Background: an optimization exercise with open tools, aiming at small area. Do not read the settings as production practice.
The RTL was checked by simulation tests, not by an equivalence proof against the original design.
Power figures rest on the tool's default switching activity, not on a simulated workload.

==> flow/design.v <==
`timescale 1ns / 1ps
module clock(
    input clk,
    input reset,
    input btn_sec,
    input btn_min,
    input btn_hour,
    input enable,
    output o_1hz,
    output reg [6:0] o_msec,
    output reg [5:0] o_sec, o_min,
    output reg [4:0] o_hour
);
    reg [26:0] clk_counter;
    reg [19:0] msec_counter;
    wire msec_pulse;
    reg prev_btn_hour, prev_btn_min, prev_btn_sec;
    reg [7:0] debounce_count_hour;
    reg [7:0] debounce_count_min;
    reg [7:0] debounce_count_sec;
    reg btn_hour_processed;
    reg btn_min_processed;
    reg btn_sec_processed;
    always @(posedge clk or posedge reset) begin
        if (reset) begin
            prev_btn_hour <= 1'b0;
            prev_btn_min <= 1'b0;
            prev_btn_sec <= 1'b0;
            debounce_count_hour <= 8'd0;
            debounce_count_min <= 8'd0;
            debounce_count_sec <= 8'd0;
            btn_hour_processed <= 1'b0;
            btn_min_processed <= 1'b0;
            btn_sec_processed <= 1'b0;
        end else begin
            prev_btn_hour <= btn_hour;
            prev_btn_min <= btn_min;
            prev_btn_sec <= btn_sec;
            btn_hour_processed <= 1'b0;
            btn_min_processed <= 1'b0;
            btn_sec_processed <= 1'b0;
            if (btn_hour & ~prev_btn_hour) begin
                if (debounce_count_hour == 8'd0) begin
                    btn_hour_processed <= 1'b1;
                    debounce_count_hour <= 8'd200;  
                end
            end else if (debounce_count_hour > 0) begin
                debounce_count_hour <= debounce_count_hour - 1;
            end
            if (btn_min & ~prev_btn_min) begin
                if (debounce_count_min == 8'd0) begin
                    btn_min_processed <= 1'b1;
                    debounce_count_min <= 8'd200;  
                end
            end else if (debounce_count_min > 0) begin
                debounce_count_min <= debounce_count_min - 1;
            end
            if (btn_sec & ~prev_btn_sec) begin
                if (debounce_count_sec == 8'd0) begin
                    btn_sec_processed <= 1'b1;
                    debounce_count_sec <= 8'd200;  
                end
            end else if (debounce_count_sec > 0) begin
                debounce_count_sec <= debounce_count_sec - 1;
            end
        end
    end
    always @(posedge clk or posedge reset) begin
        if (reset) begin
            clk_counter <= 0;
        end else begin
            if (clk_counter >= 1_000_000 - 1) begin   
                clk_counter <= 0;
            end else begin
                clk_counter <= clk_counter + 1;
            end
        end
    end
    assign o_1hz = (clk_counter == 1_000_000 - 1);
    always @(posedge clk or posedge reset) begin
        if (reset) begin
            msec_counter <= 0;
        end else begin
            if (msec_counter >= 10_000 - 1) begin   
                msec_counter <= 0;
            end else begin
                msec_counter <= msec_counter + 1;
            end
        end
    end
    assign msec_pulse = (msec_counter == 10_000 - 1);
    always @(posedge clk or posedge reset) begin
        if (reset) begin
            o_msec <= 0;
            o_sec <= 0;
            o_min <= 0;
            o_hour <= 0;
        end
        else if (enable) begin
            if (msec_pulse) begin
                if (o_msec >= 99) begin
                    o_msec <= 0;
                end else begin
                    o_msec <= o_msec + 1;
                end
            end
            if (btn_hour_processed) begin
                if (o_hour >= 23) begin
                    o_hour <= 0;
                end else begin
                    o_hour <= o_hour + 1;
                end
            end
            else if (btn_min_processed) begin
                if (o_min >= 59) begin
                    o_min <= 0;
                end else begin
                    o_min <= o_min + 1;
                end
            end
            else if (btn_sec_processed) begin
                if (o_sec >= 59) begin
                    o_sec <= 0;
                end else begin
                    o_sec <= o_sec + 1;
                end
            end
            else if (o_1hz) begin
                o_msec <= 0;  
                if (o_sec >= 59) begin
                    o_sec <= 0;
                    if (o_min >= 59) begin
                        o_min <= 0;
                        if (o_hour >= 23) begin
                            o_hour <= 0;
                        end else begin
                            o_hour <= o_hour + 1;
                        end
                    end else begin
                        o_min <= o_min + 1;
                    end
                end else begin
                    o_sec <= o_sec + 1;
                end
            end
        end
    end
endmodule
`timescale 1ns / 1ps
module stopwatch_cu(
    input clk,
    input reset,
    input i_btn_run,
    input i_btn_clear,
    output reg o_run,
    output reg o_clear
    );
    parameter STOP = 2'b00, RUN = 2'b01, CLEAR = 2'b10;
    reg [1:0] state, next;
    always @(posedge clk, posedge reset) begin
        if(reset) state <= STOP;
        else state <= next;
    end
    always @(*) begin
        next <= state;
        case (state)
            STOP: begin
                if(i_btn_run == 1'b1) next <= RUN;
                else if(i_btn_clear == 1'b1) next <= CLEAR;
                else next <= state;
            end
            RUN: begin
                if(i_btn_run == 1'b1) next <= STOP;
                else next <= state;
            end
            CLEAR: begin
                if(i_btn_clear == 1'b1) next <= STOP;
                else next <= state;
            end
            default: next <= state;
        endcase
    end
    always @(*) begin
        o_run = 1'b0;
        o_clear = 1'b0;
        case (state)
            STOP: begin
                o_run <= 1'b0;
                o_clear <= 1'b0;
            end
            RUN: begin
                o_run <= 1'b1;
                o_clear <= 1'b0;
            end
            CLEAR: begin
                o_clear <= 1'b1;
            end
            default: begin
                o_run <= 1'b0;
                o_clear <= 1'b0;
            end
        endcase
    end
endmodule
module cu(
    input clk,                
    input reset,              
    input btn_run,          
    input echo,               
    input dp_done,            
    input tick_10msec,        
    output reg trigger,       
    output reg start_dp,      
    output reg [3:0] led_status,   
    output reg fsm_error      
);
    localparam IDLE = 2'd0;
    localparam TRIGGER = 2'd1;
    localparam WAIT_ECHO = 2'd2;
    localparam COUNT_ECHO = 2'd3;
    reg [1:0] current_state;
    reg [1:0] next_state;
    reg [1:0] prev_state;     
    reg [31:0] counter;
    reg [31:0] cycle_counter;     
    reg echo_prev;            
    reg [31:0] state_timeout_counter;   
    reg [31:0] idle_counter;            
    reg [7:0] error_count;              
    localparam TRIGGER_TIMEOUT = 20;   
    localparam WAIT_ECHO_TIMEOUT = 2_500;   
    localparam COUNT_ECHO_TIMEOUT = 2_500;   
    localparam IDLE_TIMEOUT_MS = 100;           
    wire echo_posedge = echo && !echo_prev;
    wire echo_negedge = !echo && echo_prev;
    always @(posedge clk or posedge reset) begin
        if (reset) begin
            current_state <= IDLE;
            echo_prev <= 0;
            prev_state <= IDLE;
            cycle_counter <= 0;
        end else begin
            prev_state <= current_state;
            current_state <= next_state;
            echo_prev <= echo;
            if (current_state == COUNT_ECHO && next_state == IDLE) begin
                cycle_counter <= cycle_counter + 1;
                if (cycle_counter >= 999)
                    cycle_counter <= 0;
            end
        end
    end
    always @(*) begin
        case (current_state)
            IDLE: begin
                if (btn_run)   
                    next_state = TRIGGER;
                else
                    next_state = IDLE;
            end
            TRIGGER: begin
                if (counter >= 10) begin   
                    next_state = WAIT_ECHO;
                end else begin
                    next_state = TRIGGER;
                end
            end
            WAIT_ECHO: begin
                if (echo_posedge)   
                    next_state = COUNT_ECHO;
                else if (state_timeout_counter >= WAIT_ECHO_TIMEOUT)   
                    next_state = IDLE;
                else
                    next_state = WAIT_ECHO;
            end
            COUNT_ECHO: begin
                if (echo_negedge)   
                    next_state = IDLE;
                else if (state_timeout_counter >= COUNT_ECHO_TIMEOUT)   
                    next_state = IDLE;
                else
                    next_state = COUNT_ECHO;
            end
            default: next_state = IDLE;
        endcase
    end
    always @(posedge clk or posedge reset) begin
        if (reset) begin
            state_timeout_counter <= 0;
            idle_counter <= 0;
            fsm_error <= 0;
            error_count <= 0;
        end else begin
            if (current_state != prev_state) begin
                state_timeout_counter <= 0;
            end else begin
                state_timeout_counter <= state_timeout_counter + 1;
            end
            if (current_state == IDLE) begin
                if (tick_10msec) begin
                    idle_counter <= idle_counter + 1;
                    if (idle_counter >= IDLE_TIMEOUT_MS) begin
                        fsm_error <= 1;   
                    end
                end
            end else begin
                idle_counter <= 0;
            end
            case (current_state)
                TRIGGER: begin
                    if (state_timeout_counter >= TRIGGER_TIMEOUT) begin
                        fsm_error <= 1;   
                        error_count <= error_count + 1;
                    end
                end
                WAIT_ECHO: begin
                    if (state_timeout_counter >= WAIT_ECHO_TIMEOUT) begin
                        fsm_error <= 1;   
                        error_count <= error_count + 1;
                    end
                end
                COUNT_ECHO: begin
                    if (state_timeout_counter >= COUNT_ECHO_TIMEOUT) begin
                        fsm_error <= 1;   
                        error_count <= error_count + 1;
                    end
                end
                default: begin
                end
            endcase
            if (btn_run) begin
                fsm_error <= 0;   
                if (error_count > 0)
                    error_count <= error_count - 1;
            end
            if (error_count >= 5) begin
                fsm_error <= 1;
            end
        end
    end
    always @(posedge clk or posedge reset) begin
        if (reset) begin
            counter <= 0;
            trigger <= 0;
            start_dp <= 0;
            led_status <= 4'b0000;
        end else begin
            case (current_state)
                IDLE: begin
                    counter <= 0;
                    trigger <= 0;
                    start_dp <= 0;
                    if (fsm_error)
                        led_status <= 4'b1111;   
                    else
                        led_status <= 4'b0001;
                end
                TRIGGER: begin
                    counter <= counter + 1;
                    trigger <= 1;   
                    led_status <= 4'b0010;
                    if (counter >= 10) begin   
                        trigger <= 0;   
                    end
                end
                WAIT_ECHO: begin
                    counter <= 0;
                    trigger <= 0;
                    led_status <= 4'b0100;
                    start_dp <= 1;   
                end
                COUNT_ECHO: begin
                    start_dp <= 0;   
                    led_status <= 4'b1000;
                end
                default: begin
                    counter <= 0;
                    trigger <= 0;
                    start_dp <= 0;
                    led_status <= 4'b0000;
                end
            endcase
        end
    end
endmodule
module display_mux (
    input            sw_mode,         
    input      [2:0] current_state,   
    input      [6:0] sw_msec,         
    input      [5:0] sw_sec,          
    input      [5:0] sw_min,          
    input      [4:0] sw_hour,         
    input      [6:0] clk_msec,        
    input      [5:0] clk_sec,         
    input      [5:0] clk_min,         
    input      [4:0] clk_hour,        
    input      [7:0] sensor_value,    
    output reg [6:0] o_msec,          
    output reg [5:0] o_sec,           
    output reg [5:0] o_min,           
    output reg [4:0] o_hour           
);
    parameter STATE_0 = 3'b000;   
    parameter STATE_1 = 3'b001;   
    parameter STATE_2 = 3'b010;   
    parameter STATE_3 = 3'b011;   
    parameter STATE_4 = 3'b100;   
    parameter STATE_5 = 3'b101;   
    parameter STATE_6 = 3'b110;   
    parameter STATE_7 = 3'b111;   
    always @(*) begin
        o_msec = 7'd0;
        o_sec  = 6'd0;
        o_min  = 6'd0;
        o_hour = 5'd0;
        case (current_state)
            STATE_0, STATE_1: begin
                o_msec = sw_msec;
                o_sec  = sw_sec;
                o_min  = sw_min;
                o_hour = sw_hour;
            end
            STATE_2, STATE_3: begin
                o_msec = clk_msec;
                o_sec  = clk_sec;
                o_min  = clk_min;
                o_hour = clk_hour;
            end
            STATE_4, STATE_5: begin
                o_msec = sensor_value[6:0];   
                o_sec = 6'd0;    
                o_min = 6'd0;
                o_hour = 5'd0;
            end
            STATE_6: begin
                o_msec = sensor_value[6:0];   
                o_sec  = 6'd2;   
                o_min  = 6'd0;
                o_hour = 5'd0;
            end
            STATE_7: begin
                o_msec = sensor_value[6:0];   
                o_sec  = 6'd3;   
                o_min  = 6'd0;
                o_hour = 5'd0;
            end
            default: begin
                o_msec = 7'd0;
                o_sec  = 6'd0;
                o_min  = 6'd0;
                o_hour = 5'd0;
            end
        endcase
    end
endmodule
module dist_calculator(
    input clk,                     
    input reset,                   
    input echo,                    
    input btn_run,                 
    output reg trigger,            
    output [6:0] msec,             
    output reg [3:0] led_indicator,   
    output reg dist_start,         
    output reg done,
    output dist_idle   
);
    localparam IDLE = 2'd0;
    localparam TRIGGER = 2'd1;
    localparam WAIT_ECHO = 2'd2;
    localparam COUNT_ECHO = 2'd3;
    reg [1:0] current_state;
    assign dist_idle = (current_state == IDLE);
    reg [1:0] next_state;
    reg [19:0] counter;            
    reg [19:0] echo_counter;       
    reg [6:0] distance_cm;         
    reg echo_prev;                 
    reg btn_prev;                  
    wire echo_posedge = echo && !echo_prev;
    wire echo_negedge = !echo && echo_prev;
    wire btn_posedge = btn_run && !btn_prev;
    wire btn_active = btn_run;     
    reg [6:0] last_valid_distance;
    localparam ECHO_TIMEOUT = 20'd5000;   
    localparam TRIGGER_WIDTH = 20'd10;   
    wire [6:0] internal_distance = (distance_cm > 0 && distance_cm <= 99) ? 
                                   distance_cm[6:0] : 
                                   last_valid_distance;
    assign msec = internal_distance;
    always @(posedge clk or posedge reset) begin
        if (reset) begin
            last_valid_distance <= 7'd1;   
        end else if (distance_cm > 0 && distance_cm <= 99) begin
            last_valid_distance <= distance_cm;
        end
    end
    always @(posedge clk or posedge reset) begin
        if (reset) begin
            current_state <= IDLE;
            echo_prev <= 0;
            btn_prev <= 0;
        end else begin
            current_state <= next_state;
            echo_prev <= echo;
            btn_prev <= btn_run;
        end
    end
    always @(*) begin
        case (current_state)
            IDLE: begin
                if (btn_active)   
                    next_state = TRIGGER;
                else
                    next_state = IDLE;
            end
            TRIGGER: begin
                if (counter >= TRIGGER_WIDTH) begin   
                    next_state = WAIT_ECHO;
                end else begin
                    next_state = TRIGGER;
                end
            end
            WAIT_ECHO: begin
                if (echo_posedge)   
                    next_state = COUNT_ECHO;
                else if (counter >= ECHO_TIMEOUT)   
                    next_state = IDLE;   
                else
                    next_state = WAIT_ECHO;
            end
            COUNT_ECHO: begin
                if (echo_negedge)   
                    next_state = IDLE;
                else if (echo_counter >= ECHO_TIMEOUT)   
                    next_state = IDLE;
                else
                    next_state = COUNT_ECHO;
            end
            default: next_state = IDLE;
        endcase
    end
    always @(posedge clk or posedge reset) begin
        if (reset) begin
            counter <= 0;
            echo_counter <= 0;
            distance_cm <= 0;
            trigger <= 0;
            led_indicator <= 4'b0000;
            dist_start <= 0;
            done <= 0;
        end else begin
            case (current_state)
                IDLE: begin
                    counter <= 0;
                    echo_counter <= 0;
                    trigger <= 0;
                    led_indicator <= 4'b0001;
                    dist_start <= 0;
                    if (next_state == TRIGGER) begin
                        done <= 0;
                    end else begin
                        done <= 1;   
                    end
                end
                TRIGGER: begin
                    counter <= counter + 1;
                    trigger <= (counter < TRIGGER_WIDTH) ? 1'b1 : 1'b0;
                    led_indicator <= 4'b0010;
                    dist_start <= 1;
                    done <= 0;
                end
                WAIT_ECHO: begin
                    counter <= counter + 1;   
                    trigger <= 0;   
                    led_indicator <= 4'b0100;
                    dist_start <= 0;
                    if (counter >= ECHO_TIMEOUT) begin   
                        done <= 1;
                    end
                end
                COUNT_ECHO: begin
                    echo_counter <= echo_counter + 1;   
                    led_indicator <= 4'b1000;
                    if (echo_negedge || echo_counter >= ECHO_TIMEOUT) begin
                        done <= 1;   
                        if (echo_negedge && echo_counter > 0 && echo_counter < ECHO_TIMEOUT) begin
                            if (echo_counter < 20'd58) begin
                                distance_cm <= 7'd1;   
                            end else if (echo_counter > 20'd4500) begin   
                                distance_cm <= 7'd80;   
                            end else begin
                                distance_cm <= (echo_counter / 20'd58);
                            end
                        end
                    end
                end
                default: begin
                    counter <= 0;
                    trigger <= 0;
                    led_indicator <= 4'b0000;
                end
            endcase
        end
    end
endmodule
`timescale 1ns / 1ps
module stopwatch_dp(
    input clk,
    input reset,
    input run,
    input clear,
    output [6:0] msec,
    output [6:0] sec,
    output [6:0] min,
    output [4:0] hour
    );
    reg [19:0] clk_div;
    wire clk_10ms;
    wire w_clk_100hz;
    wire w_msec_tick, w_sec_tick, w_min_tick;
    time_counter #(.TICK_COUNT(100)) U_time_msec(
        .clk(clk),
        .reset(reset),
        .tick(w_clk_100hz),
        .clear(clear),
        .o_time(msec),
        .o_tick(w_msec_tick)
    );
    time_counter #(.TICK_COUNT(60)) U_time_sec(
        .clk(clk),
        .reset(reset),
        .tick(w_msec_tick),
        .clear(clear),
        .o_time(sec),
        .o_tick(w_sec_tick)
    );
    time_counter #(.TICK_COUNT(60)) U_time_min(
        .clk(clk),
        .reset(reset),
        .tick(w_sec_tick),
        .clear(clear),
        .o_time(min),
        .o_tick(w_min_tick)
    );
    time_counter #(.TICK_COUNT(24)) U_time_hour(
        .clk(clk),
        .reset(reset),
        .tick(w_min_tick),
        .clear(clear),
        .o_time(hour),
        .o_tick()
    );
    clk_div_100 U_clk_div(
        .clk(clk),
        .reset(reset),
        .run(run),
        .clear(clear),
        .o_clk(w_clk_100hz)
    );
endmodule
module time_counter (
    input clk,
    input reset,
    input tick,
    input clear,
    output [6:0] o_time,
    output o_tick
);
    parameter TICK_COUNT = 100;
    reg [$clog2(TICK_COUNT)-1:0] count_reg;
    reg tick_reg;
    assign o_time = count_reg;
    assign o_tick = tick_reg;
    always @(posedge clk, posedge reset) begin
        if(reset) begin
            count_reg <= 0;
            tick_reg <= 0;
        end else begin
            if(clear) begin
                count_reg <= 0;
                tick_reg <= 0;
            end else if(tick) begin
                if(count_reg >= TICK_COUNT - 1) begin
                    count_reg <= 0;
                    tick_reg <= 1'b1;
                end else begin
                    count_reg <= count_reg + 1;
                    tick_reg <= 1'b0;
                end
            end else begin
                tick_reg <= 1'b0;  
            end
        end
    end
endmodule
module clk_div_100 (
    input clk,
    input reset,
    input run,
    input clear,
    output o_clk
);
    parameter FCOUNT = 50_000;   
    reg [$clog2(FCOUNT)-1:0] count_reg;
    reg clk_reg;
    assign o_clk = clk_reg;
    always @(posedge clk, posedge reset) begin
        if(reset) begin
            count_reg <= 0;
            clk_reg <= 0;
        end else if(clear) begin
            count_reg <= 0;
            clk_reg <= 0;
        end else if(run) begin
            if(count_reg >= FCOUNT - 1) begin
                count_reg <= 0;
                clk_reg <= 1'b1;  
            end else begin
                count_reg <= count_reg + 1;
                clk_reg <= 1'b0;
            end
        end else begin
            clk_reg <= 1'b0;  
        end
    end
endmodule
module dp (
    input clk,
    input reset,
    input echo,
    input start_trigger,
    output reg done,        
    output reg [6:0] msec   
);
    reg [19:0] echo_counter;      
    reg [23:0] tick_counter;      
    reg echo_prev;                
    reg echo_detected;            
    reg measuring;                
    wire echo_posedge = echo && !echo_prev;
    wire echo_negedge = !echo && echo_prev;
    wire tick_10ms = (tick_counter >= 24'd10_000);  
    always @(posedge clk or posedge reset) begin
        if (reset) begin
            tick_counter <= 24'd0;
        end else begin
            if (tick_counter >= 24'd10_000) begin
                tick_counter <= 24'd0;  
            end else begin
                tick_counter <= tick_counter + 1'b1;
            end
        end
    end
    always @(posedge clk or posedge reset) begin
        if (reset) begin
            echo_counter <= 0;
            echo_prev <= 0;
            echo_detected <= 0;
            msec <= 0;
            done <= 0;
            measuring <= 0;
        end else begin
            echo_prev <= echo;
            if (done) done <= 0;
            if (start_trigger) begin
                measuring <= 1;
                echo_counter <= 0;
                echo_detected <= 0;
                done <= 0;
            end
            if (echo_posedge && measuring) begin
                echo_counter <= 0;
                echo_detected <= 1;
            end
            if (echo && measuring && echo_detected) begin
                echo_counter <= echo_counter + 1;
            end
            if (echo_negedge && measuring && echo_detected) begin
                if (echo_counter < 58) begin
                    msec <= 7'd1;  
                end else if (echo_counter > 58*400) begin  
                    msec <= 7'd99;  
                end else begin
                    msec <= echo_counter / 58;
                end
                done <= 1;
                measuring <= 0;
            end
            if (measuring && tick_10ms) begin
                if (!echo_detected) begin
                    msec <= 7'd0;
                    done <= 1;
                    measuring <= 0;
                end else if (!echo && echo_detected) begin
                end else if (echo && echo_detected && echo_counter > 58*400) begin
                    msec <= 7'd99;
                    done <= 1;
                    measuring <= 0;
                end
            end
        end
    end
endmodule
module btn_debounce(
    input clk,
    input reset,
    input i_btn,
    input rx_done,          
    input [7:0] rx_data,    
    input [2:0] btn_type,   
    output o_btn
);
    reg prev_btn;
    reg [19:0] debounce_cnt;   
    reg stable_btn;            
    reg btn_edge_pulse;        
    reg prev_rx_done;
    reg uart_cmd_pulse;        
    wire run_cmd = (rx_data == 8'h52) || (rx_data == 8'h72);    
    wire clear_cmd = (rx_data == 8'h43) || (rx_data == 8'h63);  
    wire sec_cmd = (rx_data == 8'h53) || (rx_data == 8'h73);    
    wire min_cmd = (rx_data == 8'h4D) || (rx_data == 8'h6D);    
    wire hour_cmd = (rx_data == 8'h48) || (rx_data == 8'h68);   
    reg cmd_match;
    always @(*) begin
        case(btn_type)
            3'd0: cmd_match = run_cmd;
            3'd1: cmd_match = clear_cmd;
            3'd2: cmd_match = sec_cmd;
            3'd3: cmd_match = min_cmd;
            3'd4: cmd_match = hour_cmd;
            default: cmd_match = 1'b0;
        endcase
    end
    always @(posedge clk or posedge reset) begin
        if(reset) begin
            prev_btn <= 1'b0;
            prev_rx_done <= 1'b0;
            debounce_cnt <= 20'd0;
            stable_btn <= 1'b0;
            btn_edge_pulse <= 1'b0;
            uart_cmd_pulse <= 1'b0;
        end else begin
            prev_btn <= stable_btn;
            if(i_btn != stable_btn) begin
                if(debounce_cnt >= 20'd10000)   
                    stable_btn <= i_btn;
                debounce_cnt <= debounce_cnt + 20'd1;
            end else begin
                debounce_cnt <= 20'd0;
            end
            btn_edge_pulse <= stable_btn & ~prev_btn;
            prev_rx_done <= rx_done;
            uart_cmd_pulse <= (rx_done & ~prev_rx_done) & cmd_match;
        end
    end
    assign o_btn = btn_edge_pulse | uart_cmd_pulse;
endmodule
module dut_ctr(
    input clk,
    input rst,
    input btn_run,
    input tick_counter,
    input btn_next,
    input sensor_data,    
    output reg [3:0] current_state,
    output reg [7:0] dnt_data,
    output reg [7:0] dnt_sensor_data,
    output reg dnt_io,
    output reg idle,
    output reg start,
    output reg wait_state,
    output reg sync_low_out,
    output reg sync_high_out,
    output reg data_sync_out,
    output reg data_bit_out,
    output reg stop_out,
    output reg read
);
    localparam IDLE = 4'b0000;
    localparam START = 4'b0001;
    localparam WAIT = 4'b0010;
    localparam SYNC_LOW = 4'b0011;
    localparam SYNC_HIGH = 4'b0100;
    localparam DATA_SYNC = 4'b0101;
    localparam DATA_BIT = 4'b0110;
    localparam STOP = 4'b0111;
    localparam READ = 4'b1000;
    localparam MAX_BITS = 3;
    reg [3:0] state;
    reg [5:0] bit_count;
    reg [39:0] received_data;
    reg [2:0] btn_sync;
    reg btn_edge;
    reg [2:0] next_btn_sync;
    reg next_btn_edge;
    reg [9:0] tick_count;
    reg [7:0] delay_counter;
    reg [7:0] bit_timeout_counter;
    reg tick_prev;
    reg [7:0] temperature;   
    reg [7:0] humidity;      
    reg is_temp_display;     
    reg bit_value;
    reg pulse_active;
    reg [19:0] pulse_counter;
    always @(posedge clk or posedge rst) begin
        if (rst) begin
            btn_sync <= 3'b000;
            btn_edge <= 1'b0;
            next_btn_sync <= 3'b000;
            next_btn_edge <= 1'b0;
            tick_prev <= 0;
            pulse_active <= 0;
            pulse_counter <= 0;
        end else begin
            btn_sync <= {btn_sync[1:0], btn_run};
            btn_edge <= (btn_sync[1] & ~btn_sync[2]);
            next_btn_sync <= {next_btn_sync[1:0], btn_next};
            next_btn_edge <= (next_btn_sync[1] & ~next_btn_sync[2]);
            tick_prev <= tick_counter;
            if (pulse_active) begin
                if (pulse_counter < 20'd500) begin   
                    pulse_counter <= pulse_counter + 1;
                end else begin
                    pulse_active <= 0;
                    pulse_counter <= 0;
                end
            end
        end
    end
    always @(posedge clk or posedge rst) begin
        if (rst) begin
            state <= IDLE;
            tick_count <= 0;
            bit_count <= 0;
            received_data <= 0;
            dnt_data <= 0;
            dnt_io <= 1'b1;
            current_state <= IDLE;
            dnt_sensor_data <= 0;
            delay_counter <= 0;
            bit_timeout_counter <= 0;
            temperature <= 8'd25;   
            humidity <= 8'd50;      
            is_temp_display <= 1;   
            bit_value <= 0;         
            idle <= 1'b1;
            start <= 1'b0;
            wait_state <= 1'b0;
            sync_low_out <= 1'b0;
            sync_high_out <= 1'b0;
            data_sync_out <= 1'b0;
            data_bit_out <= 1'b0;
            stop_out <= 1'b0;
            read <= 1'b0;
        end else begin
            idle <= 1'b0;
            start <= 1'b0;
            wait_state <= 1'b0;
            sync_low_out <= 1'b0;
            sync_high_out <= 1'b0;
            data_sync_out <= 1'b0;
            data_bit_out <= 1'b0;
            stop_out <= 1'b0;
            read <= 1'b0;
            if (tick_counter & ~tick_prev) begin
                delay_counter <= delay_counter + 1;
                bit_timeout_counter <= bit_timeout_counter + 1;
            end
            if (state == IDLE && next_btn_edge) begin
                is_temp_display <= ~is_temp_display;
                if (is_temp_display) 
                    dnt_sensor_data <= humidity;   
                else 
                    dnt_sensor_data <= temperature;   
            end
            case (state)
                IDLE: begin
                    idle <= 1'b1;
                    dnt_io <= 1'b1;
                    current_state <= IDLE;
                    if (btn_edge) begin
                        state <= START;
                        delay_counter <= 0;
                        bit_count <= 0;
                        bit_timeout_counter <= 0;
                    end
                end
                START: begin
                    start <= 1'b1;
                    dnt_io <= 1'b0;
                    current_state <= START;
                    if (delay_counter >= 50) begin
                        state <= WAIT;
                        delay_counter <= 0;
                    end
                end
                WAIT: begin
                    wait_state <= 1'b1;
                    dnt_io <= 1'b1;
                    current_state <= WAIT;
                    if (delay_counter >= 50) begin
                        state <= SYNC_LOW;
                        delay_counter <= 0;
                    end
                end
                SYNC_LOW: begin
                    sync_low_out <= 1'b1;
                    dnt_io <= 1'b0;
                    current_state <= SYNC_LOW;
                    if (delay_counter >= 50) begin
                        state <= SYNC_HIGH;
                        delay_counter <= 0;
                    end
                end
                SYNC_HIGH: begin
                    sync_high_out <= 1'b1;
                    dnt_io <= 1'b1;
                    current_state <= SYNC_HIGH;
                    if (delay_counter >= 50) begin
                        state <= DATA_SYNC;
                        delay_counter <= 0;
                    end
                end
                DATA_SYNC: begin
                    data_sync_out <= 1'b1;
                    dnt_io <= 1'b0;
                    current_state <= DATA_SYNC;
                    if (delay_counter >= 50) begin
                        state <= DATA_BIT;
                        delay_counter <= 0;
                        bit_timeout_counter <= 0;
                    end
                end
                DATA_BIT: begin
                    data_bit_out <= 1'b1;
                    dnt_io <= 1'b1;
                    current_state <= DATA_BIT;
                    if (bit_count < 8)       
                        bit_value = bit_count[0];
                    else if (bit_count < 16)  
                        bit_value = ~bit_count[0];
                    else if (bit_count < 24)  
                        bit_value = bit_count[1];
                    else                      
                        bit_value = ~bit_count[1];
                    if (next_btn_edge || bit_timeout_counter >= 30) begin
                        received_data <= {received_data[38:0], bit_value};
                        bit_count <= bit_count + 1;
                        delay_counter <= 0;
                        bit_timeout_counter <= 0;
                        state <= STOP;
                    end
                end
                STOP: begin
                    stop_out <= 1'b1;
                    dnt_io <= 1'b1;
                    current_state <= STOP;
                    if (delay_counter >= 100) begin
                        state <= READ;
                        delay_counter <= 0;
                    end
                end
                READ: begin
                    read <= 1'b1;
                    dnt_io <= 1'b0;
                    current_state <= READ;
                    if (bit_count >= 32) begin
                        humidity <= received_data[39:32];       
                        temperature <= received_data[23:16];    
                        if (is_temp_display)
                            dnt_sensor_data <= received_data[23:16];   
                        else
                            dnt_sensor_data <= received_data[39:32];   
                    end else if (bit_count > 0) begin
                        humidity <= humidity + 1;
                        temperature <= temperature + 1;
                        if (is_temp_display)
                            dnt_sensor_data <= temperature + 1;
                        else
                            dnt_sensor_data <= humidity + 1;
                    end
                    if (delay_counter >= 50) begin
                        state <= IDLE;
                        delay_counter <= 0;
                    end
                end
                default: begin
                    state <= IDLE;
                    current_state <= IDLE;
                end
            endcase
        end
    end
endmodule
`timescale 1ns / 1ps
module FIFO (
    input clk, reset,
    input [7:0] wdata,
    input wr, rd,
    output [7:0] rdata,
    output full, empty
);
    wire [3:0] waddr, raddr;
    register_file u_reg_file (
        .clk(clk),
        .waddr(waddr),
        .wdata(wdata),
        .wr(wr && !full),  
        .raddr(raddr),
        .rdata(rdata),
        .rd(rd && !empty)   
    );
    FIFO_control_unit u_ctrl_unit (
        .clk(clk),
        .reset(reset),
        .wr(wr),
        .waddr(waddr),
        .full(full),
        .rd(rd),
        .raddr(raddr),
        .empty(empty)
    );
endmodule
`timescale 1ns / 1ps
module register_file (
    input clk,
    input [3:0] waddr,
    input [7:0] wdata,
    input wr,
    input [3:0] raddr,
    output [7:0] rdata,
    input rd
);
    reg [7:0] mem [0:15];
    always @(posedge clk) begin
        if (wr) begin
            mem[waddr] <= wdata;
        end
    end
    assign rdata = (rd) ? mem[raddr] : 8'b0;  
endmodule
`timescale 1ns / 1ps
module FIFO_control_unit (
    input clk, reset,
    input wr,
    output [3:0] waddr,
    output full,
    input rd,
    output [3:0] raddr,
    output empty 
);
    reg full_reg, full_next, empty_reg, empty_next;
    reg [3:0] wptr_reg, wptr_next, rptr_reg, rptr_next;
    assign waddr = wptr_reg;
    assign raddr = rptr_reg;
    assign full = full_reg;
    assign empty = empty_reg;
    always @(posedge clk or posedge reset) begin
        if (reset) begin
            full_reg <= 0;
            empty_reg <= 1;
            wptr_reg <= 0;
            rptr_reg <= 0;
        end else begin
            full_reg <= full_next;
            empty_reg <= empty_next;
            wptr_reg <= wptr_next;
            rptr_reg <= rptr_next;
        end
    end
    always @(*) begin
        full_next = full_reg;
        empty_next = empty_reg;
        wptr_next = wptr_reg;
        rptr_next = rptr_reg;
        case ({wr,rd})
            2'b01: begin  
                if (!empty_reg) begin
                    rptr_next = (rptr_reg + 1);  
                    full_next = 0;
                    if (wptr_reg == (rptr_next)) begin
                        empty_next = 1;
                    end
                end
            end
            2'b10: begin  
                if (!full_reg) begin
                    wptr_next = (wptr_reg + 1);  
                    empty_next = 0;
                    if ((wptr_next) == rptr_reg) begin
                        full_next = 1;
                    end
                end
            end
            2'b11: begin  
                if (empty_reg) begin
                    wptr_next = (wptr_reg + 1) % 16;
                    empty_next = 0;
                end else if(full_reg) begin
                    rptr_next = (rptr_reg + 1) % 16;
                    full_next = 0;
                end else begin
                    wptr_next = (wptr_reg + 1) % 16;
                    rptr_next = (rptr_reg + 1) % 16;
                end
            end
            default: begin  
                wptr_next = wptr_reg;
                rptr_next = rptr_reg;
                full_next = full_reg;
                empty_next = empty_reg;
            end
        endcase
    end
endmodule
module fnd_controller (
    input clk,
    input reset,
    input sw_mode,
    input [1:0] sw,
    input [6:0] msec,
    input [5:0] sec,
    input [5:0] min,
    input [4:0] hour,
    input [2:0] current_state,
    output [7:0] fnd_font,
    output [3:0] fnd_comm
);
    wire [3:0] w_digit_msec_1, w_digit_msec_10,
               w_digit_sec_1, w_digit_sec_10,
               w_digit_min_1, w_digit_min_10,
               w_digit_hour_1, w_digit_hour_10;
    wire [2:0] w_seg_sel;
    wire w_clk_100hz;
    reg [24:0] dot_counter;
    reg r_dot_toggle;
    always @(posedge clk, posedge reset) begin
        if (reset) begin
            dot_counter  <= 0;
            r_dot_toggle <= 0;
        end else begin
            if (dot_counter == 250_000 - 1) begin
                dot_counter  <= 0;
                r_dot_toggle <= ~r_dot_toggle;
            end else begin
                dot_counter <= dot_counter + 1;
            end
        end
    end
    clk_divider U_clk_divider (
        .clk  (clk),
        .reset(reset),
        .o_clk(w_clk_100hz)
    );
    counter_8 U_counter_8 (
        .clk  (clk),
        .en   (w_clk_100hz),
        .reset(reset),
        .o_sel(w_seg_sel)
    );
    decoder_3x8 U_decoder (
        .seg_select(w_seg_sel),
        .seg_comm  (fnd_comm)
    );
    digit_splitter #(
        .BIT_WIDTH(7)
    ) U_msec_ds (
        .bcd(msec),
        .digit_1(w_digit_msec_1),
        .digit_10(w_digit_msec_10)
    );
    digit_splitter #(
        .BIT_WIDTH(6)
    ) U_sec_ds (
        .bcd(sec),
        .digit_1(w_digit_sec_1),
        .digit_10(w_digit_sec_10)
    );
    digit_splitter #(
        .BIT_WIDTH(6)
    ) U_min_ds (
        .bcd(min),
        .digit_1(w_digit_min_1),
        .digit_10(w_digit_min_10)
    );
    digit_splitter #(
        .BIT_WIDTH(5)
    ) U_hour_ds (
        .bcd(hour),
        .digit_1(w_digit_hour_1),
        .digit_10(w_digit_hour_10)
    );
    wire [3:0] sensor_ones = msec % 10;   
    wire [3:0] sensor_tens = msec / 10;   
    reg [3:0] r_bcd;
    reg dot_out;
    always @(*) begin
        r_bcd   = 4'h0;
        dot_out = 1'b1;
        case (current_state)
            3'b000: begin   
                case (w_seg_sel[1:0])
                    2'b00: begin
                        r_bcd   = w_digit_sec_1;
                        dot_out = 1'b1;
                    end
                    2'b01: begin
                        r_bcd   = w_digit_sec_10;
                        dot_out = 1'b1;
                    end
                    2'b10: begin
                        r_bcd   = w_digit_msec_1;
                        dot_out = ~r_dot_toggle;
                    end
                    2'b11: begin
                        r_bcd   = w_digit_msec_10;
                        dot_out = 1'b1;
                    end
                endcase
            end
            3'b001: begin   
                case (w_seg_sel[1:0])
                    2'b00: begin
                        r_bcd   = w_digit_min_1;
                        dot_out = 1'b1;
                    end
                    2'b01: begin
                        r_bcd   = w_digit_min_10;
                        dot_out = 1'b1;
                    end
                    2'b10: begin
                        r_bcd   = w_digit_hour_1;
                        dot_out = ~r_dot_toggle;
                    end
                    2'b11: begin
                        r_bcd   = w_digit_hour_10;
                        dot_out = 1'b1;
                    end
                endcase
            end
            3'b010: begin   
                case (w_seg_sel[1:0])
                    2'b00: begin
                        r_bcd   = w_digit_msec_1;
                        dot_out = 1'b1;
                    end
                    2'b01: begin
                        r_bcd   = w_digit_msec_10;
                        dot_out = 1'b1;
                    end
                    2'b10: begin
                        r_bcd   = w_digit_sec_1;
                        dot_out = ~r_dot_toggle;
                    end
                    2'b11: begin
                        r_bcd   = w_digit_sec_10;
                        dot_out = 1'b1;
                    end
                endcase
            end
            3'b011: begin   
                case (w_seg_sel[1:0])
                    2'b00: begin
                        r_bcd   = w_digit_min_1;
                        dot_out = 1'b1;
                    end
                    2'b01: begin
                        r_bcd   = w_digit_min_10;
                        dot_out = 1'b1;
                    end
                    2'b10: begin
                        r_bcd   = w_digit_hour_1;
                        dot_out = ~r_dot_toggle;
                    end
                    2'b11: begin
                        r_bcd   = w_digit_hour_10;
                        dot_out = 1'b1;
                    end
                endcase
            end
            3'b100: begin   
                case (w_seg_sel[1:0])
                    2'b00: begin
                        r_bcd   = msec % 10;
                        dot_out = 1'b1;
                    end
                    2'b01: begin
                        r_bcd   = (msec / 10) % 10;
                        dot_out = 1'b1;
                    end
                    2'b10: begin
                        r_bcd   = 4'hC;   
                        dot_out = 1'b1;
                    end
                    2'b11: begin
                        r_bcd   = 4'd0;   
                        dot_out = 1'b1;
                    end
                endcase
            end
            3'b110, 3'b111: begin   
                case (w_seg_sel[1:0])
                    2'b00: begin
                        r_bcd   = sensor_ones;
                        dot_out = 1'b1;
                    end
                    2'b01: begin
                        r_bcd   = sensor_tens;
                        dot_out = 1'b1;
                    end
                    default: begin
                        r_bcd   = 4'd0;
                        dot_out = 1'b1;
                    end
                endcase
            end
            default: begin
                r_bcd   = 4'd0;
                dot_out = 1'b1;
            end
        endcase
    end
    wire [6:0] seg_pattern;
    bcdtoseg U_bcdtoseg (
        .bcd(r_bcd),
        .seg(seg_pattern)
    );
    assign fnd_font = {dot_out, seg_pattern};   
endmodule
module clk_divider (
    input  clk,
    input  reset,
    output o_clk
);
    parameter FCOUNT = 1_000;
    reg [$clog2(FCOUNT)-1:0] r_counter;
    reg r_clk;
    assign o_clk = (r_counter == FCOUNT - 1) & ~r_clk;   
    always @(posedge clk, posedge reset) begin
        if (reset) begin
            r_counter <= 0;
            r_clk <= 1'b0;
        end else begin
            if (r_counter == FCOUNT - 1) begin
                r_counter <= 0;
                r_clk <= ~r_clk;   
            end else begin
                r_counter <= r_counter + 1;
            end
        end
    end
endmodule
module counter_8 (
    input clk,
    input en,   
    input reset,
    output [2:0] o_sel
);
    reg [2:0] r_counter;
    assign o_sel = r_counter;
    always @(posedge clk, posedge reset) begin
        if (reset) begin
            r_counter <= 0;
        end else begin
            if (en) r_counter <= r_counter + 1;
        end
    end
endmodule
module decoder_3x8 (
    input [2:0] seg_select,
    output reg [3:0] seg_comm
);
    always @(seg_select) begin
        case (seg_select)
            3'b000: seg_comm = 4'b1110;   
            3'b001: seg_comm = 4'b1101;   
            3'b010: seg_comm = 4'b1011;   
            3'b011: seg_comm = 4'b0111;   
            3'b100:
            seg_comm = 4'b1110;   
            3'b101:
            seg_comm = 4'b1101;   
            3'b110:
            seg_comm = 4'b1011;   
            3'b111:
            seg_comm = 4'b0111;   
            default: seg_comm = 4'b1111;   
        endcase
    end
endmodule
module digit_splitter #(
    parameter BIT_WIDTH = 7
) (
    input [BIT_WIDTH-1:0] bcd,
    output [3:0] digit_1,
    output [3:0] digit_10
);
    assign digit_1  = bcd % 10;   
    assign digit_10 = bcd / 10 % 10;   
endmodule
module mux_8x1 (
    input [2:0] sel,   
    input [3:0] x0,
    input [3:0] x1,
    input [3:0] x2,
    input [3:0] x3,
    input [3:0] x4,
    input [3:0] x5,
    input [3:0] x6,
    input [3:0] x7,
    input dot_toggle,
    output reg dot_out,
    output reg [3:0] y
);
    always @(*) begin
        case (sel)
            3'b000: begin
                y = x0;
                dot_out = 1'b0;
            end
            3'b001: begin
                y = x1;
                dot_out = 1'b0;
            end
            3'b010: begin
                y = x2;
                dot_out = 1'b0;
            end
            3'b011: begin
                y = x3;
                dot_out = 1'b0;
            end
            3'b100: begin
                y = x4;
                dot_out = 1'b0;
            end
            3'b101: begin
                y = x5;
                dot_out = 1'b0;
            end
            3'b110: begin
                y = x6;
                dot_out = dot_toggle;
            end   
            3'b111: begin
                y = x7;
                dot_out = 1'b0;
            end
            default: begin
                y = 4'hf;
                dot_out = 1'b0;
            end
        endcase
    end
endmodule
module bcdtoseg (
    input [3:0] bcd,
    output reg [6:0] seg   
);
    always @(bcd) begin
        case (bcd)
            4'h0: seg = 7'b1000000;   
            4'h1: seg = 7'b1111001;
            4'h2: seg = 7'b0100100;
            4'h3: seg = 7'b0110000;
            4'h4: seg = 7'b0011001;
            4'h5: seg = 7'b0010010;
            4'h6: seg = 7'b0000010;
            4'h7: seg = 7'b1111000;
            4'h8: seg = 7'b0000000;
            4'h9: seg = 7'b0010000;
            4'hA: seg = 7'b0001000;
            4'hB: seg = 7'b0000011;
            4'hC: seg = 7'b1000110;
            4'hD: seg = 7'b0100001;
            4'hE: seg = 7'b0000110;
            4'hF: seg = 7'b0001110;
            default: seg = 7'b1111111;
        endcase
    end
endmodule
module mux_2x1 (
    input sw_mode,
    input [3:0] msec_sec,
    input [3:0] min_hour,
    input dot_msec_sec,
    input dot_min_hour,
    output reg [3:0] bcd,
    output reg dot_out
);
    always @(*) begin
        bcd = 4'hf;   
        dot_out = 1'b1;   
    end
endmodule
module dot_module (
    input clk,
    input reset,
    output reg dot_toggle
);
    reg [24:0] dot_counter;
    always @(posedge clk or posedge reset) begin
        if (reset) begin
            dot_counter <= 0;
            dot_toggle  <= 0;
        end else begin
            if (dot_counter == 500_000 - 1) begin   
                dot_counter <= 0;
                dot_toggle  <= ~dot_toggle;   
            end else begin
                dot_counter <= dot_counter + 1;
            end
        end
    end
endmodule
module tick_generator (
    input clk,
    input reset,
    output reg tick_10msec
);
    reg [19:0] counter;
    always @(posedge clk or posedge reset) begin
        if (reset) begin
            counter <= 0;
            tick_10msec <= 0;
        end else begin
            if (counter >= 10_000 - 1) begin   
                counter <= 0;
                tick_10msec <= 1;   
            end else begin
                counter <= counter + 1;
                tick_10msec <= 0;
            end
        end
    end
endmodule
module fsm_controller (
    input clk,
    input reset,
    input [3:0] sw,         
    input btn_run,
    input sw_mode_in,
    output reg [2:0] current_state,
    output reg is_clock_mode,
    output reg is_ultrasonic_mode,
    output reg is_temp_humid_mode,
    output reg sw2,
    output reg sw3,
    output reg sw4,
    output reg sw5
);
    parameter STATE_0 = 3'b000;   
    parameter STATE_1 = 3'b001;   
    parameter STATE_2 = 3'b010;   
    parameter STATE_3 = 3'b011;   
    parameter STATE_4 = 3'b100;   
    parameter STATE_5 = 3'b101;   
    parameter STATE_6 = 3'b110;   
    parameter STATE_7 = 3'b111;   
    wire sw0, sw1;
    assign sw0 = sw[0];  
    assign sw1 = sw[1];  
    reg btn_run_prev;
    wire btn_run_edge;
    assign btn_run_edge = btn_run & ~btn_run_prev;
    reg [3:0] sw_meta1, sw_meta2, sw_meta3, sw_stable;
    reg [3:0] prev_sw;
    reg [19:0] sw_debounce_counter;
    parameter SW_DEBOUNCE_DELAY = 20'd500;   
    wire [3:0] sw_rising_edge;
    assign sw_rising_edge = sw_stable & ~prev_sw;
    reg mode_change_requested;
    reg [1:0] requested_mode;  
    reg [25:0] mode_transition_counter;
    parameter MODE_TRANSITION_DELAY = 26'd100000;   
    reg ultrasonic_mode_flag;
    reg temp_humid_mode_flag;
    reg transition_done;
    reg [25:0] done_pulse_counter;
    parameter DONE_PULSE_DURATION = 26'd100000;   
    always @(posedge clk or posedge reset) begin
        if (reset) begin
            sw_meta1 <= 4'b0000;
            sw_meta2 <= 4'b0000;
            sw_meta3 <= 4'b0000;
            sw_stable <= 4'b0000;
            prev_sw <= 4'b0000;
            btn_run_prev <= 1'b0;
            sw_debounce_counter <= 20'd0;
        end else begin
            sw_meta1 <= sw;
            sw_meta2 <= sw_meta1;
            sw_meta3 <= sw_meta2;
            if (sw_meta3 != sw_stable) begin
                if (sw_debounce_counter >= SW_DEBOUNCE_DELAY) begin
                    sw_stable <= sw_meta3;
                    sw_debounce_counter <= 20'd0;
                end else begin
                    sw_debounce_counter <= sw_debounce_counter + 1;
                end
            end else begin
                sw_debounce_counter <= 20'd0;
            end
            prev_sw <= sw_stable;
            btn_run_prev <= btn_run;
        end
    end
    always @(posedge clk or posedge reset) begin
        if (reset) begin
            mode_change_requested <= 1'b0;
            requested_mode <= 2'b00;
            mode_transition_counter <= 26'd0;
            ultrasonic_mode_flag <= 1'b0;
            temp_humid_mode_flag <= 1'b0;
            transition_done <= 1'b0;
            done_pulse_counter <= 26'd0;
        end else begin
            if (transition_done) begin
                done_pulse_counter <= done_pulse_counter + 1;
                if (done_pulse_counter >= DONE_PULSE_DURATION) begin
                    transition_done <= 1'b0;
                    done_pulse_counter <= 26'd0;
                end
            end
            if (sw_rising_edge[3]) begin
                mode_change_requested <= 1'b1;
                requested_mode <= 2'b01;  
                mode_transition_counter <= MODE_TRANSITION_DELAY;
                ultrasonic_mode_flag <= 1'b1;
                temp_humid_mode_flag <= 1'b0;
            end else if (sw_rising_edge[2] && !sw_stable[3]) begin
                mode_change_requested <= 1'b1;
                requested_mode <= 2'b10;  
                mode_transition_counter <= MODE_TRANSITION_DELAY;
                ultrasonic_mode_flag <= 1'b0;
                temp_humid_mode_flag <= 1'b1;
            end
            if (mode_transition_counter > 0) begin
                mode_transition_counter <= mode_transition_counter - 1;
                if (mode_transition_counter == 1) begin
                    mode_change_requested <= 1'b0;
                    transition_done <= 1'b1;
                    done_pulse_counter <= 26'd0;
                end
            end
            if (sw_stable[3]) begin
                ultrasonic_mode_flag <= 1'b1;
                temp_humid_mode_flag <= 1'b0;
            end else if (sw_stable[2] && !sw_stable[3]) begin
                ultrasonic_mode_flag <= 1'b0;
                temp_humid_mode_flag <= 1'b1;
            end else if (!sw_stable[3] && !sw_stable[2]) begin
                ultrasonic_mode_flag <= 1'b0;
                temp_humid_mode_flag <= 1'b0;
            end
        end
    end
    always @(posedge clk or posedge reset) begin
        if (reset) begin
            current_state <= STATE_0;
            is_clock_mode <= 1'b0;
            is_ultrasonic_mode <= 1'b0;
            is_temp_humid_mode <= 1'b0;
            sw2 <= 1'b0;
            sw3 <= 1'b0;
            sw4 <= 1'b0;
            sw5 <= 1'b0;
        end else begin
            if (sw_stable[3] || (mode_change_requested && requested_mode == 2'b01)) begin
                current_state <= STATE_4;
                is_clock_mode <= 1'b0;
                is_ultrasonic_mode <= 1'b1;
                is_temp_humid_mode <= 1'b0;
                sw2 <= 1'b1;
                sw3 <= 1'b0;
                sw4 <= 1'b1;
                sw5 <= 1'b0;
            end else if (sw_stable[2] || (mode_change_requested && requested_mode == 2'b10)) begin
                current_state <= STATE_6;
                is_clock_mode <= 1'b0;
                is_ultrasonic_mode <= 1'b0;
                is_temp_humid_mode <= 1'b1;
                sw2 <= 1'b0;
                sw3 <= 1'b1;
                sw4 <= 1'b1;
                sw5 <= 1'b1;
            end else begin
                if (sw0 == 1'b0 && sw1 == 1'b0) begin
                    current_state <= STATE_0;
                    is_clock_mode <= 1'b0;
                    is_ultrasonic_mode <= 1'b0;
                    is_temp_humid_mode <= 1'b0;
                    sw2 <= 1'b0;
                    sw3 <= 1'b0;
                    sw4 <= 1'b0;
                    sw5 <= 1'b0;
                end else if (sw0 == 1'b1 && sw1 == 1'b0) begin
                    current_state <= STATE_1;
                    is_clock_mode <= 1'b0;
                    is_ultrasonic_mode <= 1'b0;
                    is_temp_humid_mode <= 1'b0;
                    sw2 <= 1'b0;
                    sw3 <= 1'b0;
                    sw4 <= 1'b0;
                    sw5 <= 1'b0;
                end else if (sw0 == 1'b0 && sw1 == 1'b1) begin
                    current_state <= STATE_2;
                    is_clock_mode <= 1'b1;
                    is_ultrasonic_mode <= 1'b0;
                    is_temp_humid_mode <= 1'b0;
                    sw2 <= 1'b0;
                    sw3 <= 1'b0;
                    sw4 <= 1'b0;
                    sw5 <= 1'b1;
                end else begin  
                    current_state <= STATE_3;
                    is_clock_mode <= 1'b1;
                    is_ultrasonic_mode <= 1'b0;
                    is_temp_humid_mode <= 1'b0;
                    sw2 <= 1'b0;
                    sw3 <= 1'b0;
                    sw4 <= 1'b0;
                    sw5 <= 1'b1;
                end
            end
            if (btn_run_edge) begin
                case (current_state)
                    STATE_0: begin
                        current_state <= STATE_1;
                    end
                    STATE_1: begin
                        current_state <= STATE_0;
                    end
                    STATE_2: begin
                        current_state <= STATE_3;
                    end
                    STATE_3: begin
                        current_state <= STATE_2;
                    end
                    STATE_4: begin
                        current_state <= STATE_5;
                    end
                    STATE_5: begin
                        current_state <= STATE_4;
                    end
                    STATE_6: begin
                        current_state <= STATE_7;
                    end
                    STATE_7: begin
                        current_state <= STATE_6;
                    end
                    default: begin
                        current_state <= STATE_0;
                    end
                endcase
            end
        end
    end
endmodule
module uart_cu(
   input  wire        clk,
   input  wire        reset,
   input  wire [7:0]  rx_fifo_rdata,     
   input  wire        rx_fifo_empty,     
   input  wire        tx_fifo_full,      
   output reg         w_rx_rd,           
   output reg  [7:0]  tx_wdata,          
   output reg         tx_wr,             
   output reg         w_run,             
   output reg         w_clear,           
   output reg         btn_hour,          
   output reg         btn_min,           
   output reg         btn_sec,           
   output reg  [1:0]  sw,                
   output reg         ultrasonic_enable,  
   output reg         temp_humid_enable,  
   input  wire        o_run,             
   input  wire [2:0]  current_state      
);
   localparam IDLE = 2'b00;  
   localparam READ_CMD = 2'b01;  
   localparam PROCESS_CMD = 2'b10;  
   localparam SEND_RESPONSE = 2'b11;  
   localparam CMD_RUN = 8'h52;         
   localparam CMD_RUN_LOWER = 8'h72;   
   localparam CMD_CLEAR = 8'h43;       
   localparam CMD_CLEAR_LOWER = 8'h63; 
   localparam CMD_HOUR = 8'h48;        
   localparam CMD_HOUR_LOWER = 8'h68;  
   localparam CMD_MIN = 8'h4D;         
   localparam CMD_MIN_LOWER = 8'h6D;   
   localparam CMD_SEC = 8'h53;         
   localparam CMD_SEC_LOWER = 8'h73;   
   localparam CMD_ULTRASONIC = 8'h55;        
   localparam CMD_ULTRASONIC_LOWER = 8'h75;  
   localparam CMD_TEMP_HUMID = 8'h54;        
   localparam CMD_TEMP_HUMID_LOWER = 8'h74;  
   reg [1:0] state, next_state;        
   reg [7:0] cmd_reg;                  
   reg [15:0] timeout_counter;         
   reg cmd_read_done;                  
   reg [19:0] button_timer;            
   reg button_active;                  
   reg button_cooldown;                
   reg [7:0] rx_data_shift_reg;        
   reg rx_done_reg;                    
   reg rx_edge_detect;                 
   wire rx_data_debounced;             
   wire rx_cmd_edge;                   
   reg is_run_cmd;                     
   reg run_toggle_pending;             
   reg timer_start;                    
   reg [1:0] btn_sel;                  
   always @(posedge clk or posedge reset) begin
       if (reset) begin
           rx_data_shift_reg <= 8'h00;
           rx_done_reg <= 1'b0;
           rx_edge_detect <= 1'b0;
           is_run_cmd <= 1'b0;
           run_toggle_pending <= 1'b0;
       end else begin
           if (state == READ_CMD && w_rx_rd && !rx_fifo_empty) begin
               if (rx_fifo_rdata == CMD_RUN || rx_fifo_rdata == CMD_RUN_LOWER) begin
                   is_run_cmd <= 1'b1;
                   rx_data_shift_reg <= {1'b1, rx_data_shift_reg[7:1]};
               end else begin
                   is_run_cmd <= 1'b0;
                   rx_data_shift_reg <= {1'b0, rx_data_shift_reg[7:1]};
               end
               rx_done_reg <= 1'b1;
           end else if (state == IDLE) begin
               rx_done_reg <= 1'b0;
           end
           rx_edge_detect <= rx_data_debounced & rx_done_reg;
           if (rx_cmd_edge && is_run_cmd) begin
               run_toggle_pending <= 1'b1;
           end else if (state == PROCESS_CMD && run_toggle_pending) begin
               run_toggle_pending <= 1'b0;
           end
       end
   end
   assign rx_data_debounced = &rx_data_shift_reg;
   assign rx_cmd_edge = rx_data_debounced & rx_done_reg & (~rx_edge_detect);
   always @(posedge clk or posedge reset) begin
       if (reset) begin
           button_timer <= 20'd0;
           btn_hour <= 1'b0;
           btn_min <= 1'b0;
           btn_sec <= 1'b0;
           button_active <= 1'b0;
           button_cooldown <= 1'b0;
       end else begin
           btn_hour <= 1'b0;
           btn_min <= 1'b0;
           btn_sec <= 1'b0;
           if (timer_start && !button_active && !button_cooldown) begin
               button_active <= 1'b1;
               button_timer <= 20'd500;   
               case (btn_sel)
                   2'b01: btn_hour <= 1'b1;
                   2'b10: btn_min <= 1'b1;
                   2'b11: btn_sec <= 1'b1;
                   default: ;  
               endcase
           end
           else if (button_timer > 0) begin
               button_timer <= button_timer - 1;
               if (button_timer == 1) begin
                   button_active <= 1'b0;
                   button_cooldown <= 1'b0;   
               end
           end
       end
   end
   always @(posedge clk or posedge reset) begin
       if (reset) begin
           state <= IDLE;
           cmd_reg <= 8'h00;
           timeout_counter <= 16'h0000;
           cmd_read_done <= 1'b0;
       end else begin
           state <= next_state;
           if (state == IDLE) begin
               timeout_counter <= 16'h0000;
               cmd_read_done <= 1'b0;
           end else begin
               timeout_counter <= timeout_counter + 1;
               if (timeout_counter == 16'hFFFF) begin
                   timeout_counter <= 16'h0000;
                   state <= IDLE;
               end
           end
           if (state == READ_CMD && w_rx_rd && !rx_fifo_empty) begin
               cmd_reg <= rx_fifo_rdata;
               cmd_read_done <= 1'b1;
           end
       end
   end
   always @(*) begin
       next_state = state;
       case (state)
           IDLE: begin
               if (!rx_fifo_empty)
                   next_state = READ_CMD;
           end
           READ_CMD: begin
               if (cmd_read_done)
                   next_state = PROCESS_CMD;
               else if (rx_fifo_empty)
                   next_state = IDLE;
           end
           PROCESS_CMD: begin
               next_state = SEND_RESPONSE;
           end
           SEND_RESPONSE: begin
               if (!tx_fifo_full)
                   next_state = IDLE;
           end
           default: next_state = IDLE;
       endcase
   end
   always @(posedge clk or posedge reset) begin
       if (reset) begin
           w_rx_rd <= 1'b0;
           tx_wdata <= 8'h00;
           tx_wr <= 1'b0;
           w_run <= 1'b0;
           w_clear <= 1'b0;
           sw <= 2'b00;
           ultrasonic_enable <= 1'b0;
           temp_humid_enable <= 1'b0;
           timer_start <= 1'b0;
           btn_sel <= 2'b00;
       end else begin
           w_rx_rd <= 1'b0;
           tx_wr <= 1'b0;
           w_clear <= 1'b0;
           ultrasonic_enable <= 1'b0;
           temp_humid_enable <= 1'b0;
           timer_start <= 1'b0;
           case (state)
               IDLE: begin
               end
               READ_CMD: begin
                   if (!rx_fifo_empty && !cmd_read_done)
                       w_rx_rd <= 1'b1;
               end
               PROCESS_CMD: begin
                   if (run_toggle_pending && is_run_cmd) begin
                       if (current_state[2:1] == 2'b00) begin   
                           w_run <= ~o_run;   
                       end
                   end
                   else if (cmd_read_done) begin
                       case (cmd_reg)
                           CMD_CLEAR, CMD_CLEAR_LOWER: begin
                               if (current_state[2:1] == 2'b00) begin   
                                   w_clear <= 1'b1;
                                   w_run <= 1'b0;     
                               end
                           end
                           CMD_HOUR, CMD_HOUR_LOWER: begin
                               if (current_state[2:1] == 2'b01 && !button_active && !button_cooldown) begin   
                                   btn_sel <= 2'b01;   
                                   timer_start <= 1'b1;   
                               end
                           end
                           CMD_MIN, CMD_MIN_LOWER: begin
                               if (current_state[2:1] == 2'b01 && !button_active && !button_cooldown) begin   
                                   btn_sel <= 2'b10;   
                                   timer_start <= 1'b1;   
                               end
                           end
                           CMD_SEC, CMD_SEC_LOWER: begin
                               if (current_state[2:1] == 2'b01 && !button_active && !button_cooldown) begin   
                                   btn_sel <= 2'b11;   
                                   timer_start <= 1'b1;   
                               end
                           end
                           CMD_ULTRASONIC, CMD_ULTRASONIC_LOWER: begin
                               if (current_state[2:1] == 2'b10) begin   
                                   ultrasonic_enable <= 1'b1;
                               end
                           end
                           CMD_TEMP_HUMID, CMD_TEMP_HUMID_LOWER: begin
                               if (current_state[2:1] == 2'b11) begin   
                                   temp_humid_enable <= 1'b1;
                               end
                           end
                           default: begin
                           end
                       endcase
                   end
               end
               SEND_RESPONSE: begin
                   if (!tx_fifo_full) begin
                       tx_wdata <= cmd_reg;
                       tx_wr <= 1'b1;
                   end
               end
           endcase
       end
   end
endmodule
module uart_fifo_top (
    input wire clk,   
    input wire rst,   
    input  wire rx,   
    output wire tx,   
    output wire       w_run,      
    output wire       w_clear,    
    output wire       btn_hour,   
    output wire       btn_min,    
    output wire       btn_sec,    
    output wire [1:0] sw,         
    input wire       o_run,          
    input wire [2:0] current_state,  
    output wire       w_rx_done,   
    output wire [7:0] w_rx_data,   
    output wire ultrasonic_enable,   
    output wire temp_humid_enable    
);
    wire       w_tick;   
    wire       w_tx_done;   
    reg        btn_run = 1'b1;   
    wire [7:0] rdata;   
    wire       rd;   
    wire [7:0] tx_fifo_rdata;   
    wire       tx_fifo_empty;   
    wire       tx_rd;   
    wire       tx_fifo_full;   
    wire [7:0] rx_fifo_wdata;   
    wire       rx_fifo_full;   
    wire       rx_wr;   
    wire       rx_fifo_empty;   
    wire [7:0] rx_fifo_rdata;   
    wire       w_rx_rd;   
    wire [7:0] tx_wdata;   
    wire       tx_wr;   
    wire       tx_start;   
    assign rx_fifo_wdata = w_rx_data;
    assign rdata = rx_fifo_rdata;
    assign rd = w_rx_rd;
    uart_cu U_UART_CU (
        .clk  (clk),
        .reset(rst),
        .rx_fifo_rdata(rx_fifo_rdata),
        .rx_fifo_empty(rx_fifo_empty),
        .tx_fifo_full (tx_fifo_full),
        .w_rx_rd(w_rx_rd),
        .tx_wdata(tx_wdata),
        .tx_wr(tx_wr),
        .w_run(w_run),
        .w_clear(w_clear),
        .btn_hour(btn_hour),
        .btn_min(btn_min),
        .btn_sec(btn_sec),
        .sw(sw),
        .ultrasonic_enable(ultrasonic_enable),
        .temp_humid_enable(temp_humid_enable),
        .o_run(o_run),
        .current_state(current_state)
    );
    assign tx_start = ~tx_fifo_empty;   
    assign tx_rd = w_tx_done & ~tx_fifo_empty;   
    assign rx_wr = w_rx_done & ~rx_fifo_full;   
    FIFO u_fifo_tx (
        .clk(clk),
        .reset(rst),
        .wdata(tx_wdata),
        .wr(tx_wr),
        .rd(tx_rd),
        .rdata(tx_fifo_rdata),
        .full(tx_fifo_full),
        .empty(tx_fifo_empty)
    );
    uart_tx U_uart_tx (
        .clk(clk),
        .rst(rst),
        .tick(w_tick),
        .start_trigger(tx_start),
        .data_in(tx_fifo_rdata),
        .o_tx_done(w_tx_done),
        .o_tx(tx),
        .o_state(),   
        .o_bit_count(),   
        .o_tick_count()   
    );
    baud_tick_gen U_tick_gen (
        .clk(clk),
        .rst(rst),
        .baud_tick(w_tick)
    );
    uart_rx u_UART_Rx (
        .clk(clk),
        .rst(rst),
        .tick(w_tick),
        .rx(rx),
        .rx_done(w_rx_done),
        .rx_data(w_rx_data)
    );
    FIFO u_fifo_rx (
        .clk(clk),
        .reset(rst),
        .wdata(rx_fifo_wdata),
        .wr(rx_wr),
        .rd(w_rx_rd),
        .rdata(rx_fifo_rdata),
        .full(rx_fifo_full),
        .empty(rx_fifo_empty)
    );
endmodule
module uart_tx (
    input clk,
    input rst,
    input tick,
    input start_trigger,
    input [7:0] data_in,
    output o_tx_done,
    output o_tx,
    output [2:0] o_state,
    output [2:0] o_bit_count,
    output [3:0] o_tick_count
);
    localparam IDLE = 3'h0, START = 3'h1, DATA = 3'h2, STOP = 3'h3;
    reg [2:0] state, next;
    reg tx_reg, tx_next;
    reg [2:0] bit_count, bit_count_next;
    reg [3:0] tick_count_reg, tick_count_next;
    reg [7:0] temp_data_reg, temp_data_next;
    reg tx_done_reg, tx_done_next;
    assign o_tx = tx_reg;
    assign o_tx_done = tx_done_reg;
    assign o_state = state;
    assign o_bit_count = bit_count;
    assign o_tick_count = tick_count_reg;
    always @(posedge clk or posedge rst) begin
        if (rst) begin
            state <= IDLE;
            tx_reg <= 1'b1;          
            tx_done_reg <= 1'b0;
            bit_count <= 3'b000;
            tick_count_reg <= 4'b0000;
            temp_data_reg <= 8'h00;
        end else begin
            state <= next;
            tx_reg <= tx_next;       
            tx_done_reg <= tx_done_next;
            bit_count <= bit_count_next;
            tick_count_reg <= tick_count_next;
            temp_data_reg <= temp_data_next;
        end
    end
    always @(*) begin
        next = state;
        tx_next = tx_reg;   
        tx_done_next = 1'b0;  
        tick_count_next = tick_count_reg;
        bit_count_next = bit_count;
        temp_data_next = temp_data_reg;
        case (state)
            IDLE: begin
                tx_next = 1'b1;         
                tx_done_next = 1'b0;
                tick_count_next = 4'b0000;
                bit_count_next = 3'b000;
                if (start_trigger) begin
                    next = START;
                    temp_data_next = data_in;
                end
            end
            START: begin
                tx_next = 1'b0;   
                if (tick) begin
                    if (tick_count_reg == 4'b1111) begin   
                        next = DATA;
                        tick_count_next = 4'b0000;
                    end else begin
                        tick_count_next = tick_count_reg + 4'b0001;
                    end
                end
            end
            DATA: begin
                tx_next = temp_data_reg[bit_count];
                if (tick) begin
                    if (tick_count_reg == 4'b1111) begin   
                        tick_count_next = 4'b0000;
                        if (bit_count == 3'b111) begin   
                            next = STOP;
                        end else begin
                            bit_count_next = bit_count + 3'b001;
                        end
                    end else begin
                        tick_count_next = tick_count_reg + 4'b0001;
                    end
                end
            end
            STOP: begin
                tx_next = 1'b1;   
                if (tick) begin
                    if (tick_count_reg == 4'b1111) begin   
                        next = IDLE;
                        tx_done_next = 1'b1;   
                        tick_count_next = 4'b0000;
                    end else begin
                        tick_count_next = tick_count_reg + 4'b0001;
                    end
                end
            end
            default: begin
                next = IDLE;
                tx_next = 1'b1;
                tx_done_next = 1'b0;
                tick_count_next = 4'b0000;
                bit_count_next = 3'b000;
            end
        endcase
    end
endmodule
module uart_rx (
    input clk,
    rst,
    tick,
    rx,
    output rx_done,
    output [7:0] rx_data
);
    localparam IDLE = 0, START = 1, DATA = 2, STOP = 3;
    reg [1:0] state, next;
    reg rx_done_reg, rx_done_next;
    reg [2:0] bit_count_reg, bit_count_next;
    reg [4:0] tick_count_reg, tick_count_next;
    reg [7:0] rx_data_reg, rx_data_next;
    assign rx_done = rx_done_reg;
    assign rx_data = rx_data_reg;
    always @(posedge clk or posedge rst) begin
        if (rst) begin
            state <= 0;
            rx_done_reg <= 0;
            rx_data_reg <= 0;
            bit_count_reg <= 0;
            tick_count_reg <= 0;
        end else begin
            state <= next;
            rx_done_reg <= rx_done_next;
            rx_data_reg <= rx_data_next;
            bit_count_reg <= bit_count_next;
            tick_count_reg <= tick_count_next;
        end
    end
    always @(*) begin
        next = state;
        tick_count_next = tick_count_reg;
        bit_count_next = bit_count_reg;
        rx_data_next = rx_data_reg;
        rx_done_next = 0;
        case (state)
            IDLE: begin
                rx_done_next = 1'b0;
                tick_count_next = 0;
                bit_count_next = 0;
                if (rx == 0) begin
                    next = START;
                end
            end
            START: begin
                if (tick) begin
                    if (tick_count_reg == 7) begin
                        next = DATA;
                        tick_count_next = 0;
                    end else begin
                        tick_count_next = tick_count_reg + 1;
                    end
                end
            end
            DATA: begin
                if (tick) begin
                    if (tick_count_reg == 15) begin
                        rx_data_next[bit_count_reg] = rx;
                        tick_count_next = 0;
                        if (bit_count_reg == 7) begin
                            next = STOP;
                        end else begin
                            bit_count_next = bit_count_reg + 1;
                        end
                    end else begin
                        tick_count_next = tick_count_reg + 1;
                    end
                end
            end
            STOP: begin
                if (tick) begin
                    if (tick_count_reg==15) begin   
                        next = IDLE;
                        rx_done_next = 1'b1;
                    end else begin
                        tick_count_next = tick_count_reg + 1;
                    end
                end
            end
        endcase
    end
endmodule
`timescale 1ns / 1ps
module baud_tick_gen (
    input  clk,
    input  rst,
    output baud_tick
);
    parameter BAUD_RATE = 9600;
    localparam BAUD_COUNT = 7;   
    localparam COUNTER_WIDTH = 10;   
    reg [COUNTER_WIDTH-1:0] count_reg, count_next;
    reg tick_reg, tick_next;
    assign baud_tick = tick_reg;
    always @(posedge clk or posedge rst) begin
        if (rst) begin
            count_reg <= 0;
            tick_reg  <= 0;
        end else begin
            count_reg <= count_next;
            tick_reg  <= tick_next;
        end
    end
    always @(*) begin
        count_next = count_reg + 1;
        tick_next  = 1'b0;   
        if (count_reg >= BAUD_COUNT - 1) begin
            count_next = 0;
            tick_next  = 1'b1;
        end
    end
endmodule
module top_stopwatch (
    input clk,
    input reset,
    input btn_run,    
    input btn_clear,  
    input ultrasonic_mode_btn,   
    input temp_humid_mode_btn,   
    input [3:0] hw_sw,   
    input rx,   
    output tx,   
    output trigger,
    output [3:0] led_indicator,   
    output dist_start,
    output dist_IDLE,
    output start,
    output idle,
    output read,
    input echo,
    input dht_data,   
    output [3:0] fnd_comm,
    output [7:0] fnd_font,
    output [8:0] led,   
    output done,   
    output wait_state,
    output sync_low_out,
    output sync_high_out,
    output data_sync_out,
    output data_bit_out,
    output stop_out,
    output dut_io,   
    output fsm_error   
);
    wire w_btn_run, w_btn_clear;
    wire w_btn_hour = 1'b0;   
    wire [2:0] current_state;
    wire is_clock_mode, is_ultrasonic_mode, is_temp_humid_mode;
    wire sw2, sw3, sw4, sw5;
    wire w_run, w_clear;
    wire [6:0] s_msec, c_msec, disp_msec;
    wire [5:0] s_sec, s_min, c_sec, c_min, disp_sec, disp_min;
    wire [4:0] s_hour, c_hour, disp_hour;
    wire [1:0] uart_sw;
    wire uart_w_run, uart_w_clear;
    wire uart_btn_hour, uart_btn_min, uart_btn_sec;
    wire       w_rx_done;   
    wire [7:0] w_rx_data;   
    wire ultrasonic_enable, temp_humid_enable;
    wire [6:0] w_msec;
    wire       w_dp_done;
    wire       w_tick_10msec;
    wire       cu_trigger;
    wire       cu_start_dp;
    wire [3:0] cu_led_status;
    wire       cu_fsm_error;
    wire       w_start_dp;
    wire [6:0] w_msec_dp;   
    wire [6:0] w_msec_ultra;   
    wire       w_dp_done_dp;   
    wire       w_dp_done_ultra;   
    wire ultrasonic_trigger;
    wire ultra_idle;   
    assign w_msec = is_ultrasonic_mode ? w_msec_ultra : w_msec_dp;
    assign w_dp_done = is_ultrasonic_mode ? w_dp_done_ultra : w_dp_done_dp;
    assign trigger = cu_trigger;
    reg  [2:0] echo_sync;
    wire       sync_echo;
    always @(posedge clk or posedge reset) begin
        if (reset) begin
            echo_sync <= 3'b000;
        end else begin
            echo_sync <= {echo_sync[1:0], echo};
        end
    end
    assign sync_echo = echo_sync[2];   
    wire btn_start_signal;
    assign btn_start_signal = (is_ultrasonic_mode ? (btn_run | ultrasonic_mode_btn) : 1'b0) | ultrasonic_enable;
    tick_generator U_TICK_GEN (
        .clk(clk),
        .reset(reset),
        .tick_10msec(w_tick_10msec)   
    );
    assign done = w_dp_done;   
    assign fsm_error = cu_fsm_error;   
    wire sensor_data;
    wire [3:0] dut_current_state;
    wire [7:0] dnt_data;
    wire [7:0] dnt_sensor_data;
    wire dnt_io;
    reg [25:0] uart_init_counter;
    reg uart_ready;
    reg [6:0] ultrasonic_distance;
    always @(posedge clk or posedge reset) begin
        if (reset) begin
            ultrasonic_distance <= 7'd0;
        end else begin
            if (is_ultrasonic_mode && w_dp_done) begin
                if (w_msec > 0 && w_msec <= 99) begin
                    ultrasonic_distance <= w_msec;
                end
            end
        end
    end
    always @(posedge clk or posedge reset) begin
        if (reset) begin
            uart_init_counter <= 26'd0;
            uart_ready <= 1'b0;
        end else if (uart_init_counter < 26'd500000) begin   
            uart_init_counter <= uart_init_counter + 1;
            uart_ready <= 1'b0;
        end else begin
            uart_ready <= 1'b1;   
        end
    end
    wire [3:0] combined_sw = hw_sw | {2'b00, uart_sw};
    wire final_btn_hour = (w_btn_hour | uart_btn_hour) & is_clock_mode;
    wire final_btn_min = (uart_btn_min) & is_clock_mode;
    wire final_btn_sec = (uart_btn_sec) & is_clock_mode;
    wire [7:0] display_sensor_data;
    assign display_sensor_data = is_ultrasonic_mode ? 
                               {1'b0, ultrasonic_distance} :   
                               dnt_sensor_data;
    assign dut_io = dnt_io;
    assign sensor_data = dht_data;
    btn_debounce U_Btn_DB_RUN (
        .clk(clk),
        .reset(reset),
        .i_btn(btn_run),
        .rx_done(w_rx_done),
        .rx_data(w_rx_data),
        .btn_type(3'd0),
        .o_btn(w_btn_run)
    );
    btn_debounce U_Btn_DB_CLEAR (
        .clk(clk),
        .reset(reset),
        .i_btn(btn_clear),
        .rx_done(w_rx_done),
        .rx_data(w_rx_data),
        .btn_type(3'd1),
        .o_btn(w_btn_clear)
    );
    uart_fifo_top U_UART_FIFO_TOP (
        .clk(clk),
        .rst(reset),
        .rx(rx),
        .tx(tx),
        .w_run(uart_w_run),
        .w_clear(uart_w_clear),
        .btn_hour(uart_btn_hour),
        .btn_min(uart_btn_min),
        .btn_sec(uart_btn_sec),
        .sw(uart_sw),
        .o_run(w_run),
        .current_state(current_state),
        .w_rx_done(w_rx_done),
        .w_rx_data(w_rx_data),
        .ultrasonic_enable(ultrasonic_enable),
        .temp_humid_enable(temp_humid_enable)
    );
    fsm_controller U_FSM (
        .clk(clk),
        .reset(reset),
        .sw(combined_sw & {4{uart_ready}}),   
        .btn_run(w_btn_run | uart_w_run),
        .sw_mode_in(is_clock_mode),
        .current_state(current_state),
        .is_clock_mode(is_clock_mode),
        .is_ultrasonic_mode(is_ultrasonic_mode),
        .is_temp_humid_mode(is_temp_humid_mode),
        .sw2(sw2),
        .sw3(sw3),
        .sw4(sw4),
        .sw5(sw5)
    );
    stopwatch_cu U_STOPWATCH_CU (
        .clk(clk),
        .reset(reset),
        .i_btn_run((w_btn_run | uart_w_run) & ~is_clock_mode & ~is_ultrasonic_mode & ~is_temp_humid_mode),
        .i_btn_clear((w_btn_clear | uart_w_clear) & ~is_clock_mode & ~is_ultrasonic_mode & ~is_temp_humid_mode),
        .o_run(w_run),
        .o_clear(w_clear)
    );
    stopwatch_dp U_STOPWATCH_DP (
        .clk  (clk),
        .reset(reset),
        .run  (w_run),
        .clear(w_clear),
        .msec (s_msec),
        .sec  (s_sec),
        .min  (s_min),
        .hour (s_hour)
    );
    clock U_CLOCK (
        .clk(clk),
        .reset(reset),
        .btn_sec(final_btn_sec & uart_ready),   
        .btn_min(final_btn_min & uart_ready),   
        .btn_hour(final_btn_hour & uart_ready),   
        .enable(is_clock_mode),
        .o_1hz(),
        .o_msec(c_msec),
        .o_sec(c_sec),
        .o_min(c_min),
        .o_hour(c_hour)
    );
    cu U_CU (
        .clk(clk),
        .reset(reset),
        .btn_run(btn_start_signal),   
        .echo(sync_echo),   
        .dp_done(w_dp_done_dp),   
        .tick_10msec(w_tick_10msec),   
        .trigger(cu_trigger),   
        .start_dp(w_start_dp),   
        .led_status(cu_led_status),   
        .fsm_error(cu_fsm_error)   
    );
    dp U_DP (
        .clk          (clk),
        .reset        (reset),
        .echo         (sync_echo),
        .start_trigger(w_start_dp),
        .done         (w_dp_done_dp),   
        .msec         (w_msec_dp)       
    );
    dist_calculator U_ULTRASONIC (
        .clk          (clk),
        .reset        (reset),
        .echo         (sync_echo),
        .btn_run      (btn_start_signal),
        .trigger      (ultrasonic_trigger),   
        .msec         (w_msec_ultra),       
        .led_indicator(led_indicator),
        .dist_start   (dist_start),
        .dist_idle    (ultra_idle),
        .done         (w_dp_done_ultra)
    );
    dut_ctr U_DUT_CTR (
        .clk(clk),
        .rst(reset),
        .btn_run((w_btn_run & is_temp_humid_mode | temp_humid_enable) & uart_ready),
        .tick_counter(w_tick_10msec),
        .btn_next(temp_humid_mode_btn & uart_ready),
        .sensor_data(dht_data),   
        .current_state(dut_current_state),
        .dnt_data(dnt_data),
        .dnt_sensor_data(dnt_sensor_data),
        .dnt_io(dnt_io),
        .idle(idle),
        .start(start),
        .wait_state(wait_state),
        .sync_low_out(sync_low_out),
        .sync_high_out(sync_high_out),
        .data_sync_out(data_sync_out),
        .data_bit_out(data_bit_out),
        .stop_out(stop_out),
        .read(read)
    );
    display_mux U_DISPLAY_MUX (
        .sw_mode(is_clock_mode),
        .current_state(current_state),
        .sw_msec(s_msec),
        .sw_sec(s_sec),
        .sw_min(s_min),
        .sw_hour(s_hour),
        .clk_msec(c_msec),
        .clk_sec(c_sec),
        .clk_min(c_min),
        .clk_hour(c_hour),
        .sensor_value(display_sensor_data),   
        .o_msec(disp_msec),
        .o_sec(disp_sec),
        .o_min(disp_min),
        .o_hour(disp_hour)
    );
    fnd_controller U_FND_CTRL (
        .clk(clk),
        .reset(reset),
        .sw_mode(is_clock_mode),
        .sw(uart_sw),
        .current_state(current_state),
        .msec(is_ultrasonic_mode || is_temp_humid_mode ? display_sensor_data[6:0] : disp_msec),
        .sec(is_ultrasonic_mode || is_temp_humid_mode ? 6'd0 : disp_sec),
        .min(is_ultrasonic_mode || is_temp_humid_mode ? 6'd0 : disp_min),
        .hour(is_ultrasonic_mode || is_temp_humid_mode ? 5'd0 : disp_hour),
        .fnd_font(fnd_font),
        .fnd_comm(fnd_comm)
    );
    assign dist_IDLE = ultra_idle;
    assign led = is_ultrasonic_mode ? {
        sync_echo,             
        btn_run,               
        btn_start_signal,      
        cu_trigger,            
        ultrasonic_distance[3:0]   
        } :
        {
        idle,
        start,
        wait_state,
        sync_low_out,
        sync_high_out,
        data_sync_out,
        data_bit_out,
        stop_out,
        read
    };
endmodule
==> flow/run.sh <==
#!/bin/bash
# synth_recipe.tcl (not shown) runs the flow's synth.tcl, then flattens the netlist and writes it again
# the make line also repeats each setting of config.mk as NAME=value (left out here)
make -C /OpenROAD-flow-scripts/flow DESIGN_CONFIG=/design/flow/config.mk WORK_HOME=/design/flow/orfs CLKGATE_MAP_FILE= SYNTH_SCRIPT=/design/flow/synth_recipe.tcl finish
==> flow/config.mk <==
export PLATFORM = sky130hd
export DESIGN_NAME = top_stopwatch
export DESIGN_NICKNAME = top_stopwatch
export VERILOG_FILES = /design/flow/design.v
export SDC_FILE = /design/flow/constraint.sdc
export NUM_CORES = 4
export LEC_CHECK = 0
export CAP_MARGIN = 20
export CORE_MARGIN = 2
export CORE_UTILIZATION = 40
export SLEW_MARGIN = 20
==> flow/constraint.sdc <==
create_clock -name core_clock -period 10.0 [get_ports {clk}]
set_input_delay 2.0000 -clock core_clock [delete_from_list [all_inputs] [get_ports {clk}]]
set_output_delay 2.0000 -clock core_clock [all_outputs]
set_load 0.01 [all_outputs]
Power grid:
Pins as bars on the die edge. Tap cells in gray.
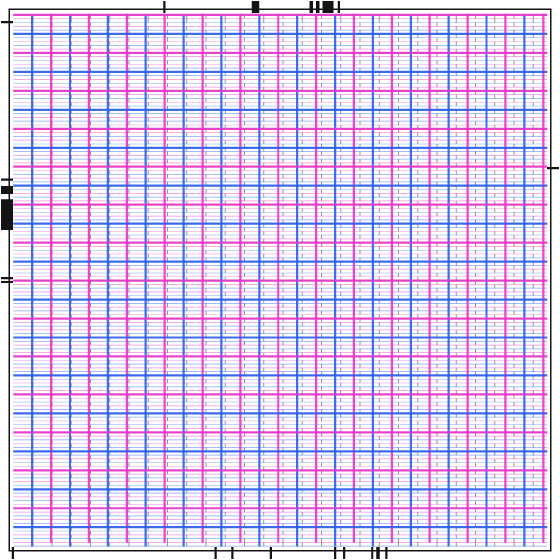
legend:
  VDD:
    color: magenta
  VSS:
    color: blue
met5 straps: 28
tap cells: 1917
rows: 140
met1 rails: 141

Placed cells, one color a class:
Bar = 100 um.
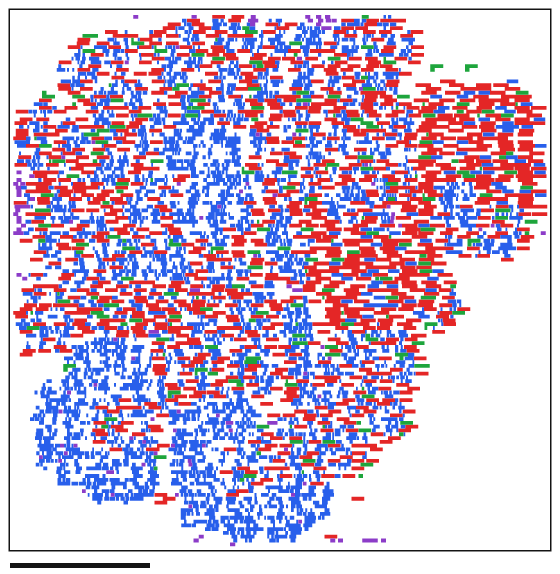
legend:
  registers:
    color: red
    cells: 1104
    share_of_their_area: 46%
  clock drivers and dummy loads:
    color: green
    cells: 229
    share_of_their_area: 6.7%
  remaining logic cells:
    color: blue
    cells: 4440
    share_of_their_area: 46%
  remaining buffers and delay cells:
    color: purple
    cells: 118
    share_of_their_area: 1.7%

==> summary.txt <==
largest net degree at the start of global routing=172; # DRC=0; Crit. Startpoint=U_DP.echo_counter[16]$_DFFE_PP0P_; CTS clk-pin slew, worst paths=60 ps; port bufs=52; final instance area=~66000 um2; critical path class=register to register; most frequent cell after synthesis=dfrtp_1; worst clock skew=55.9 ps; postcts setup bufs=0; ratio of cells with drive above 1 in the final layout=10.4%; H-tree Lvls=3; CP arrival=10010 ps; Pwr Density=roughly 170 nW/um2; fin. max-slew vios=0; Initial Util=40.3%; standard-cell row count=140; Via Count=between 40000 and 50000; final wirelength=between 100000 and 150000 um; Tmin final=approximately 9300 ps; Vias/cell=5.43; synth cell count leaders=835 x dfrtp_1, 619 x nor2_1, 547 x nand2_1; Post-synth EDFFs=roughly 260; GRT Overall Usage=approximately 17%; WL per Instance=about 16 um; MaxCap Viol Count=0; fin cells=7808; final period utilization=93.3%; Final WS setup=673 ps; hold buffers post-CTS=0; CTS Sinks=1104; initial antenna violation count=4; WP depth=32; total negative slack=0 ps; Antenna Cells=0; DP HPWL=86800 um; clk buf depth=3; chip width=387 um; DP Area=about 60000 um2; synth unique cells=around 130; status=timing/DRC/antenna clean; initial drt markers=~3300; register area share after synthesis=49.3%; synth warn=30; leakage=26.8 nW; Die Ht=around 390 um; Area contributors post-synth=dfrtp_1 36%, edfxtp_1 13%, nor2_1 4.0%, nand2_1 3.5%, xnor2_1 3.3%; Layout area overhead=11.9%; commonest non-fill, non-tap cell in the layout=dfrtp_1; Post-Syn Area=58700 um2; cell accounting for the most synthesized area=dfrtp_1; Yosys top cell area share=35.6%; Core Region=146000 um2; pre-CTS setup slack=441 ps; CP peak stage delay=approximately 530 ps; reg2reg path depth=32; Buf+Inv Stages, Crit Path=1; gr ovfl total=0; Setup Viol. Count Final=0; worst-path fanout max=11; reg2reg end=U_DP.msec[0]$_DFF_PP0_; worst skew pair latency=between 700 and 800 ps; Core Util, Final=45.1%; num ports=54; Synth Flop Type=dfrtp_1; DRT Pass-1 Iters=6; Worst path top cell family by delay=compound AO/OA/AOI/OAI gates; Routed Antenna Nets=0; r2r setup slk=between 600 and 700 ps; DIE AREA=around 150000 um2; worst hold slack=347 ps; GP Congestion=between 0.8 and 0.9; unrepaired setup endpoints after global routing=false; first-pass GRT wire length=214000 um; biggest registers after layout=U_UART_FIFO_TOP.u_fifo_rx.u_reg_file.mem (128), U_UART_FIFO_TOP.u_fifo_tx.u_reg_file.mem (128), U_DUT_CTR.received_data (39); ys async rst share=76.8%; Achievable Freq=107 MHz; HP Class=register to register; crit path to=U_DP.msec[0]$_DFF_PP0_; Syn Inst Count=5724; Mapped Avg Cell Area=10.3 um2; min-delay src=U_FSM.sw_meta2[0]$_DFF_PP0_; #FFs+latches synth=1104; total power draw=between 10 and 15 mW; Critical Path Sink Type=register; WP data required=between 10000 and 15000 ps; R2R Path Start=U_DP.echo_counter[16]$_DFFE_PP0P_; IR drop worst, VDD=between 0.00015 and 0.0002 V; Rel. slew slack=22.9%; most frequent cells in the layout=827 x dfrtp_1, 615 x nor2_1, 546 x nand2_1; CTS tree=done; nets@finish=between 5000 and 6000; number of global-route vias before repair=41254; slowest cell on the critical path=a311o_1; placed insts=7577; actual slew at the worst max-slew pin=1140 ps; startpoint types=register; hold endpoint=U_FSM.sw_meta3[0]$_DFF_PP0_; Fin. Hold Viols=0; CTS resizes=0; Root Buffer=clkbuf_16; Num CTS Buffers=120; worst hold stages=0
Clock wires, drivers and flops:
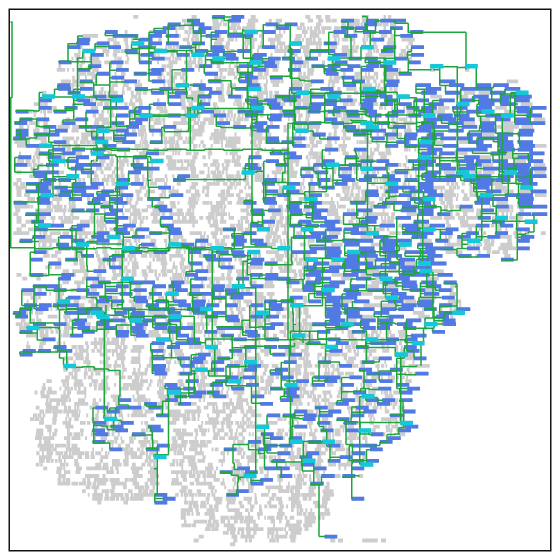
legend:
  clock-net drivers:
    color: cyan
    count: 120
  clock wires:
    color: green
    length: 14700 um
  flip-flops:
    color: blue
    count: 1104
routed clock nets: 121

[where the power goes]
| part | internal [mW] | switching (mW) |
|---|---|---|
| clock network | 2.70 | 1.93 |
| logic | 0.595 | 0.835 |
| registers | 4.98 | 0.377 |
[layout make-up]
type                            instances  area [um2]
Tap cell                             1917        2400
Multi-Input combinational cell       4252       28400
Clock buffer                          162        3400
Inverter                              188         709
Clock inverter                         67         820
Sequential cell                      1104       28900
Timing Repair Buffer                  118        1070
Fill cell                           13615       80100
[metal layers]
layer  track usage [%]  wire [um]
met2              26.7      57500
met1              24.4      62700
met3              2.26       4070
met5                 0          0
met4              3.86       2460
[cells by family (layout without fill, tap and decap cells)]
kind of cell,count (synthesis),in the layout,share of synthesized area [%]
adder cells (fa/ha/maj),142,142,3.01
other,1,47,0.00639
buffers and inverters,414,535,2.88
multiplexers,254,254,6.30
AO/OA/AOI/OAI,1152,1152,13.5
flip-flops,1104,1104,49.3
AND/OR/NAND/NOR,2233,2233,18.7
XOR/XNOR,424,424,6.33

[static timing again, ports no longer ideal]
Ports are ideal in the flow. The routed layout listed here was re-timed in OpenROAD.
Step 1: set_driving_cell puts a clkbuf_16 on clk and a buf_2 on each other input, an assumption about the parent block.
Step 2 adds t to the input delays and takes it off the output delays; t is the mean of the earliest and latest rising clock arrival at the registers after step 1. Input paths then give back, and output paths get back, about the clock's delay inside the block.
Three values: no drivers, after step 1, after step 2; two values: the first two.
t (ns): 0.802
slack for setup (ns): 0.673 / 0.673 / 0.673
worst setup path after step 2: register to register
clock arrival spread, ns: 0.057 / 0.057
After both steps setup and hold are still met in this run. The setup slack of this run moves by 0.000 ns with the drivers and by 0.000 ns with both steps.
